What follows belongs to an exercise in optimizing a design on an open flow for a short achievable clock period and few clock cycles; a production flow would make more cautious choices.
At most, simulation tests tie the RTL to the original design; equivalence was not proved.
Some runs may be left out. An edit can pass the tests and still lose a function that they never use.
No functional check of the RTL was part of run 4.
No driver is modelled on the clock port, so clocking that relies on it looks cheaper here than on a real chip.
Power and IR drop assume default switching activity.

==> flow/design.v <==
module ALU(
    input [31:0] A,
    input [31:0] B,
    input [2:0] ALUControl,
    input CLK,
    input MReset,
    output Busy,
    output reg [31:0] Result,
    output [3:0] ALUFlags
  );
  reg [31:0] AddInA, AddInB;
  wire [31:0] Sum;
  wire Cout;
  reg Cin;
  FullAdder32 fulladder(AddInA, AddInB, Cin, Sum, Cout);
  wire [31:0] MResult, MAddInA, MAddInB;
  wire MCin, MULOp, MUL_EN;
  Multiplier multiplier(
               .CLK(CLK),
               .Reset(MReset),
               .MUL_EN(MUL_EN),
               .MULOp(MULOp),
               .Operand1(A),
               .Operand2(B),
               .Sum(Sum),
               .MAddInA(MAddInA),
               .MAddInB(MAddInB),
               .MCin(MCin),
               .Result(MResult),
               .Busy(Busy)
             );
  assign MUL_EN = ALUControl[2:1] == 2'b10;
  assign MULOp = ALUControl[0];
  always @(*)
    begin
      if (MUL_EN)
        begin
          AddInA = MAddInA;
          AddInB = MAddInB;
          Cin = MCin;
        end
      else
        begin
          Cin = ALUControl[0];
          AddInA = A;
          if (Cin)
            AddInB = ~B;
          else
            AddInB = B;
        end
    end
  always  @(*)
    begin: Result_Define
      case (ALUControl)
        3'b011:
          Result = A | B;
        3'b010:
          Result = A & B;
        3'b100:
          Result = MResult;
        3'b101:
          Result = MResult;
        default:
          Result = Sum;
      endcase
    end
  reg N, Z, C, V;
  always @(*)
    begin: Flags_Set
      Z = ~(|Result);
      N = Result[31];
      C = ~ALUControl[1] & Cout;
      V = ~ALUControl[1] & (A[31] ^ Sum[31]) & ~(A[31] ^ B[31] ^ Cin);
    end
  assign ALUFlags = {N, Z, C, V};
endmodule
module FullAdder1(
    input A,
    input B,
    input Cin,
    output Sum,
    output Cout);
  assign Sum = A ^ B ^ Cin;
  assign Cout = (A & B) | (A ^ B) & Cin;
endmodule
module FullAdder32 (
    input [31:0] A,
    input [31:0] B,
    input Cin,
    output [31:0] Sum,
    output Cout);
  wire [31:0] Cout_tmp;
  FullAdder1 fulladder0(
               A[0],
               B[0],
               Cin,
               Sum[0],
               Cout_tmp[0]);
  genvar i;
  generate
    for(i = 1; i <= 31; i = i + 1)
      begin: adder_gen
        FullAdder1  fulladder(
                      .A(A[i]),
                      .B(B[i]),
                      .Cin(Cout_tmp[i - 1]),
                      .Sum(Sum[i]),
                      .Cout(Cout_tmp[i]))
                    ;
      end
  endgenerate
  assign Cout = Cout_tmp[31];
endmodule
module Multiplier(
    input CLK,  
    input Reset,  
    input MUL_EN,  
    input MULOp,  
    input [31:0] Operand1,  
    input [31:0] Operand2,  
    input [31:0] Sum,  
    output [31:0] MAddInA,  
    output [31:0] MAddInB,
    output MCin,  
    output [31:0] Result,  
    output Busy  
  );
  reg [5:0] counter;
  reg Running;  
  reg Done;  
  reg [63:0] Product;
  always @(posedge CLK)
    if (Reset)
      begin
        Running <= 1'b0;
        Done <= 1'b0;
        counter <= 6'b000000;
        Product <= 64'b0;
      end
    else if (Done)
      Done <= 1'b0;
    else if (Running)
      begin
        Product <= {{MULOp & Operand1[31]}, Sum, Product[31:1]};
        counter <= counter + 6'b000001;
        if (&counter[4:0])
          begin
            Running <= 1'b0;
            Done <= 1'b1;
          end
      end
    else if (MUL_EN)
      begin
        Running <= 1'b1;
        Product <= {{32'b0}, Operand2};
        counter <= 6'b000000;
      end
  assign Busy = MUL_EN & ~Done;
  assign MAddInA = Product[63:32];
  assign MAddInB = ({32{&counter[4:0] & MULOp & Operand2[31]}}) ^ (Operand1 & {32{Product[0]}});
  assign MCin = &counter[4:0] & MULOp & Operand2[31];
  assign Result = Product[31:0];
endmodule
module Extend(
    input [23:0] InstrImm,
    input [1:0] ImmSrc,
    output reg [31:0] ExtImm
  );
  always @(*)
    case (ImmSrc)
      2'b00 :
        ExtImm = {24'b0, InstrImm[7:0]};
      2'b01 :
        ExtImm = {20'b0, InstrImm[11:0]};
      default:
        ExtImm = {{6{InstrImm[23]}}, InstrImm[23:0], 2'b0};
    endcase
endmodule   
module Decoder(
    input [31:0] Instr,
    output reg MemtoReg,
    output reg MemW,
    output reg ALUSrc,
    output reg [1:0] ImmSrc,
    output reg RegW,
    output reg [1:0] RegSrc,
    output reg [2:0] ALUControl,
    output reg [1:0] FlagW,
    output reg PCS
  );
  reg ALUOp;
  reg Branch;
  reg [9:0] Main;
  always @(*)
    begin
      casex ({Instr[27:25], Instr[20]})  
        4'b000x :
          Main = 10'b0000001001;  
        4'b001x :
          Main = 10'b0001001001;  
        4'b01x0 :
          Main = 10'b0011010100;  
        4'b01x1 :
          Main = 10'b0101011000;  
        default:
          Main = 10'b1001100110;  
      endcase
      {Branch, MemtoReg, MemW, ALUSrc, ImmSrc, RegW, RegSrc, ALUOp} = Main;
    end
  reg [4:0] ALU;
  always @(*)
    begin
      case ({ALUOp, Instr[24:20]})  
        6'b101000 :
          ALU = 5'b00000;  
        6'b101001 :
          ALU = 5'b00011;  
        6'b100100 :
          ALU = 5'b00100;  
        6'b100101 :
          ALU = 5'b00111;  
        6'b100000 :
          ALU = 5'b01000;  
        6'b100001 :
          ALU = 5'b01010;  
        6'b111000 :
          ALU = 5'b01100;  
        6'b111001 :
          ALU = 5'b01110;  
        6'b111100:
          ALU = 5'b10100;  
        6'b111101:
          ALU = 5'b10110;  
        6'b101110:
          ALU = 5'b10000;  
        6'b101111:
          ALU = 5'b10010;  
        default:
          ALU = 5'b00000;  
      endcase
      {ALUControl, FlagW} = ALU;
    end
  always @(*)
    PCS = Branch;
endmodule
module CondLogic(
    input CLK,
    input Reset,
    input Stall,  
    input PCS,
    input RegW,
    input MemW,
    input [1:0] FlagW,
    input [3:0] Cond,
    input [3:0] ALUFlags,
    output PCSrc,
    output RegWrite,
    output MemWrite);
  reg CondEx;
  reg N, Z, C, V;
  wire [1:0] FlagWrite = FlagW[1:0] & {2{CondEx & ~Stall}};
  assign {PCSrc, RegWrite, MemWrite} = {PCS, RegW & ~Stall, MemW} & {3{CondEx}};
  always @(posedge CLK)
    begin
      if (Reset)
        {N, Z, C, V} <= 4'b0000;
      else
        begin
          if (FlagWrite[1])
            {N, Z} <= ALUFlags[3:2];
          if (FlagWrite[0])
            {C, V} <= ALUFlags[1:0];
        end
    end
  always @(*)
    case (Cond)
      4'b0000:
        CondEx = Z;  
      4'b0001 :
        CondEx = !Z;  
      4'b0010 :
        CondEx = C;  
      4'b0011 :
        CondEx = !C;  
      4'b0100 :
        CondEx = N;  
      4'b0101 :
        CondEx = !N;  
      4'b0110 :
        CondEx = V;  
      4'b0111 :
        CondEx = !V;  
      4'b1000 :
        CondEx = !V & C;  
      4'b1001 :
        CondEx = Z | !C;  
      4'b1010 :
        CondEx = !(N ^ V);  
      4'b1011 :
        CondEx = N ^ V;  
      4'b1100 :
        CondEx = !Z & !(N ^ V);  
      4'b1101 :
        CondEx = Z | (N ^ V);  
      default:
        CondEx = 1'b1;  
    endcase
endmodule
module ControlUnit(
    input [31:0] Instr,
    input [3:0] ALUFlags,
    input CLK,
    input Reset,
    input Stall,
    output MemtoReg,
    output MemWrite,
    output ALUSrc,
    output [1:0] ImmSrc,
    output RegWrite,
    output [1:0] RegSrc,
    output [2:0] ALUControl,
    output PCSrc);
  wire [3:0] Cond = Instr[31:28];
  wire PCS, RegW, MemW;
  wire [1:0] FlagW;
  CondLogic condLogic(
              CLK,
              Reset,
              Stall,
              PCS,
              RegW,
              MemW,
              FlagW,
              Cond,
              ALUFlags,
              PCSrc,
              RegWrite,
              MemWrite);
  Decoder decoder(
            Instr,
            MemtoReg,
            MemW,
            ALUSrc,
            ImmSrc,
            RegW,
            RegSrc,
            ALUControl,
            FlagW,
            PCS);
endmodule
module ProgramCounter (
    input CLK,
    input Reset,  
    input PCSrc,  
    input [31:0] Result,  
    input Busy,  
    output reg [31:0] PC,
    output [31:0] PC_Plus_4
  );
  reg [31:0] next_PC;
  assign PC_Plus_4 = PC + 4;
  reg [31:0] PC_tmp;
  always @(posedge CLK)
    if (Reset)
      PC <= 0;
    else if (~Busy)
      PC <= next_PC;
  always @(*)
    if (PCSrc == 1'b0)
      next_PC = PC_Plus_4;
    else
      next_PC = Result;
endmodule
module RegisterFile(
    input CLK,
    input WE3,  
    input [3:0] A1,  
    input [3:0] A2,  
    input [3:0] A3,  
    input [31:0] WD3, 
    input [31:0] R15,  
    output reg [31:0] RD1,  
    output reg [31:0] RD2  
  );
  reg [31:0] RegBankCore[0:14];
  always @(posedge CLK)
    if (WE3 && (A3 != 4'b1111))
      RegBankCore[A3] <= WD3;
  always @(*)
    if (A1 == 4'b1111)
      RD1 = R15;
    else
      RD1 = RegBankCore[A1];
  always @(*)
    if (A2 == 4'b1111)
      RD2 = R15;
    else
      RD2 = RegBankCore[A2];
endmodule
module ARMcore_top(
    input wire CLK,
    input wire Reset,  
    output wire [31:0] PC,
    input wire [31:0] Instr,
    output wire [31:0] DataAddr,
    output wire [31:0] WriteData,
    output wire MemWrite,
    input wire [31:0] ReadData
  );
  reg [31:0] SrcA, SrcB;
  wire [2:0] ALUControl;
  wire [31:0] ALUResult;
  wire [3:0] ALUFlags;
  wire Busy;
  ALU alu(
        .A(SrcA),
        .B(SrcB),
        .ALUControl(ALUControl),
        .Result(ALUResult),
        .ALUFlags(ALUFlags),
        .MReset(Reset),
        .CLK(CLK),
        .Busy(Busy)
      );
  wire MemtoReg, ALUSrc;
  wire [1:0] ImmSrc;
  wire RegWrite;
  wire [1:0] RegSrc;
  wire PCSrc;
  ControlUnit controlUnit(
                .Instr(Instr),
                .ALUFlags(ALUFlags),
                .CLK(CLK),
                .Reset(Reset),
                .Stall(Busy),
                .MemtoReg(MemtoReg),
                .MemWrite(MemWrite),
                .ALUSrc(ALUSrc),
                .ImmSrc(ImmSrc),
                .RegWrite(RegWrite),
                .RegSrc(RegSrc),
                .ALUControl(ALUControl),
                .PCSrc(PCSrc)
              );
  wire [23:0] InstrImm = Instr[23:0];
  wire [31:0] ExtImm;
  Extend extend(
           .InstrImm(InstrImm),
           .ImmSrc(ImmSrc),
           .ExtImm(ExtImm)
         );
  wire [31:0] PCPlus4;
  reg [31:0] Result;
  ProgramCounter programCounter(
                   .CLK(CLK),
                   .Reset(Reset),
                   .PCSrc(PCSrc),
                   .Result(Result),
                   .Busy(Busy),
                   .PC(PC),
                   .PC_Plus_4(PCPlus4)
                 );
  reg [3:0] A1, A2;
  wire [3:0] A3 = Instr[15:12];
  wire [31:0] PCPlus8 = PCPlus4 + 4;
  wire [31:0] RD1, RD2;
  RegisterFile registerFile(
                 .CLK(CLK),
                 .WE3(RegWrite),
                 .A1(A1),
                 .A2(A2),
                 .A3(A3),
                 .WD3(Result),
                 .R15(PCPlus8),
                 .RD1(RD1),
                 .RD2(RD2)
               );
  always @(*)
    begin
      if (RegSrc[0])
        A1 = 4'b1111;
      else
        A1 = Instr[19:16];
      if (RegSrc[1])
        A2 = Instr[15:12];
      else
        A2 = Instr[3:0];
      if (ALUSrc)
        SrcB = ExtImm;
      else
        SrcB = RD2;
      SrcA = RD1;
    end
  assign DataAddr = ALUResult;
  assign WriteData = RD2;
  wire [31:0] RD = ReadData;
  always @(*)
    if (MemtoReg)
      Result = RD;
    else
      Result = ALUResult;
endmodule
==> flow/run.sh <==
#!/bin/bash
# synth_recipe.tcl (not shown) runs the flow's synth.tcl, then flattens the netlist and writes it again
# the make line also repeats each setting of config.mk as NAME=value (left out here)
make -C /OpenROAD-flow-scripts/flow DESIGN_CONFIG=/design/flow/config.mk WORK_HOME=/design/flow/orfs CLKGATE_MAP_FILE= SYNTH_SCRIPT=/design/flow/synth_recipe.tcl finish
==> flow/config.mk <==
export PLATFORM = sky130hd
export DESIGN_NAME = ARMcore_top
export DESIGN_NICKNAME = ARMcore_top
export VERILOG_FILES = /design/flow/design.v
export SDC_FILE = /design/flow/constraint.sdc
export NUM_CORES = 4
export LEC_CHECK = 0
export CAP_MARGIN = 20
export CORE_MARGIN = 2
export CORE_UTILIZATION = 40
export SLEW_MARGIN = 20
==> flow/constraint.sdc <==
create_clock -name core_clock -period 28.0 [get_ports {CLK}]
set_input_delay 5.6000 -clock core_clock [delete_from_list [all_inputs] [get_ports {CLK}]]
set_output_delay 5.6000 -clock core_clock [all_outputs]
set_load 0.01 [all_outputs]
==> out/qor.csv, run 1 <==
stage,metric,value,unit
sta,minimum clock period,27.34,ns
die,row count,110,
global_route,M1 GR Usage,0.487,
sta,relative slew slack,0.197,
yosys,Mapped Cells,3737,
clocking,"Reg clk slew, reported paths",0.05,ns
detailed_routing,DRC viols,0,
sta,clk_skew,0.0414,ns
die,tap cells,1176,
finish,final core utilization,0.467,
hold_path,WHS Path Cells,2,
place,gpl congestion,1.05,
die,CORE AREA,89700,um^2
finish,proportion of cell area spent on the clock network,0.0574,
sta,Hold WS,0.484,ns
finish,share of cells above drive strength 1,0.124,
detailed_routing,top routing layer in use,met5,
yosys,compound-cell area share of the yosys netlist,0.213,
finish,clk_buf instances,80,
worst_setup_path,critical path peak fanout,21,
power_and_ir_drop,Seq power,1070,uW
yosys,"Warnings, synthesis",8,
worst_setup_path,Worst Path Buf+Inv,10,
worst_setup_path,R2R Path End,controlUnit.condLogic.Z,
yosys,sequential fraction of the synthesis area,0.458,
yosys,"area leader, netlist",edfxtp_1,
worst_setup_path,Worst EP required,22.40,ns
detailed_routing,via count,35300,
clocking,CTS tree,built,
clocking,Hold Buf Count CTS,0,
finish,fraction of area in multi-input gates,0.436,
sta,Final Cycle Share,0.977,
yosys,mapped cell area,36100,um^2
detailed_routing,Routed met2 length,73300,um
worst_setup_path,worst path arrival time,21.74,ns
detailed_routing,number of antenna-violating nets in the routed design,0,
hold_path,HP Start,programCounter.PC[31],
clocking,CTS Buffer Depth,3,
hold_path,Worst Hold End,programCounter.PC[31],
yosys,synthesized area per cell,9.66,um^2
worst_setup_path,Critical Path Slowest Stage Cell,clkdlybuf4s50_1,
detailed_routing,met3 WL post-DR,25000,um
finish,Top reg by flops,registerFile.RegBankCore,
detailed_routing,vias per inst,6.97,
yosys,Synthesized Nets,3844,
power_and_ir_drop,P_comb,766,uW
clocking,setup bufs post-CTS,0,
global_route,vias in the first global route,32100,
clocking,CTS HTree Levels,3,
sta,RSZ-0062 raised after global routing,no,
sta,pins over their slew limit,0,
worst_setup_path,Worst path top cell family by delay,adder cells,
sta,worst slew pin tran,1.19,ns
yosys,simple-gate area share of the yosys netlist,0.160,
detailed_routing,Wirelength per Cell,35.4,um
worst_setup_path,CP endpoint,DataAddr[31],
finish,Top Registers,"registerFile.RegBankCore (480), alu.multiplier.Product (64), programCounter.PC (32)",
worst_setup_path,WP depth,54,
yosys,async set-reset flop share out of synthesis,0,
finish,Seq area share,0.395,
power_and_ir_drop,clock share of power,0.347,
power_and_ir_drop,Switching Share,0.350,
power_and_ir_drop,peak supply drop,0.0434,mV
yosys,proportion of synthesized area in mux cells,0.0751,
hold_path,Hold Crit Class,register to register,
power_and_ir_drop,Leakage Power,0.0142,uW
worst_setup_path,Worst Setup SP,Instr[26],
die,die area,92700,um^2
clocking,CTS resizes,0,
worst_setup_path,type of origin of the critical path,primary input,
place,placed wire-length estimate,124000,um
yosys,area fraction of the dominant cell type after synthesis,0.399,
power_and_ir_drop,Sw Pwr,984,uW
finish,Ant. Diodes,4,
finish,multi-input gate count,2764,
clocking,total CTS buffers,70,
yosys,synth top area cells,"edfxtp_1, dfxtp_1, mux2i_1, nand2_1, o21ai_0",
global_route,met2 global-route usage,0.531,
finish,number of fillers in the final layout,8392,
global_route,first-pass GRT wire length,249000,um
worst_setup_path,crit-path max cell delay,0.58,ns
job,Max Cap Viol,0,
global_route,met3 Use GR,0.113,
global_route,largest net degree at the start of global routing,64,
place,PortBufs,162,
worst_setup_path,worst r2r src,programCounter.PC[2],
yosys,number of flops mapped to enable cells by yosys,480,
yosys,Post-Synth Adder-Cell Area,0.0234,
power_and_ir_drop,Top power group,sequential cells,
finish,synth-to-layout area growth,16.1,%
clocking,Root Buffer,clkbuf_16,
outcome,outcome,timing/DRC/antenna clean,
detailed_routing,initial DRC count,5880,
place,DP Cell Count,4926,
global_route,gr usage total,0.374,
power_and_ir_drop,combinational share of power,0.272,
global_route,grt total ovfl,0,
detailed_routing,total iterations of the first detailed-routing run,6,
yosys,most frequent cells after synthesis,"edfxtp_1, nand2_1, nor2_1, o21ai_0, a21oi_1",
sta,Final setup viols,0,
global_route,number of antenna violations at the first check in global routing,10,
worst_setup_path,Worst path most repeated cell,fa_1,
sta,final setup TNS,0,ns
power_and_ir_drop,power share of the sequential group,0.380,
detailed_routing,Routed WL,179000,um
yosys,"count leader, synth",edfxtp_1,
finish,Top class by area,multi-input combinational cells,
detailed_routing,met1 WL,66200,um
finish,Reg area,16600,um^2
worst_setup_path,element type at the critical path end,output pin,
yosys,Post-Synth XOR/XNOR Area,0.0263,
clocking,clock latency on the worst-skew pair,0.66,ns
global_route,grt peak-use layer,met2,
sta,top achievable clock speed,36.6,MHz
yosys,Yosys reg bits,587,
finish,max reg flops,480,
finish,nets@finish,3930,
yosys,Unique masters post-synth,104,
finish,inverter count,65,
yosys,largest family of logic cells by synthesized area,compound AO/OA/AOI/OAI gates,
die,initial core utilization,0.402,
finish,Signal buf overhead,0.0701,
finish,Non-CTS buffers,335,
power_and_ir_drop,P_clk,978,uW
finish,area of the multi-input gates,18300,um^2
yosys,Most used DFF post-synth,edfxtp_1,
worst_setup_path,R2R Setup Slk,8.78,ns
worst_setup_path,r2r worst-path depth,59,
die,die width,304,um
power_and_ir_drop,cell internal pwr,1830,uW
clocking,clock sink count,587,
sta,Fin. Hold Viols,0,
power_and_ir_drop,Pwr Density,67.1,nW/um^2
finish,FFs & Latches,587,
worst_setup_path,Crit Path Class,primary input to output pin,
Testbench counts for the RTL of run 1, summed over its fixed seeds: cycles 41,980.
## run 1: placed cells by master (no fill, tap or decap), drive strengths merged, types with 18 or more instances in the layout
| master | count |
|---|---|
| clkdlybuf4s50 | 157 |
| fa | 32 |
| o22ai | 37 |
| mux2i | 159 |
| a31oi | 79 |
| and2 | 29 |
| a2111oi | 18 |
| a21oi | 246 |
| xnor2 | 79 |
| nor2 | 285 |
| o31ai | 33 |
| a22oi | 42 |
| xor2 | 27 |
| nor4 | 24 |
| dfxtp | 107 |
| clkinv | 21 |
| a311oi | 18 |
| mux2 | 65 |
| a221oi | 36 |
| nor2b | 32 |
| clkbuf | 80 |
| edfxtp | 480 |
| o221ai | 52 |
| nand2 | 414 |
| a211oi | 110 |
| inv | 74 |
| and3 | 67 |
| nand2b | 21 |
| buf | 178 |
| o211ai | 21 |
| o21ai | 269 |
| nor3 | 46 |
| nand3 | 191 |
| nand4 | 33 |
| a32oi | 29 |
## run 1: stage by stage
step                power, uW  cell area (um^2)  setup slack, ns
finish                   2810             41900            0.657
global placement         1810             39400            0.601
global route             2870             41900         0.000526
CTS                      2780             41900            0.468
detailed placement       1810             39400            0.544
floorplan                1430             36100             1.47
run_1/top_view.png
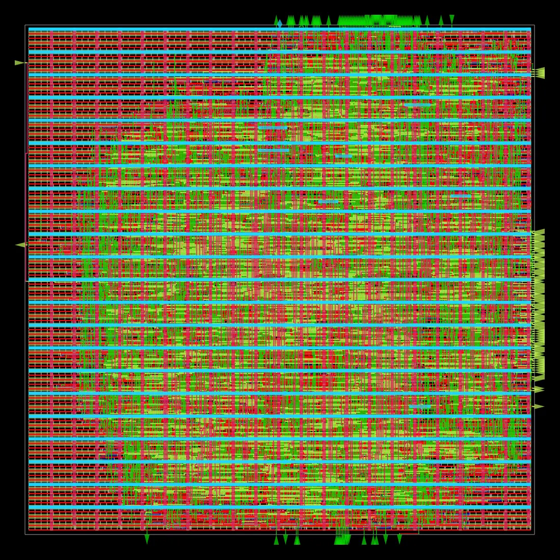
post-route cell area: 41900 um^2
Die Span Y: 304 um
Layout Cells excl Fill: 5057
IO Count: 163

run_1/closeup.png
Window x 208 to 248, y 208 to 248 um. Cells in gray, sequential cells in the stronger gray; small squares are vias.
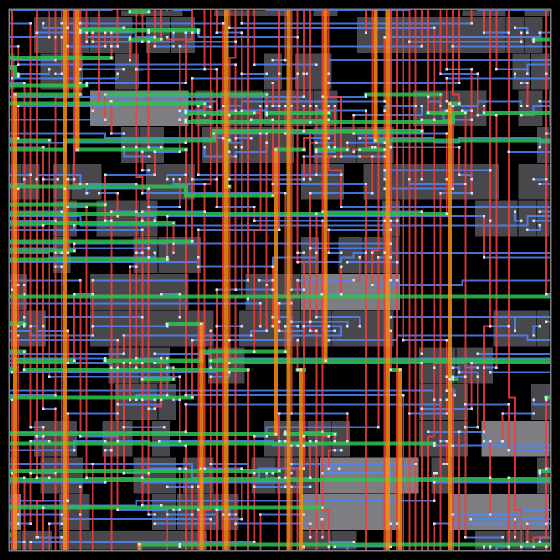
legend:
  M3:
    color: green
  M4:
    color: orange
  M2:
    color: red
  M1:
    color: blue
netlist names of flops here include: programCounter.PC (4), alu.multiplier.Product (2)
most frequent: nor2_1 (11), nand2_1 (9)
cells with their middle in the window: 97
sequential cells in the window: 6

run_1/class_map.png
(1.5 px per um) Fill, decap, tap and diode cells in gray.
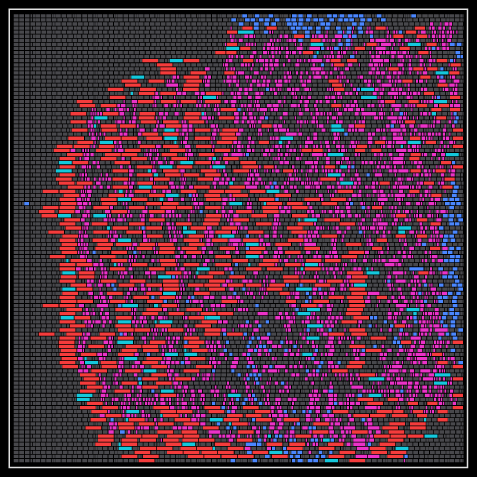
legend:
  clock drivers and dummy loads:
    color: cyan
    cells: 126
    share_of_their_area: 5.9%
  remaining logic cells:
    color: magenta
    cells: 2829
    share_of_their_area: 46%
  remaining buffers and delay cells:
    color: blue
    cells: 335
    share_of_their_area: 7.3%
  registers:
    color: red
    cells: 587
    share_of_their_area: 41%

## Run 2: large edit since run 1, in outline
flow/design.v: 502 -> 1711 lines; modules unchanged: 0
  Multiplier: edited, 50 -> 1528 lines
  ARMcore_top: edited, 103 -> 183 lines
  removed: ALU, FullAdder1, FullAdder32, Extend, Decoder, CondLogic, ControlUnit, ProgramCounter, RegisterFile
==> module ARMcore_top as of run 2 <==
module ARMcore_top(
    input wire CLK,
    input wire Reset,  
    output wire [31:0] PC,
    input wire [31:0] Instr,
    output wire [31:0] DataAddr,
    output wire [31:0] WriteData,
    output wire MemWrite,
    input wire [31:0] ReadData
  );
  reg [31:0] pcF;           
  reg        eValid;        
  reg [31:0] IR;
  reg [31:0] pc8E;          
  reg        mWrite;        
  reg        mIsLoad;
  reg [3:0]  mRd;
  reg        mSetNZ;        
  reg [31:0] mulS, mulC;    
  reg [31:0] addrM, wdataM;
  reg        weM;
  reg N, Z, C, V;
  reg [32*15-1:0] RF;       
  assign PC = pcF;
  assign DataAddr = addrM;
  assign WriteData = wdataM;
  assign MemWrite = weM;
  wire [3:0] cond = IR[31:28];
  wire isBr  = IR[27];
  wire isMem = ~IR[27] & IR[26];
  wire isDP  = ~IR[27] & ~IR[26];
  wire isLDR = isMem & IR[20];
  wire isSTR = isMem & ~IR[20];
  wire immOp = IR[25];
  wire [3:0] cmd = IR[24:21];
  wire sBit = IR[20];
  wire [3:0] rn = IR[19:16];
  wire [3:0] rd = IR[15:12];
  wire [3:0] rm = IR[3:0];
  wire cAdd = cmd == 4'b0100;
  wire cSub = cmd == 4'b0010;
  wire cAnd = cmd == 4'b0000;
  wire cOrr = cmd == 4'b1100;
  wire cMul = (cmd == 4'b1110) | (cmd == 4'b0111);
  wire isMul = isDP & cMul;
  reg condEx;
  always @(*)
    case (cond)
      4'b0000: condEx = Z;
      4'b0001: condEx = ~Z;
      4'b0010: condEx = C;
      4'b0011: condEx = ~C;
      4'b0100: condEx = N;
      4'b0101: condEx = ~N;
      4'b0110: condEx = V;
      4'b0111: condEx = ~V;
      4'b1000: condEx = ~V & C;
      4'b1001: condEx = Z | ~C;
      4'b1010: condEx = ~(N ^ V);
      4'b1011: condEx = N ^ V;
      4'b1100: condEx = ~Z & ~(N ^ V);
      4'b1101: condEx = Z | (N ^ V);
      default: condEx = 1'b1;
    endcase
  wire usesRn = ~isBr;
  wire usesRm = isDP & ~immOp;
  wire usesRd = isSTR;
  wire hazReg = mWrite & ((usesRn & (rn == mRd)) | (usesRm & (rm == mRd)) |
                          (usesRd & (rd == mRd)));
  wire hazFlag = mSetNZ & (cond[3:1] != 3'b111);
  wire stall = eValid & (hazReg | hazFlag);
  wire go = eValid & ~stall & condEx;    
  reg [31:0] rnV, rmV, rdV;
  integer k;
  always @(*)
    begin
      rnV = {32{rn == 4'd15}} & pc8E;
      rmV = {32{rm == 4'd15}} & pc8E;
      rdV = {32{rd == 4'd15}} & pc8E;
      for (k = 0; k < 15; k = k + 1)
        begin
          rnV = rnV | ({32{rn == k}} & RF[32*k +: 32]);
          rmV = rmV | ({32{rm == k}} & RF[32*k +: 32]);
          rdV = rdV | ({32{rd == k}} & RF[32*k +: 32]);
        end
    end
  wire [31:0] op2 = immOp ? {24'b0, IR[7:0]} : rmV;
  wire [31:0] addB = cSub ? ~op2 : op2;
  wire [33:0] sum34 = {1'b0, rnV, 1'b1} + {1'b0, addB, cSub};
  wire [31:0] sum = sum34[32:1];
  wire cout = sum34[33];
  reg [31:0] aluRes;
  always @(*)
    if (cAnd)
      aluRes = rnV & op2;
    else if (cOrr)
      aluRes = rnV | op2;
    else
      aluRes = sum;
  wire fN = aluRes[31];
  wire fZ = ~(|aluRes);
  wire fC = cout;
  wire fV = (rnV[31] ^ sum[31]) & ~(rnV[31] ^ op2[31] ^ cSub);
  wire wrE = go & isDP & ~cMul & (rd != 4'd15);
  wire fwNZ = go & isDP & sBit & (cAdd | cSub | cAnd | cOrr);
  wire fwCV = go & isDP & sBit & (cAdd | cSub);
  wire [31:0] treeS, treeC;
  Multiplier mul(.a(rnV), .b(op2), .s(treeS), .c(treeC));
  wire [31:0] prodM = mulS + mulC;
  wire [31:0] mData = mIsLoad ? ReadData : prodM;
  wire [31:0] target = pc8E + {{6{IR[23]}}, IR[23:0], 2'b00};
  wire redirect = go & isBr & (IR[23:0] != 24'hFFFFFF);
  always @(posedge CLK)
    if (Reset)
      begin
        pcF <= 32'd0;
        eValid <= 1'b0;
      end
    else if (~stall)
      begin
        if (redirect)
          begin
            pcF <= target;
            eValid <= 1'b0;
          end
        else
          begin
            pcF <= pcF + 32'd4;
            eValid <= 1'b1;
          end
      end
  always @(posedge CLK)
    if (~stall)
      begin
        IR <= Instr;
        pc8E <= pcF + 32'd8;
      end
  always @(posedge CLK)
    if (Reset)
      begin
        mWrite <= 1'b0;
        mSetNZ <= 1'b0;
        weM <= 1'b0;
      end
    else
      begin
        mWrite <= go & (isLDR | isMul) & (rd != 4'd15);
        mSetNZ <= go & isMul & sBit;
        weM <= go & isSTR;
      end
  always @(posedge CLK)
    begin
      mIsLoad <= isLDR;
      mRd <= rd;
      mulS <= treeS;
      mulC <= treeC;
      addrM <= rnV + {20'b0, IR[11:0]};
      wdataM <= rdV;
    end
  always @(posedge CLK)
    if (Reset)
      {N, Z, C, V} <= 4'b0000;
    else
      begin
        if (fwNZ)
          {N, Z} <= {fN, fZ};
        else if (mSetNZ)
          {N, Z} <= {prodM[31], ~(|prodM)};
        if (fwCV)
          {C, V} <= {fC, fV};
      end
  genvar g;
  generate
    for (g = 0; g < 15; g = g + 1)
      begin : rf
        always @(posedge CLK)
          if (wrE && rd == g)
            RF[32*g +: 32] <= aluRes;
          else if (mWrite && mRd == g)
            RF[32*g +: 32] <= mData;
      end
  endgenerate
endmodule
==> flow/flow/run.sh (new file) <==
#!/bin/bash
# Standard synthesis, then the standard layout steps with timing repair
# aiming for extra setup slack (the SDC is the design's, unchanged).
set -euo pipefail
EXTRA="SETUP_SLACK_MARGIN=${MARGIN:-21} MATCH_CELL_FOOTPRINT=0 TNS_END_PERCENT=100"
bash standard.sh synth > synth.log 2>&1
bash standard.sh $EXTRA finish > layout.log 2>&1
==> flow/standard.sh (new file) <==
#!/bin/bash
# synth_recipe.tcl (not shown) runs the flow's synth.tcl, then flattens the netlist and writes it again
# the make line also repeats each setting of config.mk as NAME=value (left out here)
make -C /OpenROAD-flow-scripts/flow DESIGN_CONFIG=/design/flow/config.mk WORK_HOME=/design/flow/orfs CLKGATE_MAP_FILE= SYNTH_SCRIPT=/design/flow/synth_recipe.tcl "${@:-finish}"
removed: flow/run.sh
==> out/qor.csv, run 2 <==
stage,metric,value,unit
yosys,most frequent cells after synthesis,"edfxtp_1, mux2i_1, inv_1, nand2_1, fa_1",
clocking,Hold Buf Count CTS,0,
finish,FFs & Latches,716,
worst_setup_path,type of origin of the critical path,register,
sta,Fin. Hold Viols,0,
clocking,clock sink count,716,
clocking,CTS tree,built,
global_route,gr usage total,0.439,
worst_setup_path,critical path peak fanout,27,
power_and_ir_drop,Pwr Density,90.4,nW/um^2
yosys,Most used DFF post-synth,edfxtp_1,
detailed_routing,vias per inst,7.01,
detailed_routing,top routing layer in use,met5,
finish,multi-input gate count,4159,
sta,setup ws final,20.29,ns
yosys,Synthesized Nets,6403,
worst_setup_path,Worst Path Buf+Inv,6,
worst_setup_path,Worst path most repeated cell,xnor2_1,
finish,fraction of area in multi-input gates,0.524,
finish,proportion of cell area spent on the clock network,0.0398,
power_and_ir_drop,Overall Power,6280,uW
die,tap cells,1917,
worst_setup_path,Worst EP required,28.63,ns
global_route,largest net degree at the start of global routing,71,
finish,max reg flops,480,
finish,"commonest cells after routing, fill and taps aside","edfxtp_1, mux2i_1, inv_1",
yosys,"Warnings, synthesis",1,
sta,clk_skew,0.0635,ns
worst_setup_path,worst r2r src,IR[1],
yosys,"area leader, netlist",edfxtp_1,
detailed_routing,Routed met2 length,135000,um
global_route,grt peak-use layer,met2,
finish,Signal buf overhead,0.0893,
finish,nets@finish,6617,
clocking,clock latency on the worst-skew pair,0.77,ns
finish,Reg area,19800,um^2
finish,share of cells above drive strength 1,0.150,
global_route,met3 Use GR,0.176,
clocking,CTS HTree Levels,3,
finish,final core utilization,0.477,
sta,top achievable clock speed,130,MHz
detailed_routing,via count,56100,
finish,synth-to-layout area growth,18.5,%
yosys,number of flops mapped to enable cells by yosys,544,
yosys,synthesized area per cell,10.1,um^2
place,DP Cell Count,7657,
global_route,first-pass GRT wire length,454000,um
hold_path,HP Start,pcF[1],
hold_path,Hold Crit Class,register to register,
worst_setup_path,Worst path top cell family by delay,adder cells,
detailed_routing,DRC viols,0,
finish,Non-CTS buffers,590,
outcome,outcome,timing/DRC/antenna clean,
sta,worst slew pin tran,1.24,ns
finish,Seq area share,0.286,
die,CORE AREA,146000,um^2
yosys,synth top area cells,"edfxtp_1, fa_1, mux2i_1, dfxtp_1, a22o_1",
die,die area,149000,um^2
finish,Top class by area,multi-input combinational cells,
detailed_routing,met1 WL,128000,um
finish,clk_buf instances,110,
power_and_ir_drop,peak supply drop,0.130,mV
finish,number of fillers in the final layout,13500,
power_and_ir_drop,Leakage Power,0.0301,uW
finish,Layout Cells excl Fill,8004,
sta,final setup TNS,0,ns
sta,Final Cycle Share,0.275,
sta,Hold WS,0.482,ns
sta,minimum clock period,7.71,ns
sta,RSZ-0062 raised after global routing,yes,
die,Die Span Y,387,um
worst_setup_path,Crit Path Class,register to register,
detailed_routing,Wirelength per Cell,42.5,um
global_route,vias in the first global route,53500,
yosys,Mapped Cells,5792,
finish,inverter count,456,
job,Max Cap Viol,0,
clocking,total CTS buffers,83,
global_route,grt total ovfl,0,
sta,relative slew slack,0.169,
die,row count,140,
place,PortBufs,162,
yosys,Yosys reg bits,716,
finish,Top reg by flops,RF,
die,die width,387,um
detailed_routing,Routed WL,340000,um
place,placed wire-length estimate,225000,um
worst_setup_path,crit-path max cell delay,0.54,ns
global_route,number of antenna violations at the first check in global routing,23,
finish,Ant. Diodes,12,
yosys,"count leader, synth",edfxtp_1,
place,gpl congestion,1.05,
place,Area after DPL,63300,um^2
die,initial core utilization,0.402,
worst_setup_path,Critical Path Slowest Stage Cell,fa_1,
yosys,Unique masters post-synth,113,
finish,area of the multi-input gates,36400,um^2
finish,"most common cell after layout, fill and taps aside",edfxtp_1,
sta,pins over their slew limit,0,
worst_setup_path,element type at the critical path end,register,
clocking,"Reg clk slew, reported paths",0.07,ns
detailed_routing,total iterations of the first detailed-routing run,9,
yosys,sequential fraction of the synthesis area,0.338,
worst_setup_path,Worst Setup SP,IR[1],
place,dpl ws,18.21,ns
global_route,met2 global-route usage,0.607,
yosys,async set-reset flop share out of synthesis,0,
clocking,Root Buffer,clkbuf_16,
detailed_routing,number of antenna-violating nets in the routed design,0,
yosys,mapped cell area,58600,um^2
yosys,area fraction of the dominant cell type after synthesis,0.279,
finish,post-route cell area,69400,um^2
sta,Final setup viols,0,
global_route,M1 GR Usage,0.572,
die,IO Count,163,
detailed_routing,initial DRC count,9920,
clocking,CTS Buffer Depth,3,
detailed_routing,met3 WL post-DR,50800,um
worst_setup_path,worst path arrival time,8.33,ns
Testbench counts for the RTL of run 2, summed over its fixed seeds: cycles 10,263.
==> run 2: cell count changes in the layout (fill, tap and decap cells not counted), moves of 100 or more <==
cell / change
ha_1: +127
a22o_1: +209
a22oi_1: +130
fa_1: +373
buf_4: +152
o21ai_0: -153
mux2i_1: +372
inv_1: +368
a221oi_1: +153
xnor2_1: +100
==> run 2: cells by family after synthesis <==
logic type,after synthesis,share of synthesized area
compound gates,1311,0.168
buf+inv,917,0.0623
fa+ha+maj,546,0.169
simple gates,1484,0.126
xor+xnor,238,0.0356
flops,716,0.338
mux,580,0.101
==> run 2: final timing paths <==
check	endpoint	slack, ns	depth (start not counted)
setup / recovery	mulS[31]	20.29	28
hold / removal	pc8E[1]	0.48	0
setup reg to reg	mulS[31]	20.29	28
hold reg to reg	pc8E[1]	0.48	0
==> run 2: report_power, final <==
part	internal, uW	leakage, uW	total (uW)	switching (uW)
logic	1340	0.0222	3600	2250
registers	1480	0.00649	1540	63.6
clock network	623	0.00133	1140	516
==> run 2: what timing repair did <==
item                                    in CTS  in global routing
pin swaps                                   19                 51
endpoints found under the setup margin     527                 83
resized for setup                          369                 84
buffers inserted                            85                 65
cloned                                      23                  8
run_2/closeup.png
Window x 270 to 310, y 270 to 310 um. Cells in gray, sequential cells in the stronger gray; small squares are vias.
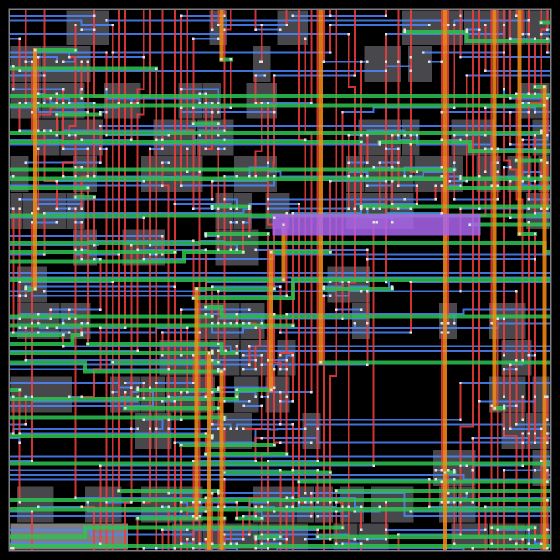
legend:
  M4:
    color: orange
  M1:
    color: blue
  M2:
    color: red
  M5:
    color: purple
  M3:
    color: green
most frequent: nor2_1 (10), nand2_1 (9), a21oi_1 (8)
netlist names of flops here include: RF (1)
cells with their middle in the window: 97
sequential cells in the window: 1

run_2/port_trees.png
(1 px per um)
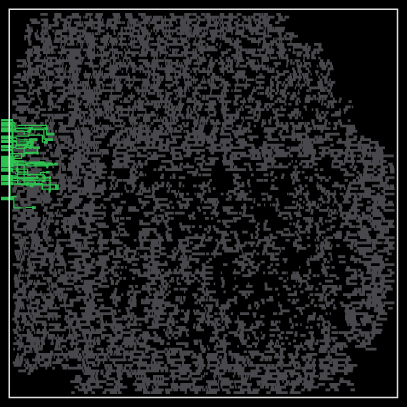
legend:
  ReadData:
    color: green
    direction: input
    edge: left
    end_cells: 32
    buffers: 32
    wire: 1170 um

==> run 3: changes to the inputs <==
==> flow/run.sh (new file) <==
#!/bin/bash
# synth_recipe.tcl (not shown) runs the flow's synth.tcl, then flattens the netlist and writes it again
# the make line also repeats each setting of config.mk as NAME=value (left out here)
make -C /OpenROAD-flow-scripts/flow DESIGN_CONFIG=/design/flow/config.mk WORK_HOME=/design/flow/orfs CLKGATE_MAP_FILE= SYNTH_SCRIPT=/design/flow/synth_recipe.tcl finish
removed: flow/flow/run.sh
removed: flow/standard.sh
==> out/qor.csv, run 3 <==
stage,metric,value,unit
detailed_routing,number of antenna-violating nets in the routed design,0,
clocking,total CTS buffers,84,
yosys,Mapped Cells,5792,
finish,inverter count,453,
finish,multi-input gate count,4159,
finish,Reg area,19800,um^2
yosys,area fraction of the dominant cell type after synthesis,0.279,
sta,RSZ-0062 raised after global routing,no,
sta,pins over their slew limit,0,
global_route,number of antenna violations at the first check in global routing,19,
yosys,Yosys reg bits,716,
sta,Fin. Hold Viols,0,
power_and_ir_drop,cell internal pwr,3460,uW
global_route,grt total ovfl,0,
sta,minimum clock period,10.04,ns
detailed_routing,met3 WL post-DR,46400,um
finish,Signal buf overhead,0.0532,
clocking,CTS Buffer Depth,3,
outcome,outcome,timing/DRC/antenna clean,
power_and_ir_drop,Sw Pwr,2770,uW
global_route,met3 Use GR,0.167,
die,CORE AREA,146000,um^2
power_and_ir_drop,Switching Share,0.444,
worst_setup_path,Worst path most repeated cell,xnor2_1,
yosys,most frequent cells after synthesis,"edfxtp_1, mux2i_1, inv_1, nand2_1, fa_1",
finish,Top class by area,multi-input combinational cells,
worst_setup_path,Worst path top cell family by delay,adder cells,
global_route,grt peak-use layer,met2,
yosys,Most used DFF post-synth,edfxtp_1,
sta,Final setup viols,0,
global_route,first-pass GRT wire length,432000,um
worst_setup_path,Worst Path Buf+Inv,6,
power_and_ir_drop,clock share of power,0.195,
sta,Final Cycle Share,0.358,
global_route,M1 GR Usage,0.524,
finish,Top reg by flops,RF,
yosys,Post-Synth Adder-Cell Area,0.169,
clocking,CTS tree,built,
yosys,"area leader, netlist",edfxtp_1,
clocking,Root Buffer,clkbuf_16,
power_and_ir_drop,power share of the sequential group,0.247,
clocking,setup bufs post-CTS,0,
yosys,Post-Synth XOR/XNOR Area,0.0356,
yosys,"Warnings, synthesis",1,
detailed_routing,DRC viols,0,
die,initial core utilization,0.402,
finish,proportion of cell area spent on the clock network,0.0457,
die,tap cells,1917,
detailed_routing,top routing layer in use,met5,
yosys,async set-reset flop share out of synthesis,0,
worst_setup_path,type of origin of the critical path,register,
clocking,clock latency on the worst-skew pair,0.76,ns
detailed_routing,via count,54100,
place,dpl ws,18.21,ns
detailed_routing,Routed WL,315000,um
die,row count,140,
detailed_routing,met1 WL,117000,um
yosys,proportion of synthesized area in mux cells,0.101,
finish,"commonest cells after routing, fill and taps aside","edfxtp_1, mux2i_1, inv_1",
sta,clk_skew,0.0743,ns
job,Max Cap Viol,0,
clocking,CTS resizes,0,
yosys,mapped cell area,58600,um^2
detailed_routing,initial DRC count,8560,
place,PortBufs,162,
[run 3: cell count changes in the layout (fill, tap and decap cells not counted), sizes merged]
cell           delta
clkbuf           -29
bufinv            +5
clkinvlp          -6
inv               +4
clkdlybuf4s50    +97
clkinv            -7
dlymetal6s2s     -93
buf             -149
diode             -6
[run 3: power groups by stage]
stage	Clock (uW)	Sequential, uW	Combinational (uW)
2_1_floorplan	0	1530	2020
3_3_place_gp	0	1550	3300
3_5_place_dp	0	1550	3320
4_1_cts	1220	1530	3380
5_1_grt	1260	1540	3730
6_report	1220	1540	3470
[run 3: final timing paths]
kind / startpoint / endpoint / slack (ns) / cells past startpoint
worst max-delay path: IR[18] / mulS[31] / 17.96 / 28
worst min-delay path: pcF[1] / pc8E[1] / 0.48 / 0
worst max register to register: IR[18] / mulS[31] / 17.96 / 28
worst min register to register: pcF[1] / pc8E[1] / 0.48 / 0
[run 3: per-stage QoR]
step                area, um^2  hold WS, ns
floorplan                58600        0.375
global placement         63200        0.468
detailed placement       63200        0.477
CTS                      66300        0.482
global route             66300        0.493
finish                   66300        0.479
run_3/route_heat.png
(1 px per um) 39 x 39 tiles, from black (low) to pale yellow (high), scaled to the fullest tile. Values are wire area over tile area, all layers added.
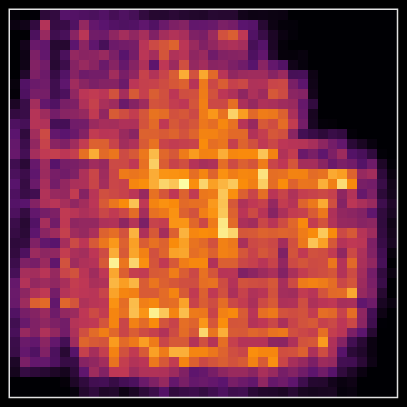
nearly empty tiles: 11%
tiles over half the peak: 40%
emptiest ninth of the die: top right
fullest tile: 0.95
mean over tiles: 0.38

run_3/class_map.png
(1 px per um) Fill, decap, tap and diode cells in gray.
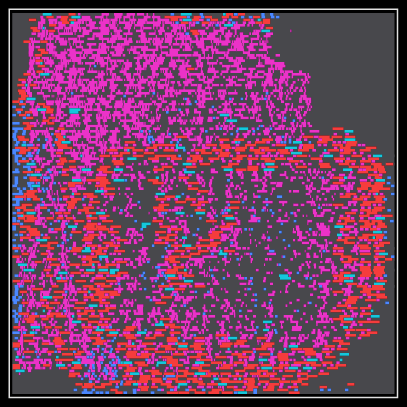
legend:
  clock drivers and dummy loads:
    color: cyan
    cells: 157
    share_of_their_area: 4.7%
  remaining buffers and delay cells:
    color: blue
    cells: 412
    share_of_their_area: 5.5%
  remaining logic cells:
    color: magenta
    cells: 4612
    share_of_their_area: 59%
  registers:
    color: red
    cells: 716
    share_of_their_area: 31%

## Run 4: large edit since run 3, in outline
flow/design.v: 1711 -> 1959 lines; modules unchanged: 0
  MulTree1: new, 1427 lines
  MulTree2: new, 297 lines
  ARMcore_top: edited, 183 -> 235 lines
  removed: Multiplier
==> module ARMcore_top as of run 4 <==
module ARMcore_top(
    input wire CLK,
    input wire Reset,  
    output wire [31:0] PC,
    input wire [31:0] Instr,
    output wire [31:0] DataAddr,
    output wire [31:0] WriteData,
    output wire MemWrite,
    input wire [31:0] ReadData
  );
  localparam MH = 6;        
  reg [31:0] pcF;           
  reg        eValid;        
  reg [31:0] IR;
  reg [31:0] pc8E;          
  reg [31:0] pc4E;          
  reg [11:2] pcE;           
  reg [63:0] btbValid;
  reg [4*64-1:0] btbTag;    
  reg [10*64-1:0] btbTgt;   
  reg        mLoad;         
  reg        mMul;          
  reg [3:0]  mRd;
  reg        mSetNZ;        
  reg [32*MH-1:0] mulRows;  
  reg [31:0] addrM, wdataM;
  reg        weM;
  reg        wLoad;         
  reg [3:0]  wRd;
  reg [31:0] ldData;
  reg N, Z, C, V;
  reg [32*15-1:0] RF;       
  assign PC = pcF;
  assign DataAddr = addrM;
  assign WriteData = wdataM;
  assign MemWrite = weM;
  wire [3:0] cond = IR[31:28];
  wire isBr  = IR[27];
  wire isMem = ~IR[27] & IR[26];
  wire isDP  = ~IR[27] & ~IR[26];
  wire isLDR = isMem & IR[20];
  wire isSTR = isMem & ~IR[20];
  wire immOp = IR[25];
  wire [3:0] cmd = IR[24:21];
  wire sBit = IR[20];
  wire [3:0] rn = IR[19:16];
  wire [3:0] rd = IR[15:12];
  wire [3:0] rm = IR[3:0];
  wire cAdd = cmd == 4'b0100;
  wire cSub = cmd == 4'b0010;
  wire cAnd = cmd == 4'b0000;
  wire cOrr = cmd == 4'b1100;
  wire cMul = (cmd == 4'b1110) | (cmd == 4'b0111);
  wire isMul = isDP & cMul;
  reg condEx;
  always @(*)
    case (cond)
      4'b0000: condEx = Z;
      4'b0001: condEx = ~Z;
      4'b0010: condEx = C;
      4'b0011: condEx = ~C;
      4'b0100: condEx = N;
      4'b0101: condEx = ~N;
      4'b0110: condEx = V;
      4'b0111: condEx = ~V;
      4'b1000: condEx = ~V & C;
      4'b1001: condEx = Z | ~C;
      4'b1010: condEx = ~(N ^ V);
      4'b1011: condEx = N ^ V;
      4'b1100: condEx = ~Z & ~(N ^ V);
      4'b1101: condEx = Z | (N ^ V);
      default: condEx = 1'b1;
    endcase
  wire mWrite = mLoad | mMul;
  wire usesRn = ~isBr;
  wire usesRm = isDP & ~immOp;
  wire usesRd = isSTR;
  wire hazReg = mWrite & ((usesRn & (rn == mRd)) | (usesRm & (rm == mRd)) |
                          (usesRd & (rd == mRd)));
  wire hazFlag = mSetNZ & (cond[3:1] != 3'b111);
  wire stall = eValid & (hazReg | hazFlag);
  wire go = eValid & ~stall & condEx;    
  wire fwdN = wLoad & (rn == wRd);
  wire fwdM = wLoad & (rm == wRd);
  wire fwdD = wLoad & (rd == wRd);
  reg [31:0] rnV, rmV, rdV;
  integer k;
  always @(*)
    begin
      rnV = ({32{rn == 4'd15}} & pc8E) | ({32{fwdN}} & ldData);
      rmV = ({32{rm == 4'd15}} & pc8E) | ({32{fwdM}} & ldData);
      rdV = ({32{rd == 4'd15}} & pc8E) | ({32{fwdD}} & ldData);
      for (k = 0; k < 15; k = k + 1)
        begin
          rnV = rnV | ({32{~fwdN & (rn == k)}} & RF[32*k +: 32]);
          rmV = rmV | ({32{~fwdM & (rm == k)}} & RF[32*k +: 32]);
          rdV = rdV | ({32{~fwdD & (rd == k)}} & RF[32*k +: 32]);
        end
    end
  wire [31:0] op2 = immOp ? {24'b0, IR[7:0]} : rmV;
  wire [31:0] addB = cSub ? ~op2 : op2;
  wire [33:0] sum34 = {1'b0, rnV, 1'b1} + {1'b0, addB, cSub};
  wire [31:0] sum = sum34[32:1];
  wire cout = sum34[33];
  reg [31:0] aluRes;
  always @(*)
    if (cAnd)
      aluRes = rnV & op2;
    else if (cOrr)
      aluRes = rnV | op2;
    else
      aluRes = sum;
  wire [31:0] addP = rnV ^ addB;
  wire [31:0] addO = rnV | addB;
  wire zAdd = (addP[0] == cSub) & (&(addP[31:1] ~^ addO[30:0]));
  wire zAnd = ~(|(rnV & op2));
  wire zOrr = ~(|(rnV | op2));
  wire fN = aluRes[31];
  wire fZ = cAnd ? zAnd : cOrr ? zOrr : zAdd;
  wire fC = cout;
  wire fV = (rnV[31] ^ sum[31]) & ~(rnV[31] ^ op2[31] ^ cSub);
  wire wrE = go & isDP & ~cMul & (rd != 4'd15);
  wire fwNZ = go & isDP & sBit & (cAdd | cSub | cAnd | cOrr);
  wire fwCV = go & isDP & sBit & (cAdd | cSub);
  wire [32*MH-1:0] treeRows;
  MulTree1 mulTree1(.a(rnV), .b(op2), .rows(treeRows));
  wire [31:0] mulS, mulC;
  MulTree2 mulTree2(.rows(mulRows), .s(mulS), .c(mulC));
  wire [31:0] prodM = mulS + mulC;
  wire [31:0] mulP = mulS ^ mulC;
  wire [31:0] mulO = mulS | mulC;
  wire zProd = ~mulP[0] & (&(mulP[31:1] ~^ mulO[30:0]));
  wire [31:0] target = pc8E + {{6{IR[23]}}, IR[23:0], 2'b00};
  wire taken = go & isBr;
  wire [31:0] nextE = taken ? target : pc4E;    
  wire resolve = eValid & ~stall;
  wire redirect = resolve & (nextE != pcF);
  wire [5:0] fIdx = pcF[7:2];
  wire fHit = btbValid[fIdx] & (btbTag[4*fIdx +: 4] == pcF[11:8]);
  wire [31:0] predNext = fHit ? {pcF[31:12], btbTgt[10*fIdx +: 10], 2'b00} : pcF + 32'd4;
  wire [5:0] eIdx = pcE[7:2];
  wire btbSet = resolve & taken;
  wire btbClr = redirect & ~taken;
  always @(posedge CLK)
    if (Reset)
      btbValid <= 64'd0;
    else if (btbSet)
      btbValid[eIdx] <= 1'b1;
    else if (btbClr)
      btbValid[eIdx] <= 1'b0;
  always @(posedge CLK)
    if (btbSet)
      begin
        btbTag[4*eIdx +: 4] <= pcE[11:8];
        btbTgt[10*eIdx +: 10] <= target[11:2];
      end
  always @(posedge CLK)
    if (Reset)
      begin
        pcF <= 32'd0;
        eValid <= 1'b0;
      end
    else if (~stall)
      begin
        if (redirect)
          begin
            pcF <= nextE;
            eValid <= 1'b0;
          end
        else
          begin
            pcF <= predNext;
            eValid <= 1'b1;
          end
      end
  always @(posedge CLK)
    if (~stall)
      begin
        IR <= Instr;
        pc8E <= pcF + 32'd8;
        pc4E <= pcF + 32'd4;
        pcE <= pcF[11:2];
      end
  always @(posedge CLK)
    if (Reset)
      begin
        mLoad <= 1'b0;
        mMul <= 1'b0;
        mSetNZ <= 1'b0;
        weM <= 1'b0;
        wLoad <= 1'b0;
      end
    else
      begin
        mLoad <= go & isLDR & (rd != 4'd15);
        mMul <= go & isMul & (rd != 4'd15);
        mSetNZ <= go & isMul & sBit;
        weM <= go & isSTR;
        wLoad <= mLoad & ~(wrE & (rd == mRd));
      end
  always @(posedge CLK)
    begin
      mRd <= rd;
      mulRows <= treeRows;
      addrM <= rnV + {20'b0, IR[11:0]};
      wdataM <= rdV;
      wRd <= mRd;
      ldData <= ReadData;
    end
  always @(posedge CLK)
    if (Reset)
      {N, Z, C, V} <= 4'b0000;
    else
      begin
        if (fwNZ)
          {N, Z} <= {fN, fZ};
        else if (mSetNZ)
          {N, Z} <= {prodM[31], zProd};
        if (fwCV)
          {C, V} <= {fC, fV};
      end
  genvar g;
  generate
    for (g = 0; g < 15; g = g + 1)
      begin : rf
        always @(posedge CLK)
          if (wrE && rd == g)
            RF[32*g +: 32] <= aluRes;
          else if (mMul && mRd == g)
            RF[32*g +: 32] <= prodM;
          else if (wLoad && wRd == g)
            RF[32*g +: 32] <= ldData;
      end
  endgenerate
endmodule
==> flow/flow/run.sh (new file) <==
#!/bin/bash
# Standard synthesis, then the standard layout steps with timing repair
# aiming for extra setup slack (the SDC is the design's, unchanged).
set -euo pipefail
EXTRA="SETUP_SLACK_MARGIN=${MARGIN:-21} MATCH_CELL_FOOTPRINT=0 TNS_END_PERCENT=100"
bash standard.sh synth > synth.log 2>&1
bash standard.sh $EXTRA finish > layout.log 2>&1
==> flow/standard.sh (new file) <==
#!/bin/bash
# synth_recipe.tcl (not shown) runs the flow's synth.tcl, then flattens the netlist and writes it again
# the make line also repeats each setting of config.mk as NAME=value (left out here)
make -C /OpenROAD-flow-scripts/flow DESIGN_CONFIG=/design/flow/config.mk WORK_HOME=/design/flow/orfs CLKGATE_MAP_FILE= SYNTH_SCRIPT=/design/flow/synth_recipe.tcl "${@:-finish}"
--- a/flow/config.mk
+++ b/flow/config.mk
@@ -6,4 +6,5 @@
 export NUM_CORES = 4
 export LEC_CHECK = 0
+export ABC_CLOCK_PERIOD_IN_PS = 5000
 export CAP_MARGIN = 20
 export CORE_MARGIN = 2
removed: flow/run.sh
==> out/qor.csv, run 4 <==
stage,metric,value,unit
outcome,outcome,timing/DRC/antenna clean,
clocking,CTS HTree Levels,4,
finish,"most common cell after layout, fill and taps aside",edfxtp_1,
clocking,"Reg clk slew, reported paths",0.06,ns
yosys,synthesized area per cell,10.3,um^2
sta,Hold WS,0.467,ns
clocking,CTS Buffer Depth,4,
place,PortBufs,162,
die,CORE AREA,297000,um^2
sta,Final Cycle Share,0.252,
sta,RSZ-0062 raised after global routing,yes,
detailed_routing,via count,109000,
finish,Signal buf overhead,0.0412,
global_route,largest net degree at the start of global routing,198,
worst_setup_path,worst path arrival time,1.47,ns
clocking,Root Buffer,clkbuf_16,
finish,Seq area share,0.387,
finish,max reg flops,640,
detailed_routing,vias per inst,6.94,
clocking,CTS tree,built,
global_route,gr usage total,0.386,
yosys,synth top area cells,"edfxtp_1, fa_1, dfxtp_1, mux4_2, nor2_1",
worst_setup_path,WP depth,1,
sta,final setup TNS,0,ns
die,IO Count,163,
sta,minimum clock period,7.07,ns
sta,pins over their slew limit,0,
worst_setup_path,worst r2r src,IR[0],
sta,top achievable clock speed,142,MHz
die,die width,551,um
power_and_ir_drop,Switching Share,0.514,
global_route,first-pass GRT wire length,825000,um
worst_setup_path,crit-path max cell delay,0.37,ns
finish,proportion of cell area spent on the clock network,0.0520,
clocking,total CTS buffers,217,
power_and_ir_drop,combinational share of power,0.560,
hold_path,WHS Path Cells,2,
power_and_ir_drop,P_clk,2910,uW
die,die area,304000,um^2
sta,Fin. Hold Viols,0,
worst_setup_path,type of origin of the critical path,register,
finish,multi-input gate count,8217,
detailed_routing,number of antenna-violating nets in the routed design,0,
worst_setup_path,r2r worst-path depth,26,
finish,Top Registers,"btbTgt (640), RF (480), btbTag (256)",
sta,relative slew slack,0.0967,
finish,Non-CTS buffers,644,
worst_setup_path,element type at the critical path end,output pin,
finish,synth-to-layout area growth,12.9,%
sta,clk_skew,0.130,ns
sta,Final setup viols,0,
yosys,Synthesized Nets,12300,
worst_setup_path,Critical Path Slowest Stage Cell,dfxtp_4,
clocking,clock sink count,1866,
finish,Ant. Diodes,46,
yosys,"count leader, synth",edfxtp_1,
power_and_ir_drop,Pwr Density,104,nW/um^2
yosys,Mapped Cells,11600,
finish,Reg area,52300,um^2
power_and_ir_drop,Top power group,combinational cells,
yosys,async set-reset flop share out of synthesis,0,
worst_setup_path,critical path peak fanout,2,
power_and_ir_drop,Overall Power,14100,uW
clocking,clock latency on the worst-skew pair,1.01,ns
finish,"commonest cells after routing, fill and taps aside","edfxtp_1, nand2_1, nor2_1",
yosys,mapped cell area,120000,um^2
finish,Layout Cells excl Fill,15600,
global_route,vias in the first global route,104000,
detailed_routing,Wirelength per Cell,38.5,um
finish,share of cells above drive strength 1,0.156,
yosys,Yosys reg bits,1866,
place,placed wire-length estimate,392000,um
worst_setup_path,Crit Path Class,register to output pin,
finish,FFs & Latches,1866,
power_and_ir_drop,cell internal pwr,6840,uW
job,Max Cap Viol,0,
power_and_ir_drop,P_comb,7880,uW
finish,Top class by area,multi-input combinational cells,
finish,number of fillers in the final layout,27400,
yosys,area fraction of the dominant cell type after synthesis,0.371,
detailed_routing,DRC viols,0,
worst_setup_path,Worst path top cell family by delay,flip-flops,
hold_path,Hold Crit Class,register to register,
finish,fraction of area in multi-input gates,0.467,
detailed_routing,total iterations of the first detailed-routing run,12,
power_and_ir_drop,clock share of power,0.207,
detailed_routing,initial DRC count,19000,
sta,setup ws final,20.93,ns
worst_setup_path,CP endpoint,PC[16],
place,DP Cell Count,15100,
finish,inverter count,542,
yosys,most frequent cells after synthesis,"edfxtp_1, nor2_1, nand2_1, clkbuf_1, a21oi_1",
worst_setup_path,R2R Path End,RF[27],
power_and_ir_drop,Leakage Power,0.0494,uW
worst_setup_path,Worst Path Buf+Inv,1,
yosys,number of flops mapped to enable cells by yosys,1479,
die,initial core utilization,0.403,
[run 4: cell types whose count changed after synthesis, moves of 370 or more]
cell,before,now
nor2_1,363,1211
clkbuf_1,375,745
a21oi_1,209,642
edfxtp_1,544,1479
o21ai_0,123,619
nand2_1,424,1177
mux2i_1,537,120
[run 4: routing by layer]
layer,vias up,GRT usage,routed length (um)
met2,9477,0.558,250000
li1,42800,-,-
met3,2661,0.131,82900
met5,-,0.00235,303
met1,53600,0.476,213000
met4,30,0.287,55700
[run 4: stage by stage]
stage	area [um^2]	util
2_1_floorplan	120000	-
3_3_place_gp	127000	0.426
3_5_place_dp	127000	0.427
4_1_cts	135000	0.453
5_1_grt	135000	0.454
6_report	135000	0.455
[run 4: repair_timing]
action,4_1_cts,5_1_grt
gates cloned,0,1
setup buffers,50,23
gates resized for setup,421,49
pin swaps,4,6
setup endpoints to repair,468,246
hold buffers,0,0
[run 4: logic make-up after synthesis]
group	synth area share
simple gates	0.120
buf+inv	0.0502
compound gates	0.186
xor+xnor	0.0310
fa+ha+maj	0.0907
flops	0.436
mux	0.0870
run_4/class_map.png
(1 px per um) Fill, decap, tap and diode cells in gray.
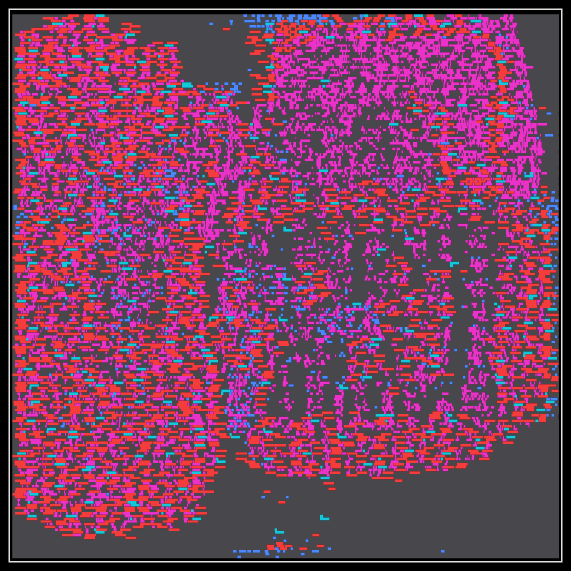
legend:
  remaining logic cells:
    color: magenta
    cells: 8759
    share_of_their_area: 50%
  registers:
    color: red
    cells: 1866
    share_of_their_area: 40%
  clock drivers and dummy loads:
    color: cyan
    cells: 393
    share_of_their_area: 5.4%
  remaining buffers and delay cells:
    color: blue
    cells: 644
    share_of_their_area: 4.3%

run_4/top_view.png
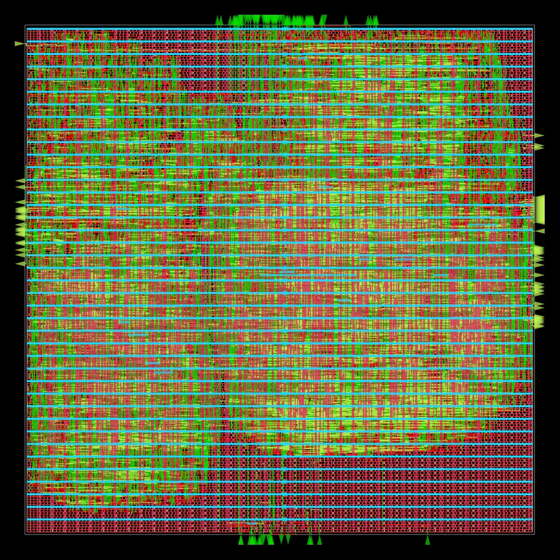
row count: 200
final core utilization: 0.455
Routed WL: 602000 um
Die Span Y: 551 um
post-route cell area: 135000 um^2

==> run 5: changes to the inputs <==
--- a/flow/design.v
+++ b/flow/design.v
@@ -1737,14 +1737,20 @@
   reg        eValid;        
   reg [31:0] IR;
+  reg [15:0] selN, selM, selD;  
   reg [31:0] pc8E;          
   reg [31:0] pc4E;          
-  reg [11:2] pcE;           
-  reg [63:0] btbValid;
-  reg [4*64-1:0] btbTag;    
-  reg [10*64-1:0] btbTgt;   
+  reg [BI+BT+1:2] pcE;      
+  localparam BI = 5;
+  localparam BT = 2;
+  localparam TB = 8;
+  localparam BN = 1 << BI;
+  reg [BN-1:0] btbValid;
+  reg [BT*BN-1:0] btbTag;
+  reg [TB*BN-1:0] btbTgt;
+  reg        rstQ;          
   reg        mLoad;         
   reg        mMul;          
   reg [3:0]  mRd;
-  reg        mSetNZ;        
+  reg        mSetN;         
   reg [32*MH-1:0] mulRows;  
   reg [31:0] addrM, wdataM;
@@ -1802,25 +1808,29 @@
   wire hazReg = mWrite & ((usesRn & (rn == mRd)) | (usesRm & (rm == mRd)) |
                           (usesRd & (rd == mRd)));
-  wire hazFlag = mSetNZ & (cond[3:1] != 3'b111);
+  wire condN = (cond[3:1] == 3'b010) | (cond[3:1] == 3'b101) | (cond[3:1] == 3'b110);
+  wire hazFlag = mSetN & condN;
   wire stall = eValid & (hazReg | hazFlag);
   wire go = eValid & ~stall & condEx;    
   wire fwdN = wLoad & (rn == wRd);
-  wire fwdM = wLoad & (rm == wRd);
+  wire fwdM = wLoad & ~immOp & (rm == wRd);
   wire fwdD = wLoad & (rd == wRd);
-  reg [31:0] rnV, rmV, rdV;
+  reg [31:0] rfN, rfM, rfD;
   integer k;
   always @(*)
     begin
-      rnV = ({32{rn == 4'd15}} & pc8E) | ({32{fwdN}} & ldData);
-      rmV = ({32{rm == 4'd15}} & pc8E) | ({32{fwdM}} & ldData);
-      rdV = ({32{rd == 4'd15}} & pc8E) | ({32{fwdD}} & ldData);
+      rfN = {32{selN[15]}} & pc8E;
+      rfM = {32{selM[15]}} & pc8E;
+      rfD = {32{selD[15]}} & pc8E;
       for (k = 0; k < 15; k = k + 1)
         begin
-          rnV = rnV | ({32{~fwdN & (rn == k)}} & RF[32*k +: 32]);
-          rmV = rmV | ({32{~fwdM & (rm == k)}} & RF[32*k +: 32]);
-          rdV = rdV | ({32{~fwdD & (rd == k)}} & RF[32*k +: 32]);
+          rfN = rfN | ({32{selN[k]}} & RF[32*k +: 32]);
+          rfM = rfM | ({32{selM[k]}} & RF[32*k +: 32]);
+          rfD = rfD | ({32{selD[k]}} & RF[32*k +: 32]);
         end
     end
-  wire [31:0] op2 = immOp ? {24'b0, IR[7:0]} : rmV;
+  wire [31:0] rnV = fwdN ? ldData : rfN;
+  wire [31:0] rmV = fwdM ? ldData : rfM;
+  wire [31:0] rdV = fwdD ? ldData : rfD;
+  wire [31:0] op2 = rmV | {24'b0, IR[7:0] & {8{immOp}}};
   wire [31:0] addB = cSub ? ~op2 : op2;
   wire [33:0] sum34 = {1'b0, rnV, 1'b1} + {1'b0, addB, cSub};
@@ -1852,7 +1862,22 @@
   MulTree2 mulTree2(.rows(mulRows), .s(mulS), .c(mulC));
   wire [31:0] prodM = mulS + mulC;
-  wire [31:0] mulP = mulS ^ mulC;
-  wire [31:0] mulO = mulS | mulC;
-  wire zProd = ~mulP[0] & (&(mulP[31:1] ~^ mulO[30:0]));
+  wire [31:0] tza, tzb;    
+  genvar t;
+  generate
+    for (t = 0; t < 32; t = t + 1)
+      begin : tz
+        assign tza[t] = ~(|rnV[t:0]);
+        assign tzb[t] = ~(|op2[t:0]);
+      end
+  endgenerate
+  wire [30:0] tzPair;
+  generate
+    for (t = 1; t < 32; t = t + 1)
+      begin : tzp
+        assign tzPair[t-1] = tza[t-1] & tzb[31-t];
+      end
+  endgenerate
+  wire zMul = tza[31] | tzb[31] | (|tzPair);
+  wire fwZmul = go & isMul & sBit;
   wire [31:0] target = pc8E + {{6{IR[23]}}, IR[23:0], 2'b00};
   wire taken = go & isBr;
@@ -1860,13 +1885,13 @@
   wire resolve = eValid & ~stall;
   wire redirect = resolve & (nextE != pcF);
-  wire [5:0] fIdx = pcF[7:2];
-  wire fHit = btbValid[fIdx] & (btbTag[4*fIdx +: 4] == pcF[11:8]);
-  wire [31:0] predNext = fHit ? {pcF[31:12], btbTgt[10*fIdx +: 10], 2'b00} : pcF + 32'd4;
-  wire [5:0] eIdx = pcE[7:2];
+  wire [BI-1:0] fIdx = pcF[BI+1:2];
+  wire fHit = ~rstQ & btbValid[fIdx] & (btbTag[BT*fIdx +: BT] == pcF[BI+BT+1:BI+2]);
+  wire [31:0] predNext = fHit ? {pcF[31:TB+2], btbTgt[TB*fIdx +: TB], 2'b00} : pcF + 32'd4;
+  wire [BI-1:0] eIdx = pcE[BI+1:2];
   wire btbSet = resolve & taken;
   wire btbClr = redirect & ~taken;
   always @(posedge CLK)
-    if (Reset)
-      btbValid <= 64'd0;
+    if (rstQ)
+      btbValid <= {BN{1'b0}};
     else if (btbSet)
       btbValid[eIdx] <= 1'b1;
@@ -1876,6 +1901,6 @@
     if (btbSet)
       begin
-        btbTag[4*eIdx +: 4] <= pcE[11:8];
-        btbTgt[10*eIdx +: 10] <= target[11:2];
+        btbTag[BT*eIdx +: BT] <= pcE[BI+BT+1:BI+2];
+        btbTgt[TB*eIdx +: TB] <= target[TB+1:2];
       end
   always @(posedge CLK)
@@ -1902,15 +1927,24 @@
       begin
         IR <= Instr;
+        selN <= 16'd1 << Instr[19:16];
+        selM <= Instr[25] ? 16'd0 : 16'd1 << Instr[3:0];
+        selD <= 16'd1 << Instr[15:12];
         pc8E <= pcF + 32'd8;
         pc4E <= pcF + 32'd4;
-        pcE <= pcF[11:2];
+        pcE <= pcF[BI+BT+1:2];
       end
   always @(posedge CLK)
+    rstQ <= Reset;
+  always @(posedge CLK)
     if (Reset)
+      weM <= 1'b0;
+    else
+      weM <= go & isSTR;
+  always @(posedge CLK)
+    if (rstQ)
       begin
         mLoad <= 1'b0;
         mMul <= 1'b0;
-        mSetNZ <= 1'b0;
-        weM <= 1'b0;
+        mSetN <= 1'b0;
         wLoad <= 1'b0;
       end
@@ -1919,6 +1953,5 @@
         mLoad <= go & isLDR & (rd != 4'd15);
         mMul <= go & isMul & (rd != 4'd15);
-        mSetNZ <= go & isMul & sBit;
-        weM <= go & isSTR;
+        mSetN <= go & isMul & sBit;
         wLoad <= mLoad & ~(wrE & (rd == mRd));
       end
@@ -1933,12 +1966,16 @@
     end
   always @(posedge CLK)
-    if (Reset)
+    if (rstQ)
       {N, Z, C, V} <= 4'b0000;
     else
       begin
         if (fwNZ)
-          {N, Z} <= {fN, fZ};
-        else if (mSetNZ)
-          {N, Z} <= {prodM[31], zProd};
+          N <= fN;
+        else if (mSetN)
+          N <= prodM[31];
+        if (fwNZ)
+          Z <= fZ;
+        else if (fwZmul)
+          Z <= zMul;
         if (fwCV)
           {C, V} <= {fC, fV};
@@ -1949,5 +1986,5 @@
       begin : rf
         always @(posedge CLK)
-          if (wrE && rd == g)
+          if (wrE && selD[g])
             RF[32*g +: 32] <= aluRes;
           else if (mMul && mRd == g)
==> flow/flow/run.sh (replaced) <==
#!/bin/bash
# Standard synthesis, then the standard layout steps with timing repair
# aiming for extra setup slack (the SDC is the design's, unchanged).
set -euo pipefail
EXTRA="SETUP_SLACK_MARGIN=${MARGIN:-21.5} MATCH_CELL_FOOTPRINT=0 TNS_END_PERCENT=100"
bash standard.sh synth > synth.log 2>&1
bash standard.sh $EXTRA finish > layout.log 2>&1
==> out/qor.csv, run 5 <==
stage,metric,value,unit
die,IO Count,163,
detailed_routing,total iterations of the first detailed-routing run,15,
detailed_routing,via count,82700,
power_and_ir_drop,Sw Pwr,4810,uW
power_and_ir_drop,power share of the sequential group,0.241,
worst_setup_path,Worst path top cell family by delay,flip-flops,
power_and_ir_drop,P_comb,5200,uW
sta,Final setup viols,0,
sta,final setup TNS,0,ns
place,DP Cell Count,11700,
sta,clk_skew,0.0568,ns
yosys,Yosys reg bits,1304,
worst_setup_path,Worst Setup SP,pcF[3],
global_route,number of antenna violations at the first check in global routing,19,
place,PortBufs,162,
worst_setup_path,Crit Path Class,register to output pin,
global_route,grt total ovfl,0,
yosys,Post-Synth XOR/XNOR Area,0.0358,
finish,Top reg by flops,RF,
finish,"most common cell after layout, fill and taps aside",nand2_1,
sta,Fin. Hold Viols,0,
finish,area of the multi-input gates,48100,um^2
worst_setup_path,worst path arrival time,1.32,ns
finish,share of cells above drive strength 1,0.131,
sta,Hold WS,0.472,ns
global_route,largest net degree at the start of global routing,158,
global_route,first-pass GRT wire length,594000,um
worst_setup_path,Worst Path Buf+Inv,1,
worst_setup_path,Worst EP required,22.40,ns
sta,worst slew pin tran,1.28,ns
detailed_routing,met3 WL post-DR,67800,um
yosys,"area leader, netlist",edfxtp_1,
place,Area after DPL,92800,um^2
clocking,CTS tree,built,
sta,Final Cycle Share,0.247,
die,die area,223000,um^2
yosys,Synthesized Nets,9841,
power_and_ir_drop,Leakage Power,0.0391,uW
global_route,grt peak-use layer,met2,
yosys,"count leader, synth",nand2_1,
yosys,"Warnings, synthesis",1,
worst_setup_path,critical path peak fanout,2,
yosys,Mapped Cells,9194,
yosys,synthesized area per cell,9.54,um^2
finish,nets@finish,9759,
global_route,M1 GR Usage,0.462,
worst_setup_path,CP endpoint,PC[3],
global_route,vias in the first global route,78500,
worst_setup_path,crit-path max cell delay,0.36,ns
worst_setup_path,element type at the critical path end,output pin,
place,dpl ws,20.46,ns
power_and_ir_drop,Top power group,combinational cells,
yosys,mapped cell area,87700,um^2
yosys,simple-gate area share of the yosys netlist,0.142,
yosys,sequential fraction of the synthesis area,0.406,
clocking,Hold Buf Count CTS,0,
place,gpl congestion,1.03,
clocking,CTS HTree Levels,4,
detailed_routing,vias per inst,6.83,
worst_setup_path,CP cell instances,buf_6,
die,initial core utilization,0.403,
clocking,clock sink count,1304,
clocking,total CTS buffers,155,
clocking,CTS Buffer Depth,3,
yosys,proportion of synthesized area in mux cells,0.0464,
worst_setup_path,type of origin of the critical path,register,
sta,relative slew slack,0.148,
yosys,Post-Synth Adder-Cell Area,0.118,
detailed_routing,number of antenna-violating nets in the routed design,0,
yosys,number of flops mapped to enable cells by yosys,948,
yosys,Most used DFF post-synth,edfxtp_1,
finish,Top Registers,"RF (480), btbTgt (256), mulRows (177)",
finish,number of fillers in the final layout,20300,
detailed_routing,Wirelength per Cell,35.5,um
detailed_routing,DRC viols,0,
power_and_ir_drop,P_clk,2100,uW
finish,max reg flops,480,
power_and_ir_drop,clock share of power,0.218,
worst_setup_path,WP depth,1,
outcome,outcome,timing/DRC/antenna clean,
job,Max Cap Viol,0,
sta,pins over their slew limit,0,
global_route,gr usage total,0.373,
power_and_ir_drop,Seq power,2310,uW
detailed_routing,initial DRC count,14800,
global_route,met2 global-route usage,0.534,
worst_setup_path,R2R Setup Slk,21.42,ns
finish,Reg area,35800,um^2
hold_path,WHS Path Cells,2,
worst_setup_path,R2R Path End,RF[378],
hold_path,Hold Crit Class,register to register,
yosys,area fraction of the dominant cell type after synthesis,0.325,
clocking,Root Buffer,clkbuf_16,
power_and_ir_drop,Pwr Density,96.7,nW/um^2
worst_setup_path,worst r2r src,selN[5],
finish,post-route cell area,99400,um^2
power_and_ir_drop,cell internal pwr,4800,uW
detailed_routing,met1 WL,150000,um
finish,Layout Cells excl Fill,12100,
yosys,async set-reset flop share out of synthesis,0,
yosys,synth top area cells,"edfxtp_1, fa_1, dfxtp_1, nand2_1, o21ai_0",
power_and_ir_drop,combinational share of power,0.541,
die,CORE AREA,218000,um^2
sta,RSZ-0062 raised after global routing,yes,
clocking,clock latency on the worst-skew pair,0.87,ns
worst_setup_path,r2r worst-path depth,23,
finish,"commonest cells after routing, fill and taps aside","nand2_1, edfxtp_1, nor2_1",
power_and_ir_drop,Overall Power,9610,uW
detailed_routing,top routing layer in use,met5,
power_and_ir_drop,Switching Share,0.500,
yosys,largest family of logic cells by synthesized area,compound AO/OA/AOI/OAI gates,
global_route,met3 Use GR,0.150,
clocking,"Reg clk slew, reported paths",0.06,ns
power_and_ir_drop,peak supply drop,0.356,mV
worst_setup_path,Critical Path Slowest Stage Cell,dfxtp_4,
yosys,compound-cell area share of the yosys netlist,0.197,
sta,top achievable clock speed,145,MHz
sta,minimum clock period,6.92,ns
sta,setup ws final,21.08,ns
yosys,Unique masters post-synth,107,
finish,synth-to-layout area growth,13.4,%
place,placed wire-length estimate,261000,um
detailed_routing,Routed met2 length,175000,um
yosys,most frequent cells after synthesis,"nand2_1, edfxtp_1, nor2_1, o21ai_0, clkbuf_1",
Testbench counts for the RTL of run 5, summed over its fixed seeds: cycles 9,931.
==> run 5: cell count changes after synthesis, moves of 66 or more <==
cell | previous run | this run
o21ai_0 | 619 | 722
nor2_1 | 1211 | 913
nand2b_1 | 80 | 146
mux4_2 | 243 | 94
a22oi_1 | 506 | 385
a21oi_1 | 642 | 381
a222oi_1 | 88 | 6
a211oi_1 | 378 | 43
a221oi_1 | 91 | 203
buf_2 | 111 | 36
mux2_2 | 328 | 88
inv_1 | 537 | 468
edfxtp_1 | 1479 | 948
a31oi_1 | 23 | 89
==> run 5: timing repair <==
| action | CTS | global route |
|---|---|---|
| cloned | 2 | 7 |
| pin swaps | 3 | 9 |
| setup buffers | 47 | 30 |
| endpoints found under the hold margin | 0 | 0 |
| endpoints found under the setup margin | 248 | 188 |
| gates resized for setup | 468 | 117 |
==> run 5: cell type report <==
| type | count | share of cell area |
|---|---|---|
| Tap cell | 2854 | 0.0359 |
| Sequential cell | 1304 | 0.360 |
| Multi-Input combinational cell | 6617 | 0.484 |
| Antenna cell | 14 | 0.000352 |
| Inverter | 472 | 0.0182 |
| Clock inverter | 82 | 0.00878 |
| Timing Repair Buffer | 562 | 0.0506 |
| Clock buffer | 207 | 0.0429 |
run_5/top_view.png
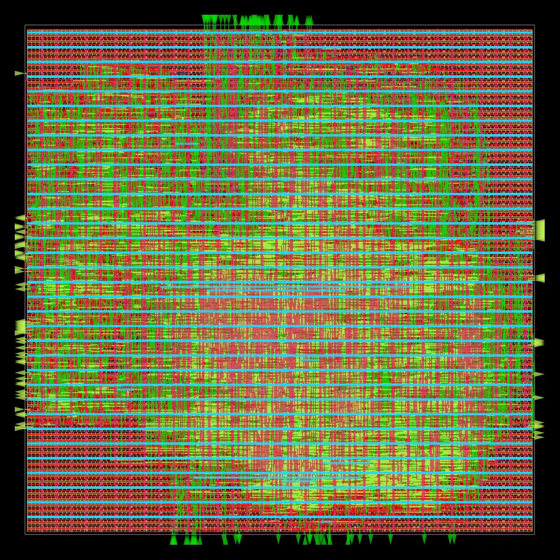
Die Span Y: 472 um
row count: 171
die width: 472 um
final core utilization: 0.457
Routed WL: 430000 um

run_5/port_trees.png
(1 px per um)
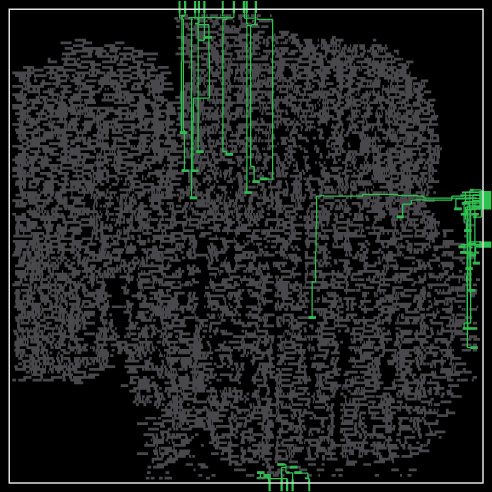
legend:
  ReadData:
    color: green
    direction: input
    edge: 17 right, 10 top, 5 bottom
    end_cells: 32
    buffers: 32
    wire: 3190 um

==> run 6: changes to the inputs <==
==> flow/flow/run.sh (replaced) <==
#!/bin/bash
# Standard synthesis, then the standard layout steps with timing repair
# aiming for extra setup slack (the SDC is the design's, unchanged), and
# after CTS the clock root split in 4 (flow/split_root.tcl).
set -euo pipefail
export FLOW_CLOCK_PORT=CLK
EXTRA="SETUP_SLACK_MARGIN=${MARGIN:-21.5} MATCH_CELL_FOOTPRINT=0 TNS_END_PERCENT=100 POST_CTS_TCL=$PWD/flow/split_root.tcl"
bash standard.sh synth > synth.log 2>&1
bash standard.sh $EXTRA finish > layout.log 2>&1
==> flow/flow/split_root.tcl (new file) <==
proc split_clock_root {} {
  set block [ord::get_db_block]
  set db [ord::get_db]
  set clk [$block findNet $::env(FLOW_CLOCK_PORT)]
  set roots [$clk getITerms]
  if {[llength $roots] != 1} {
    puts "split_clock_root: clock port drives [llength $roots] pins, left as it is"
    return
  }
  set root [[lindex $roots 0] getInst]
  set master [$root getMaster]
  set out ""
  foreach it [$root getITerms] {
    if {[$it isOutputSignal]} { set out [$it getNet] }
  }
  set loads {}
  foreach it [$out getITerms] {
    if {[$it isInputSignal]} { lappend loads $it }
  }
  if {[llength $loads] < 8} {
    puts "split_clock_root: root drives [llength $loads] pins, left as it is"
    return
  }
  # quadrants around the centre of the loads
  set sx 0; set sy 0
  foreach it $loads {
    set loc [[$it getInst] getLocation]
    set sx [expr {$sx + [lindex $loc 0]}]
    set sy [expr {$sy + [lindex $loc 1]}]
  }
  set cx [expr {$sx / [llength $loads]}]
  set cy [expr {$sy / [llength $loads]}]
  array set grp {}
  foreach it $loads {
    set loc [[$it getInst] getLocation]
    set q [expr {([lindex $loc 0] >= $cx ? 1 : 0) + ([lindex $loc 1] >= $cy ? 2 : 0)}]
    lappend grp($q) $it
  }
  set n 0
  foreach q [lsort [array names grp]] {
    set its $grp($q)
    set gx 0; set gy 0
    foreach it $its {
      set loc [[$it getInst] getLocation]
      set gx [expr {$gx + [lindex $loc 0]}]
      set gy [expr {$gy + [lindex $loc 1]}]
    }
    set gx [expr {$gx / [llength $its]}]
    set gy [expr {$gy / [llength $its]}]
    if {$n == 0} {
      # the original root keeps the first group
      foreach it $loads {
        if {[lsearch -exact $its $it] < 0} { $it disconnect }
      }
      $root setLocation $gx $gy
      $root setPlacementStatus PLACED
    } else {
      set buf [odb::dbInst_create $block $master "clkbuf_root_$n\_CLK"]
      set net [odb::dbNet_create $block "clknet_root_$n\_CLK"]
      $net setSigType CLOCK
      [$buf findITerm A] connect $clk
      [$buf findITerm X] connect $net
      foreach it $its { $it connect $net }
      $buf setLocation $gx $gy
      $buf setPlacementStatus PLACED
    }
    puts "split_clock_root: root $n drives [llength $its] pins at $gx $gy"
    incr n
  }
  global_connect
  detailed_placement
  check_placement -verbose
}
split_clock_root
==> out/qor.csv, run 6 <==
stage,metric,value,unit
outcome,outcome,timing/DRC/antenna clean,
worst_setup_path,worst r2r src,selN[5],
worst_setup_path,CP cell instances,buf_6,
sta,Final setup viols,0,
yosys,area fraction of the dominant cell type after synthesis,0.325,
die,IO Count,163,
sta,clk_skew,0.0612,ns
sta,minimum clock period,6.65,ns
power_and_ir_drop,power share of the sequential group,0.242,
power_and_ir_drop,Leakage Power,0.0390,uW
yosys,Yosys reg bits,1304,
worst_setup_path,critical path peak fanout,2,
finish,Top Registers,"RF (480), btbTgt (256), mulRows (177)",
yosys,Most used DFF post-synth,edfxtp_1,
power_and_ir_drop,Sw Pwr,4760,uW
yosys,async set-reset flop share out of synthesis,0,
power_and_ir_drop,cell internal pwr,4820,uW
worst_setup_path,crit-path max cell delay,0.36,ns
sta,Final Cycle Share,0.237,
hold_path,WHS Path Cells,2,
global_route,largest net degree at the start of global routing,158,
power_and_ir_drop,peak supply drop,0.347,mV
worst_setup_path,Worst path top cell family by delay,flip-flops,
sta,RSZ-0062 raised after global routing,yes,
worst_setup_path,WP depth,1,
yosys,synth top area cells,"edfxtp_1, fa_1, dfxtp_1, nand2_1, o21ai_0",
die,row count,171,
global_route,number of antenna violations at the first check in global routing,21,
global_route,met3 Use GR,0.144,
detailed_routing,total iterations of the first detailed-routing run,13,
detailed_routing,vias per inst,6.83,
yosys,Synthesized Nets,9841,
worst_setup_path,Worst Path Buf+Inv,1,
worst_setup_path,r2r worst-path depth,22,
power_and_ir_drop,P_comb,5150,uW
yosys,"count leader, synth",nand2_1,
yosys,"Warnings, synthesis",1,
detailed_routing,Wirelength per Cell,35.3,um
global_route,grt total ovfl,0,
worst_setup_path,Worst EP required,22.40,ns
power_and_ir_drop,Overall Power,9580,uW
worst_setup_path,R2R Path End,RF[378],
place,PortBufs,162,
finish,number of fillers in the final layout,20300,
global_route,gr usage total,0.372,
global_route,vias in the first global route,78600,
finish,Top reg by flops,RF,
detailed_routing,top routing layer in use,met5,
place,gpl congestion,1.03,
finish,nets@finish,9746,
die,die width,472,um
worst_setup_path,CP endpoint,PC[8],
clocking,clock sink count,1304,
worst_setup_path,worst path arrival time,1.05,ns
finish,"most common cell after layout, fill and taps aside",nand2_1,
global_route,M1 GR Usage,0.463,
sta,relative slew slack,0.113,
hold_path,Hold Crit Class,register to register,
yosys,Unique masters post-synth,107,
die,initial core utilization,0.403,
clocking,"Reg clk slew, reported paths",0.06,ns
power_and_ir_drop,Seq power,2310,uW
detailed_routing,via count,82600,
global_route,met2 global-route usage,0.534,
finish,max reg flops,480,
yosys,Mapped Cells,9194,
worst_setup_path,element type at the critical path end,output pin,
global_route,first-pass GRT wire length,594000,um
yosys,mapped cell area,87700,um^2
power_and_ir_drop,combinational share of power,0.538,
detailed_routing,DRC viols,0,
worst_setup_path,Critical Path Slowest Stage Cell,dfxtp_4,
worst_setup_path,type of origin of the critical path,register,
power_and_ir_drop,Pwr Density,96.5,nW/um^2
finish,final core utilization,0.456,
global_route,grt peak-use layer,met2,
place,placed wire-length estimate,261000,um
finish,"commonest cells after routing, fill and taps aside","nand2_1, edfxtp_1, nor2_1",
sta,Hold WS,0.471,ns
detailed_routing,met3 WL post-DR,66900,um
worst_setup_path,Worst Setup SP,pcF[8],
yosys,"area leader, netlist",edfxtp_1,
run 6: cell counts after synthesis:
No cell type changed its count.
run 6: per-stage QoR:
stage / std cells / cell area, um^2 / setup WS, ns
after floorplan: 9194 / 87700 / 21.65
after global placement: 11700 / 92800 / 20.54
after detailed placement: 11700 / 92800 / 20.46
after global routing: 12100 / 99200 / 21.34
final: 12100 / 99300 / 21.35
run 6: tightest hold or removal path, delay by kind of cell (launching register included):
kind / cells / cell delay, ns
compound gates: 2 / 0.11
flops: 1 / 0.31
run 6: cell type report, clock buffers not listed:
type / count / area share
Sequential cell: 1304 / 0.360
Timing Repair Buffer: 546 / 0.0483
Antenna cell: 15 / 0.000378
Inverter: 472 / 0.0182
Buffer: 3 / 0.000756
Multi-Input combinational cell: 6617 / 0.484
Tap cell: 2854 / 0.0360
Clock inverter: 82 / 0.00880
run 6: logic make-up after synthesis:
group           count (synthesis)  share of synthesized area
buf+inv                      1275                     0.0554
xor+xnor                      354                     0.0358
compound gates               2548                      0.197
flops                        1304                      0.406
simple gates                 2854                      0.142
fa+ha+maj                     581                      0.118
mux                           278                     0.0464
run_6/port_trees.png
(1 px per um)
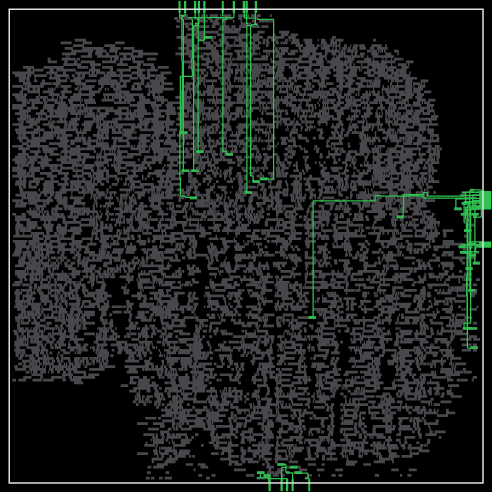
legend:
  ReadData:
    color: green
    direction: input
    edge: 17 right, 10 top, 5 bottom
    end_cells: 32
    buffers: 32
    wire: 3190 um

run_6/top_view.png
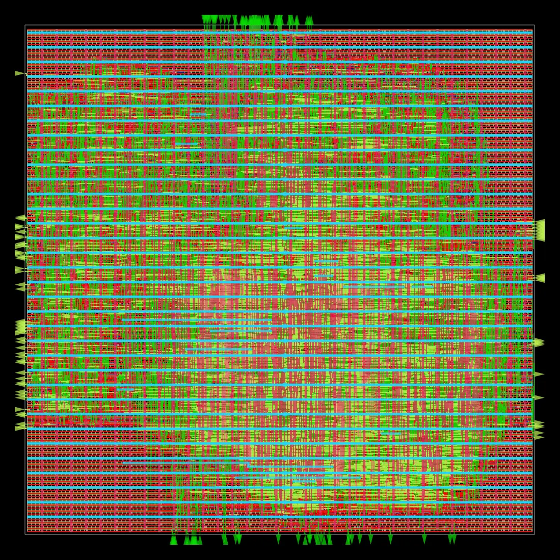
Routed WL: 427000 um
post-route cell area: 99300 um^2

==> run 7: changes to the inputs <==
--- a/flow/design.v
+++ b/flow/design.v
@@ -1741,5 +1741,5 @@
   reg [31:0] pc4E;          
   reg [BI+BT+1:2] pcE;      
-  localparam BI = 5;
+  localparam BI = 6;
   localparam BT = 2;
   localparam TB = 8;
==> out/qor.csv, run 7 <==
stage,metric,value,unit
outcome,outcome,timing/DRC/antenna clean,
yosys,Most used DFF post-synth,edfxtp_1,
sta,final setup TNS,0,ns
job,Max Cap Viol,0,
yosys,number of flops mapped to enable cells by yosys,1269,
worst_setup_path,worst path arrival time,1.20,ns
die,row count,187,
worst_setup_path,CP cell instances,buf_6,
power_and_ir_drop,Switching Share,0.476,
global_route,met2 global-route usage,0.511,
sta,Hold WS,0.472,ns
place,placed wire-length estimate,309000,um
worst_setup_path,Critical Path Slowest Stage Cell,dfxtp_4,
finish,nets@finish,11200,
clocking,clock latency on the worst-skew pair,0.67,ns
worst_setup_path,type of origin of the critical path,register,
clocking,"Reg clk slew, reported paths",0.06,ns
global_route,grt peak-use layer,met2,
worst_setup_path,Crit Path Class,register to output pin,
power_and_ir_drop,cell internal pwr,5840,uW
worst_setup_path,element type at the critical path end,output pin,
finish,share of cells above drive strength 1,0.129,
power_and_ir_drop,Overall Power,11100,uW
detailed_routing,number of antenna-violating nets in the routed design,0,
yosys,Yosys reg bits,1657,
sta,pins over their slew limit,0,
detailed_routing,met3 WL post-DR,69000,um
sta,Fin. Hold Viols,0,
detailed_routing,via count,93600,
sta,Final setup viols,0,
sta,clk_skew,0.0943,ns
place,dpl ws,20.56,ns
yosys,"Warnings, synthesis",1,
sta,Final Cycle Share,0.243,
hold_path,Hold Crit Class,register to register,
die,CORE AREA,259000,um^2
yosys,synthesized area per cell,9.72,um^2
worst_setup_path,Worst path top cell family by delay,flip-flops,
place,gpl congestion,1.03,
finish,Top reg by flops,btbTgt,
die,die width,515,um
finish,Top Registers,"btbTgt (512), RF (480), mulRows (177)",
power_and_ir_drop,clock share of power,0.240,
detailed_routing,met1 WL,175000,um
worst_setup_path,Worst Path Buf+Inv,1,
detailed_routing,top routing layer in use,met5,
die,die area,265000,um^2
yosys,mapped cell area,104000,um^2
global_route,met3 Use GR,0.131,
global_route,number of antenna violations at the first check in global routing,25,
sta,setup ws final,21.20,ns
yosys,most frequent cells after synthesis,"nand2_1, edfxtp_1, nor2_1, clkbuf_1, o21ai_0",
detailed_routing,Routed met2 length,199000,um
sta,top achievable clock speed,147,MHz
yosys,"count leader, synth",nand2_1,
global_route,grt total ovfl,0,
power_and_ir_drop,peak supply drop,0.388,mV
place,PortBufs,162,
finish,max reg flops,512,
clocking,CTS tree,built,
clocking,clock sink count,1657,
finish,"commonest cells after routing, fill and taps aside","nand2_1, edfxtp_1, nor2_1",
power_and_ir_drop,power share of the sequential group,0.263,
detailed_routing,total iterations of the first detailed-routing run,13,
die,IO Count,163,
yosys,sequential fraction of the synthesis area,0.439,
yosys,Synthesized Nets,11400,
yosys,synth top area cells,"edfxtp_1, fa_1, dfxtp_1, nand2_1, nor2_1",
detailed_routing,initial DRC count,15700,
worst_setup_path,crit-path max cell delay,0.43,ns
die,Die Span Y,515,um
power_and_ir_drop,Pwr Density,94.5,nW/um^2
finish,Layout Cells excl Fill,14200,
detailed_routing,vias per inst,6.60,
finish,synth-to-layout area growth,13.1,%
worst_setup_path,critical path peak fanout,1,
global_route,gr usage total,0.354,
detailed_routing,Wirelength per Cell,34.0,um
power_and_ir_drop,Leakage Power,0.0449,uW
die,initial core utilization,0.402,
global_route,vias in the first global route,89000,
finish,Reg area,46100,um^2
yosys,area fraction of the dominant cell type after synthesis,0.365,
finish,post-route cell area,118000,um^2
detailed_routing,DRC viols,0,
sta,relative slew slack,0.141,
power_and_ir_drop,Sw Pwr,5310,uW
yosys,Unique masters post-synth,97,
global_route,largest net degree at the start of global routing,185,
worst_setup_path,Worst EP required,22.40,ns
yosys,async set-reset flop share out of synthesis,0,
place,DP Cell Count,13700,
global_route,M1 GR Usage,0.449,
global_route,first-pass GRT wire length,673000,um
detailed_routing,Routed WL,482000,um
finish,"most common cell after layout, fill and taps aside",nand2_1,
yosys,Mapped Cells,10700,
finish,area of the multi-input gates,54100,um^2
sta,RSZ-0062 raised after global routing,yes,
yosys,"area leader, netlist",edfxtp_1,
place,Area after DPL,110000,um^2
sta,worst slew pin tran,1.29,ns
finish,final core utilization,0.455,
sta,minimum clock period,6.80,ns
finish,number of fillers in the final layout,24100,
power_and_ir_drop,combinational share of power,0.498,
Testbench counts for the RTL of run 7, summed over its fixed seeds: cycles 9,887.
-- run 7: area by class of cell, clock buffers not listed --
type / count / share of cell area
inverters: 475 / 0.0154
plain buffers: 3 / 0.000636
multi-input cells: 7687 / 0.458
flip-flops and latches: 1657 / 0.390
clock inverters: 107 / 0.0112
repair buffers: 573 / 0.0423
well taps: 3402 / 0.0361
diodes: 30 / 0.000636
-- run 7: cells by family (layout without fill, tap and decap cells) --
family / count (synthesis) / after routing / share of synthesized area
muxes: 381 / 381 / 0.0575
DFF: 1657 / 1657 / 0.439
adders and majority gates: 578 / 578 / 0.0987
AOI/OAI and AO/OA: 2888 / 2888 / 0.182
and+or+nand+nor: 3485 / 3487 / 0.142
xor gates and xnor gates: 353 / 353 / 0.0296
other: 0 / 30 / 0
buffers and inverters: 1394 / 1409 / 0.0511
-- run 7: worst paths after layout --
kind         startpoint        to  slack, ns  depth (start not counted)
max                 weM  MemWrite      21.20                          1
min            register  register       0.47                          2
max reg2reg    selN[11]   RF[158]      21.58                         20
min reg2reg    register  register       0.47                          2
-- run 7: power groups by stage --
stage	registers (uW)	clock network, uW	logic (uW)
finish	2930	2670	5550
global route	2940	2770	5780
detailed placement	2990	0	5290
global placement	2980	0	5220
floorplan	2930	0	2810
run_7/closeup.png
Window x 366 to 406, y 366 to 406 um. Cells in gray, sequential cells in the stronger gray; small squares are vias.
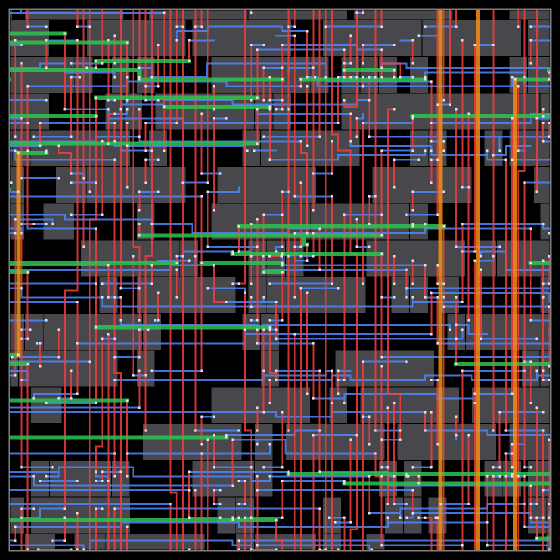
legend:
  M1:
    color: blue
  M2:
    color: red
  M3:
    color: green
  M4:
    color: orange
sequential cells in the window: 0
cells with their middle in the window: 98
most frequent: nor2_1 (54), fa_1 (32), inv_1 (7)

run_7/class_map.png
(1 px per um) Fill, decap, tap and diode cells in gray.
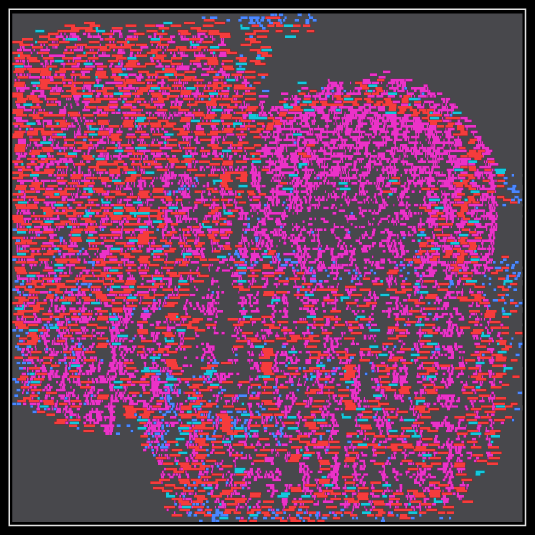
legend:
  registers:
    color: red
    cells: 1657
    share_of_their_area: 41%
  clock drivers and dummy loads:
    color: cyan
    cells: 361
    share_of_their_area: 5.9%
  remaining logic cells:
    color: magenta
    cells: 8162
    share_of_their_area: 49%
  remaining buffers and delay cells:
    color: blue
    cells: 573
    share_of_their_area: 4.4%

==> run 8: changes to the inputs <==
--- a/flow/design.v
+++ b/flow/design.v
@@ -1741,5 +1741,5 @@
   reg [31:0] pc4E;          
   reg [BI+BT+1:2] pcE;      
-  localparam BI = 6;
+  localparam BI = 5;
   localparam BT = 2;
   localparam TB = 8;
--- a/flow/config.mk
+++ b/flow/config.mk
@@ -9,4 +9,4 @@
 export CAP_MARGIN = 20
 export CORE_MARGIN = 2
-export CORE_UTILIZATION = 40
+export CORE_UTILIZATION = 50
 export SLEW_MARGIN = 20
==> out/qor.csv, run 8 <==
stage,metric,value,unit
yosys,area fraction of the dominant cell type after synthesis,0.325,
worst_setup_path,element type at the critical path end,register,
worst_setup_path,crit-path max cell delay,0.60,ns
detailed_routing,DRC viols,0,
yosys,Most used DFF post-synth,edfxtp_1,
finish,area of the multi-input gates,48200,um^2
hold_path,Hold Crit Class,register to register,
yosys,proportion of synthesized area in mux cells,0.0464,
power_and_ir_drop,Leakage Power,0.0392,uW
yosys,number of flops mapped to enable cells by yosys,948,
yosys,synthesized area per cell,9.54,um^2
worst_setup_path,CP cell instances,"buf_4, buf_6, a22o_1, a221oi_1, nand4_1, mux2_4, nor2_2, xnor2_1, ha_1, a21o_1, a21oi_2, a31oi_2, and4_1, o31a_1, o311a_1, o31a_1, o41ai_4, buf_4, mux2_2, nand3_2, o221ai_4, buf_4, nor2_1, a31o_2",
yosys,"Warnings, synthesis",1,
worst_setup_path,worst r2r src,selM[12],
yosys,sequential fraction of the synthesis area,0.406,
finish,synth-to-layout area growth,12.8,%
sta,minimum clock period,6.67,ns
clocking,"Reg clk slew, reported paths",0.06,ns
global_route,largest net degree at the start of global routing,124,
global_route,grt total ovfl,0,
detailed_routing,Routed met2 length,172000,um
yosys,simple-gate area share of the yosys netlist,0.142,
detailed_routing,vias per inst,7.15,
detailed_routing,number of antenna-violating nets in the routed design,0,
clocking,clock latency on the worst-skew pair,0.60,ns
sta,Final setup viols,0,
yosys,async set-reset flop share out of synthesis,0,
finish,Top Registers,"RF (480), btbTgt (256), mulRows (177)",
sta,Final Cycle Share,0.238,
global_route,met3 Use GR,0.202,
sta,RSZ-0062 raised after global routing,yes,
worst_setup_path,Critical Path Slowest Stage Cell,nand4_1,
yosys,largest family of logic cells by synthesized area,compound AO/OA/AOI/OAI gates,
place,PortBufs,162,
worst_setup_path,critical path peak fanout,20,
sta,Fin. Hold Viols,0,
sta,pins over their slew limit,0,
die,die width,423,um
finish,Top reg by flops,RF,
global_route,met2 global-route usage,0.651,
outcome,outcome,timing/DRC/antenna clean,
detailed_routing,total iterations of the first detailed-routing run,14,
yosys,Mapped Cells,9194,
finish,"commonest cells after routing, fill and taps aside","nand2_1, edfxtp_1, nor2_1",
global_route,gr usage total,0.467,
worst_setup_path,r2r worst-path depth,24,
die,IO Count,163,
finish,max reg flops,480,
sta,Hold WS,0.477,ns
worst_setup_path,Worst path most repeated cell,buf_4,
die,CORE AREA,174000,um^2
worst_setup_path,worst path arrival time,7.02,ns
sta,clk_skew,0.0444,ns
yosys,Post-Synth Adder-Cell Area,0.118,
finish,"most common cell after layout, fill and taps aside",nand2_1,
yosys,mapped cell area,87700,um^2
finish,nets@finish,9755,
power_and_ir_drop,Pwr Density,98.8,nW/um^2
sta,top achievable clock speed,150,MHz
yosys,compound-cell area share of the yosys netlist,0.197,
finish,number of fillers in the final layout,15200,
place,Area after DPL,92300,um^2
die,row count,153,
die,Die Span Y,423,um
worst_setup_path,Crit Path Class,register to register,
yosys,most frequent cells after synthesis,"nand2_1, edfxtp_1, nor2_1, o21ai_0, clkbuf_1",
place,gpl congestion,1.05,
worst_setup_path,Worst EP required,28.35,ns
global_route,vias in the first global route,78600,
hold_path,WHS Path Cells,2,
place,placed wire-length estimate,262000,um
place,DP Cell Count,11200,
power_and_ir_drop,Overall Power,9770,uW
job,Max Cap Viol,0,
yosys,Unique masters post-synth,107,
sta,relative slew slack,0.152,
detailed_routing,met3 WL post-DR,67500,um
global_route,number of antenna violations at the first check in global routing,34,
detailed_routing,met1 WL,148000,um
clocking,CTS tree,built,
sta,setup ws final,21.33,ns
detailed_routing,Routed WL,428000,um
finish,share of cells above drive strength 1,0.132,
place,dpl ws,20.07,ns
finish,final core utilization,0.568,
detailed_routing,via count,82900,
worst_setup_path,Worst Path Buf+Inv,4,
yosys,Yosys reg bits,1304,
finish,Layout Cells excl Fill,11600,
sta,worst slew pin tran,1.27,ns
global_route,grt peak-use layer,met2,
clocking,clock sink count,1304,
yosys,"area leader, netlist",edfxtp_1,
worst_setup_path,Worst Setup SP,selM[12],
die,initial core utilization,0.504,
detailed_routing,top routing layer in use,met5,
yosys,synth top area cells,"edfxtp_1, fa_1, dfxtp_1, nand2_1, o21ai_0",
power_and_ir_drop,peak supply drop,0.299,mV
global_route,first-pass GRT wire length,593000,um
global_route,M1 GR Usage,0.577,
detailed_routing,Wirelength per Cell,36.9,um
die,die area,179000,um^2
worst_setup_path,Worst path top cell family by delay,compound AO/OA/AOI/OAI gates,
yosys,"count leader, synth",nand2_1,
worst_setup_path,type of origin of the critical path,register,
sta,final setup TNS,0,ns
finish,Reg area,35800,um^2
worst_setup_path,WP depth,24,
yosys,Synthesized Nets,9841,
detailed_routing,initial DRC count,15800,
finish,post-route cell area,98900,um^2
yosys,Post-Synth XOR/XNOR Area,0.0358,
Testbench counts for the RTL of run 8, summed over its fixed seeds: cycles 9,931.
run 8: cell types whose count changed in the layout (fill, tap and decap cells not counted), sizes merged, moves of 28 or more:
cell / before / now
nand2: 1674 / 1178
edfxtp: 1269 / 948
a211oi: 305 / 46
a21oi: 624 / 382
a22o: 237 / 373
nor2: 1046 / 913
mux4: 166 / 94
a221oi: 252 / 206
clkbuf: 255 / 210
mux2i: 140 / 96
nand2b: 108 / 146
dfxtp: 388 / 356
or2: 63 / 31
clkinv: 81 / 53
run 8: where the power goes:
group,total (uW),switching [uW],internal (uW)
Sequential,2310,98.8,2210
Combinational,5370,3870,1500
Clock,2100,894,1200
Total,9770,4870,4910
run 8: area by class of cell, clock buffers not listed:
cell class | instances | share of cell area
clock inverter | 76 | 0.00865
inverter | 472 | 0.0182
timing repair buffer | 561 | 0.0505
sequential | 1304 | 0.362
multi-input combinational | 6616 | 0.487
antenna | 39 | 0.000987
buffer | 3 | 0.000759
tap | 2325 | 0.0294
run 8: final timing paths:
kind	endpoint	slack (ns)
max	RF[188]	21.33
min	register	0.48
max reg2reg	RF[188]	21.33
min reg2reg	register	0.48
run_8/route_heat.png
(1 px per um) 21 x 21 tiles, from black (low) to pale yellow (high), scaled to the fullest tile. Values are wire area over tile area, all layers added.
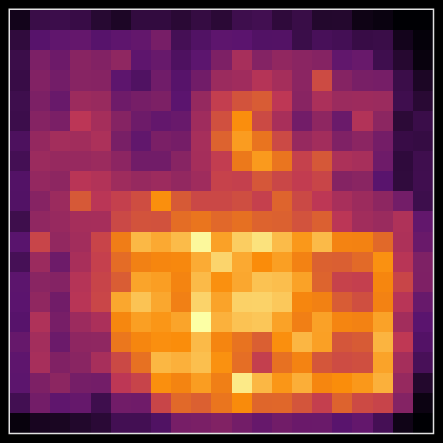
emptiest ninth of the die: top right
tiles over half the peak: 40%
mean over tiles: 0.45
nearly empty tiles: 0.90%
fullest tile: 0.99

run_8/closeup.png
Window x 297 to 337, y 297 to 337 um. Cells in gray, sequential cells in the stronger gray; small squares are vias.
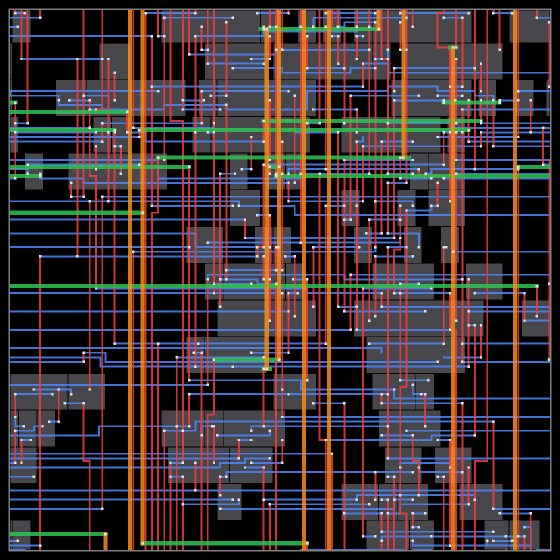
legend:
  M3:
    color: green
  M1:
    color: blue
  M4:
    color: orange
  M2:
    color: red
cells with their middle in the window: 80
most frequent: nor2_1 (21), inv_1 (13), fa_1 (12)
sequential cells in the window: 0

==> run 9: changes to the inputs <==
--- a/flow/config.mk
+++ b/flow/config.mk
@@ -9,4 +9,4 @@
 export CAP_MARGIN = 20
 export CORE_MARGIN = 2
-export CORE_UTILIZATION = 50
+export CORE_UTILIZATION = 58
 export SLEW_MARGIN = 20
==> out/qor.csv, run 9 <==
stage,metric,value,unit
die,initial core utilization,0.585,
yosys,most frequent cells after synthesis,"nand2_1, edfxtp_1, nor2_1, o21ai_0, clkbuf_1",
worst_setup_path,crit-path max cell delay,0.52,ns
finish,Top reg by flops,RF,
yosys,area fraction of the dominant cell type after synthesis,0.325,
clocking,clock sink count,1304,
worst_setup_path,Worst EP required,28.43,ns
sta,top achievable clock speed,150,MHz
place,DP Cell Count,10900,
global_route,grt peak-use layer,met2,
worst_setup_path,r2r worst-path depth,22,
sta,Fin. Hold Viols,0,
yosys,synth top area cells,"edfxtp_1, fa_1, dfxtp_1, nand2_1, o21ai_0",
finish,"most common cell after layout, fill and taps aside",nand2_1,
yosys,Most used DFF post-synth,edfxtp_1,
die,row count,142,
worst_setup_path,worst path arrival time,7.10,ns
global_route,first-pass GRT wire length,573000,um
worst_setup_path,Critical Path Slowest Stage Cell,nand4_1,
worst_setup_path,R2R Setup Slk,21.33,ns
clocking,clock latency on the worst-skew pair,0.63,ns
yosys,Unique masters post-synth,107,
sta,Hold WS,0.466,ns
global_route,met2 global-route usage,0.710,
sta,final setup TNS,0,ns
power_and_ir_drop,clock share of power,0.214,
sta,worst slew pin tran,1.29,ns
place,Area after DPL,91800,um^2
detailed_routing,met3 WL post-DR,73900,um
worst_setup_path,R2R Path End,RF[220],
yosys,Synthesized Nets,9841,
finish,Reg area,35700,um^2
worst_setup_path,Crit Path Class,register to register,
yosys,synthesized area per cell,9.54,um^2
die,die width,393,um
sta,minimum clock period,6.67,ns
worst_setup_path,critical path peak fanout,24,
worst_setup_path,CP endpoint,RF[220],
clocking,"Reg clk slew, reported paths",0.06,ns
place,placed wire-length estimate,258000,um
detailed_routing,top routing layer in use,met5,
power_and_ir_drop,Overall Power,9790,uW
worst_setup_path,Worst Setup SP,selM[2],
detailed_routing,Routed met2 length,161000,um
power_and_ir_drop,peak supply drop,0.388,mV
sta,relative slew slack,0.138,
detailed_routing,number of antenna-violating nets in the routed design,0,
power_and_ir_drop,cell internal pwr,4840,uW
global_route,met3 Use GR,0.256,
global_route,largest net degree at the start of global routing,123,
finish,area of the multi-input gates,48000,um^2
finish,Layout Cells excl Fill,11300,
die,CORE AREA,150000,um^2
power_and_ir_drop,Leakage Power,0.0390,uW
detailed_routing,initial DRC count,16000,
outcome,outcome,timing/DRC/antenna clean,
global_route,M1 GR Usage,0.640,
hold_path,WHS Path Cells,2,
place,gpl congestion,1.05,
yosys,number of flops mapped to enable cells by yosys,948,
finish,number of fillers in the final layout,11900,
power_and_ir_drop,combinational share of power,0.550,
global_route,gr usage total,0.526,
sta,setup ws final,21.33,ns
## run 9: cell counts after synthesis
Identical to the previous run, type by type.
## run 9: kinds of logic after synthesis
kind of cell    after synthesis  share of synthesized area
simple gates               2854                      0.142
fa+ha+maj                   581                      0.118
mux                         278                     0.0464
flops                      1304                      0.406
xor+xnor                    354                     0.0358
buf+inv                    1275                     0.0554
compound gates             2548                      0.197
## run 9: power groups by stage
stage / registers [uW] / logic, uW / clock network (uW)
after global placement: 2360 / 4820 / 0
after detailed placement: 2360 / 4900 / 0
after floorplan: 2310 / 2590 / 0
after global routing: 2320 / 5490 / 2150
final: 2310 / 5380 / 2090
## run 9: critical path, delay by kind of cell, from the launching register on
kind	cells	cell delay [ns]
compound gates	10	2.68
fa+ha+maj	1	0.45
xor+xnor	1	0.13
simple gates	3	0.89
mux	2	0.69
flops	1	0.36
buf+inv	5	1.26
## run 9: cell type report, clock buffers not listed
type,instances,area share
flip-flops and latches,1304,0.364
well taps,2016,0.0257
repair buffers,559,0.0495
inverters,472,0.0184
diodes,25,0.000637
plain buffers,3,0.000764
clock inverters,90,0.0120
multi-input cells,6616,0.489
run_9/closeup.png
Window x 275 to 315, y 275 to 315 um. Cells in gray, sequential cells in the stronger gray; small squares are vias.
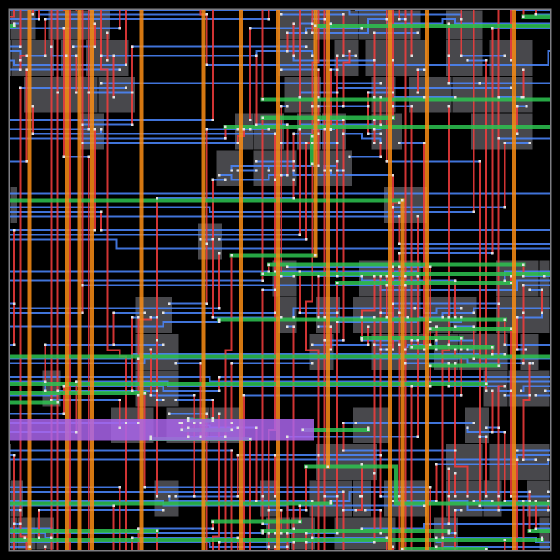
legend:
  M2:
    color: red
  M3:
    color: green
  M4:
    color: orange
  M1:
    color: blue
  M5:
    color: purple
cells with their middle in the window: 79
sequential cells in the window: 0
most frequent: ha_1 (9), xnor2_1 (8)

run_9/route_heat.png
(1 px per um) 39 x 39 tiles, from black (low) to pale yellow (high), scaled to the fullest tile. Values are wire area over tile area, all layers added.
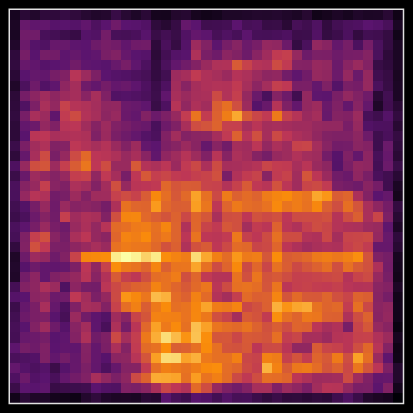
fullest tile: 1.3
nearly empty tiles: 0.10%
mean over tiles: 0.53
tiles over half the peak: 34%
Routed WL: 416000 um
Wirelength per Cell: 36.9 um
via count: 84100

-- separate check: timing with driven ports --
Ports are ideal in the flow. The routed layouts listed here were re-timed in OpenROAD.
Step 1 assumes that a clkbuf_16 drives the clock port and a buf_2 every other input.
Step 2 adds t to the input delays and takes it off the output delays; t is the mean of the earliest and latest rising clock arrival at the registers after step 1. Input paths then give back, and output paths get back, about the clock's delay inside the block.
a / b / c = ideal / step 1 / step 2; a / b = the first two.
run | shift t [ns] | setup slack, ns | pins driven straight from the clock port
run 1 | 0.708 | 0.657 / 0.629 / 0.629 | 1
run 2 | 0.823 | 20.292 / 20.292 / 20.108 | 1
run 3 | 0.819 | 17.963 / 17.963 / 17.963 | 1
run 4 | 1.046 | 20.933 / 20.828 / 20.244 | 1
run 5 | 0.934 | 21.085 / 20.992 / 20.794 | 1
run 6 | 0.770 | 21.351 / 21.162 / 20.886 | 4
run 7 | 0.831 | 21.205 / 20.994 / 20.776 | 4
run 8 | 0.783 | 21.327 / 21.133 / 20.851 | 4
run 9 | 0.773 | 21.328 / 21.134 / 20.924 | 4
After both steps every run listed still meets setup and hold. For run 4, which loses most, drivers alone change the setup slack by -0.105 ns; drivers and shift together by -0.689 ns.
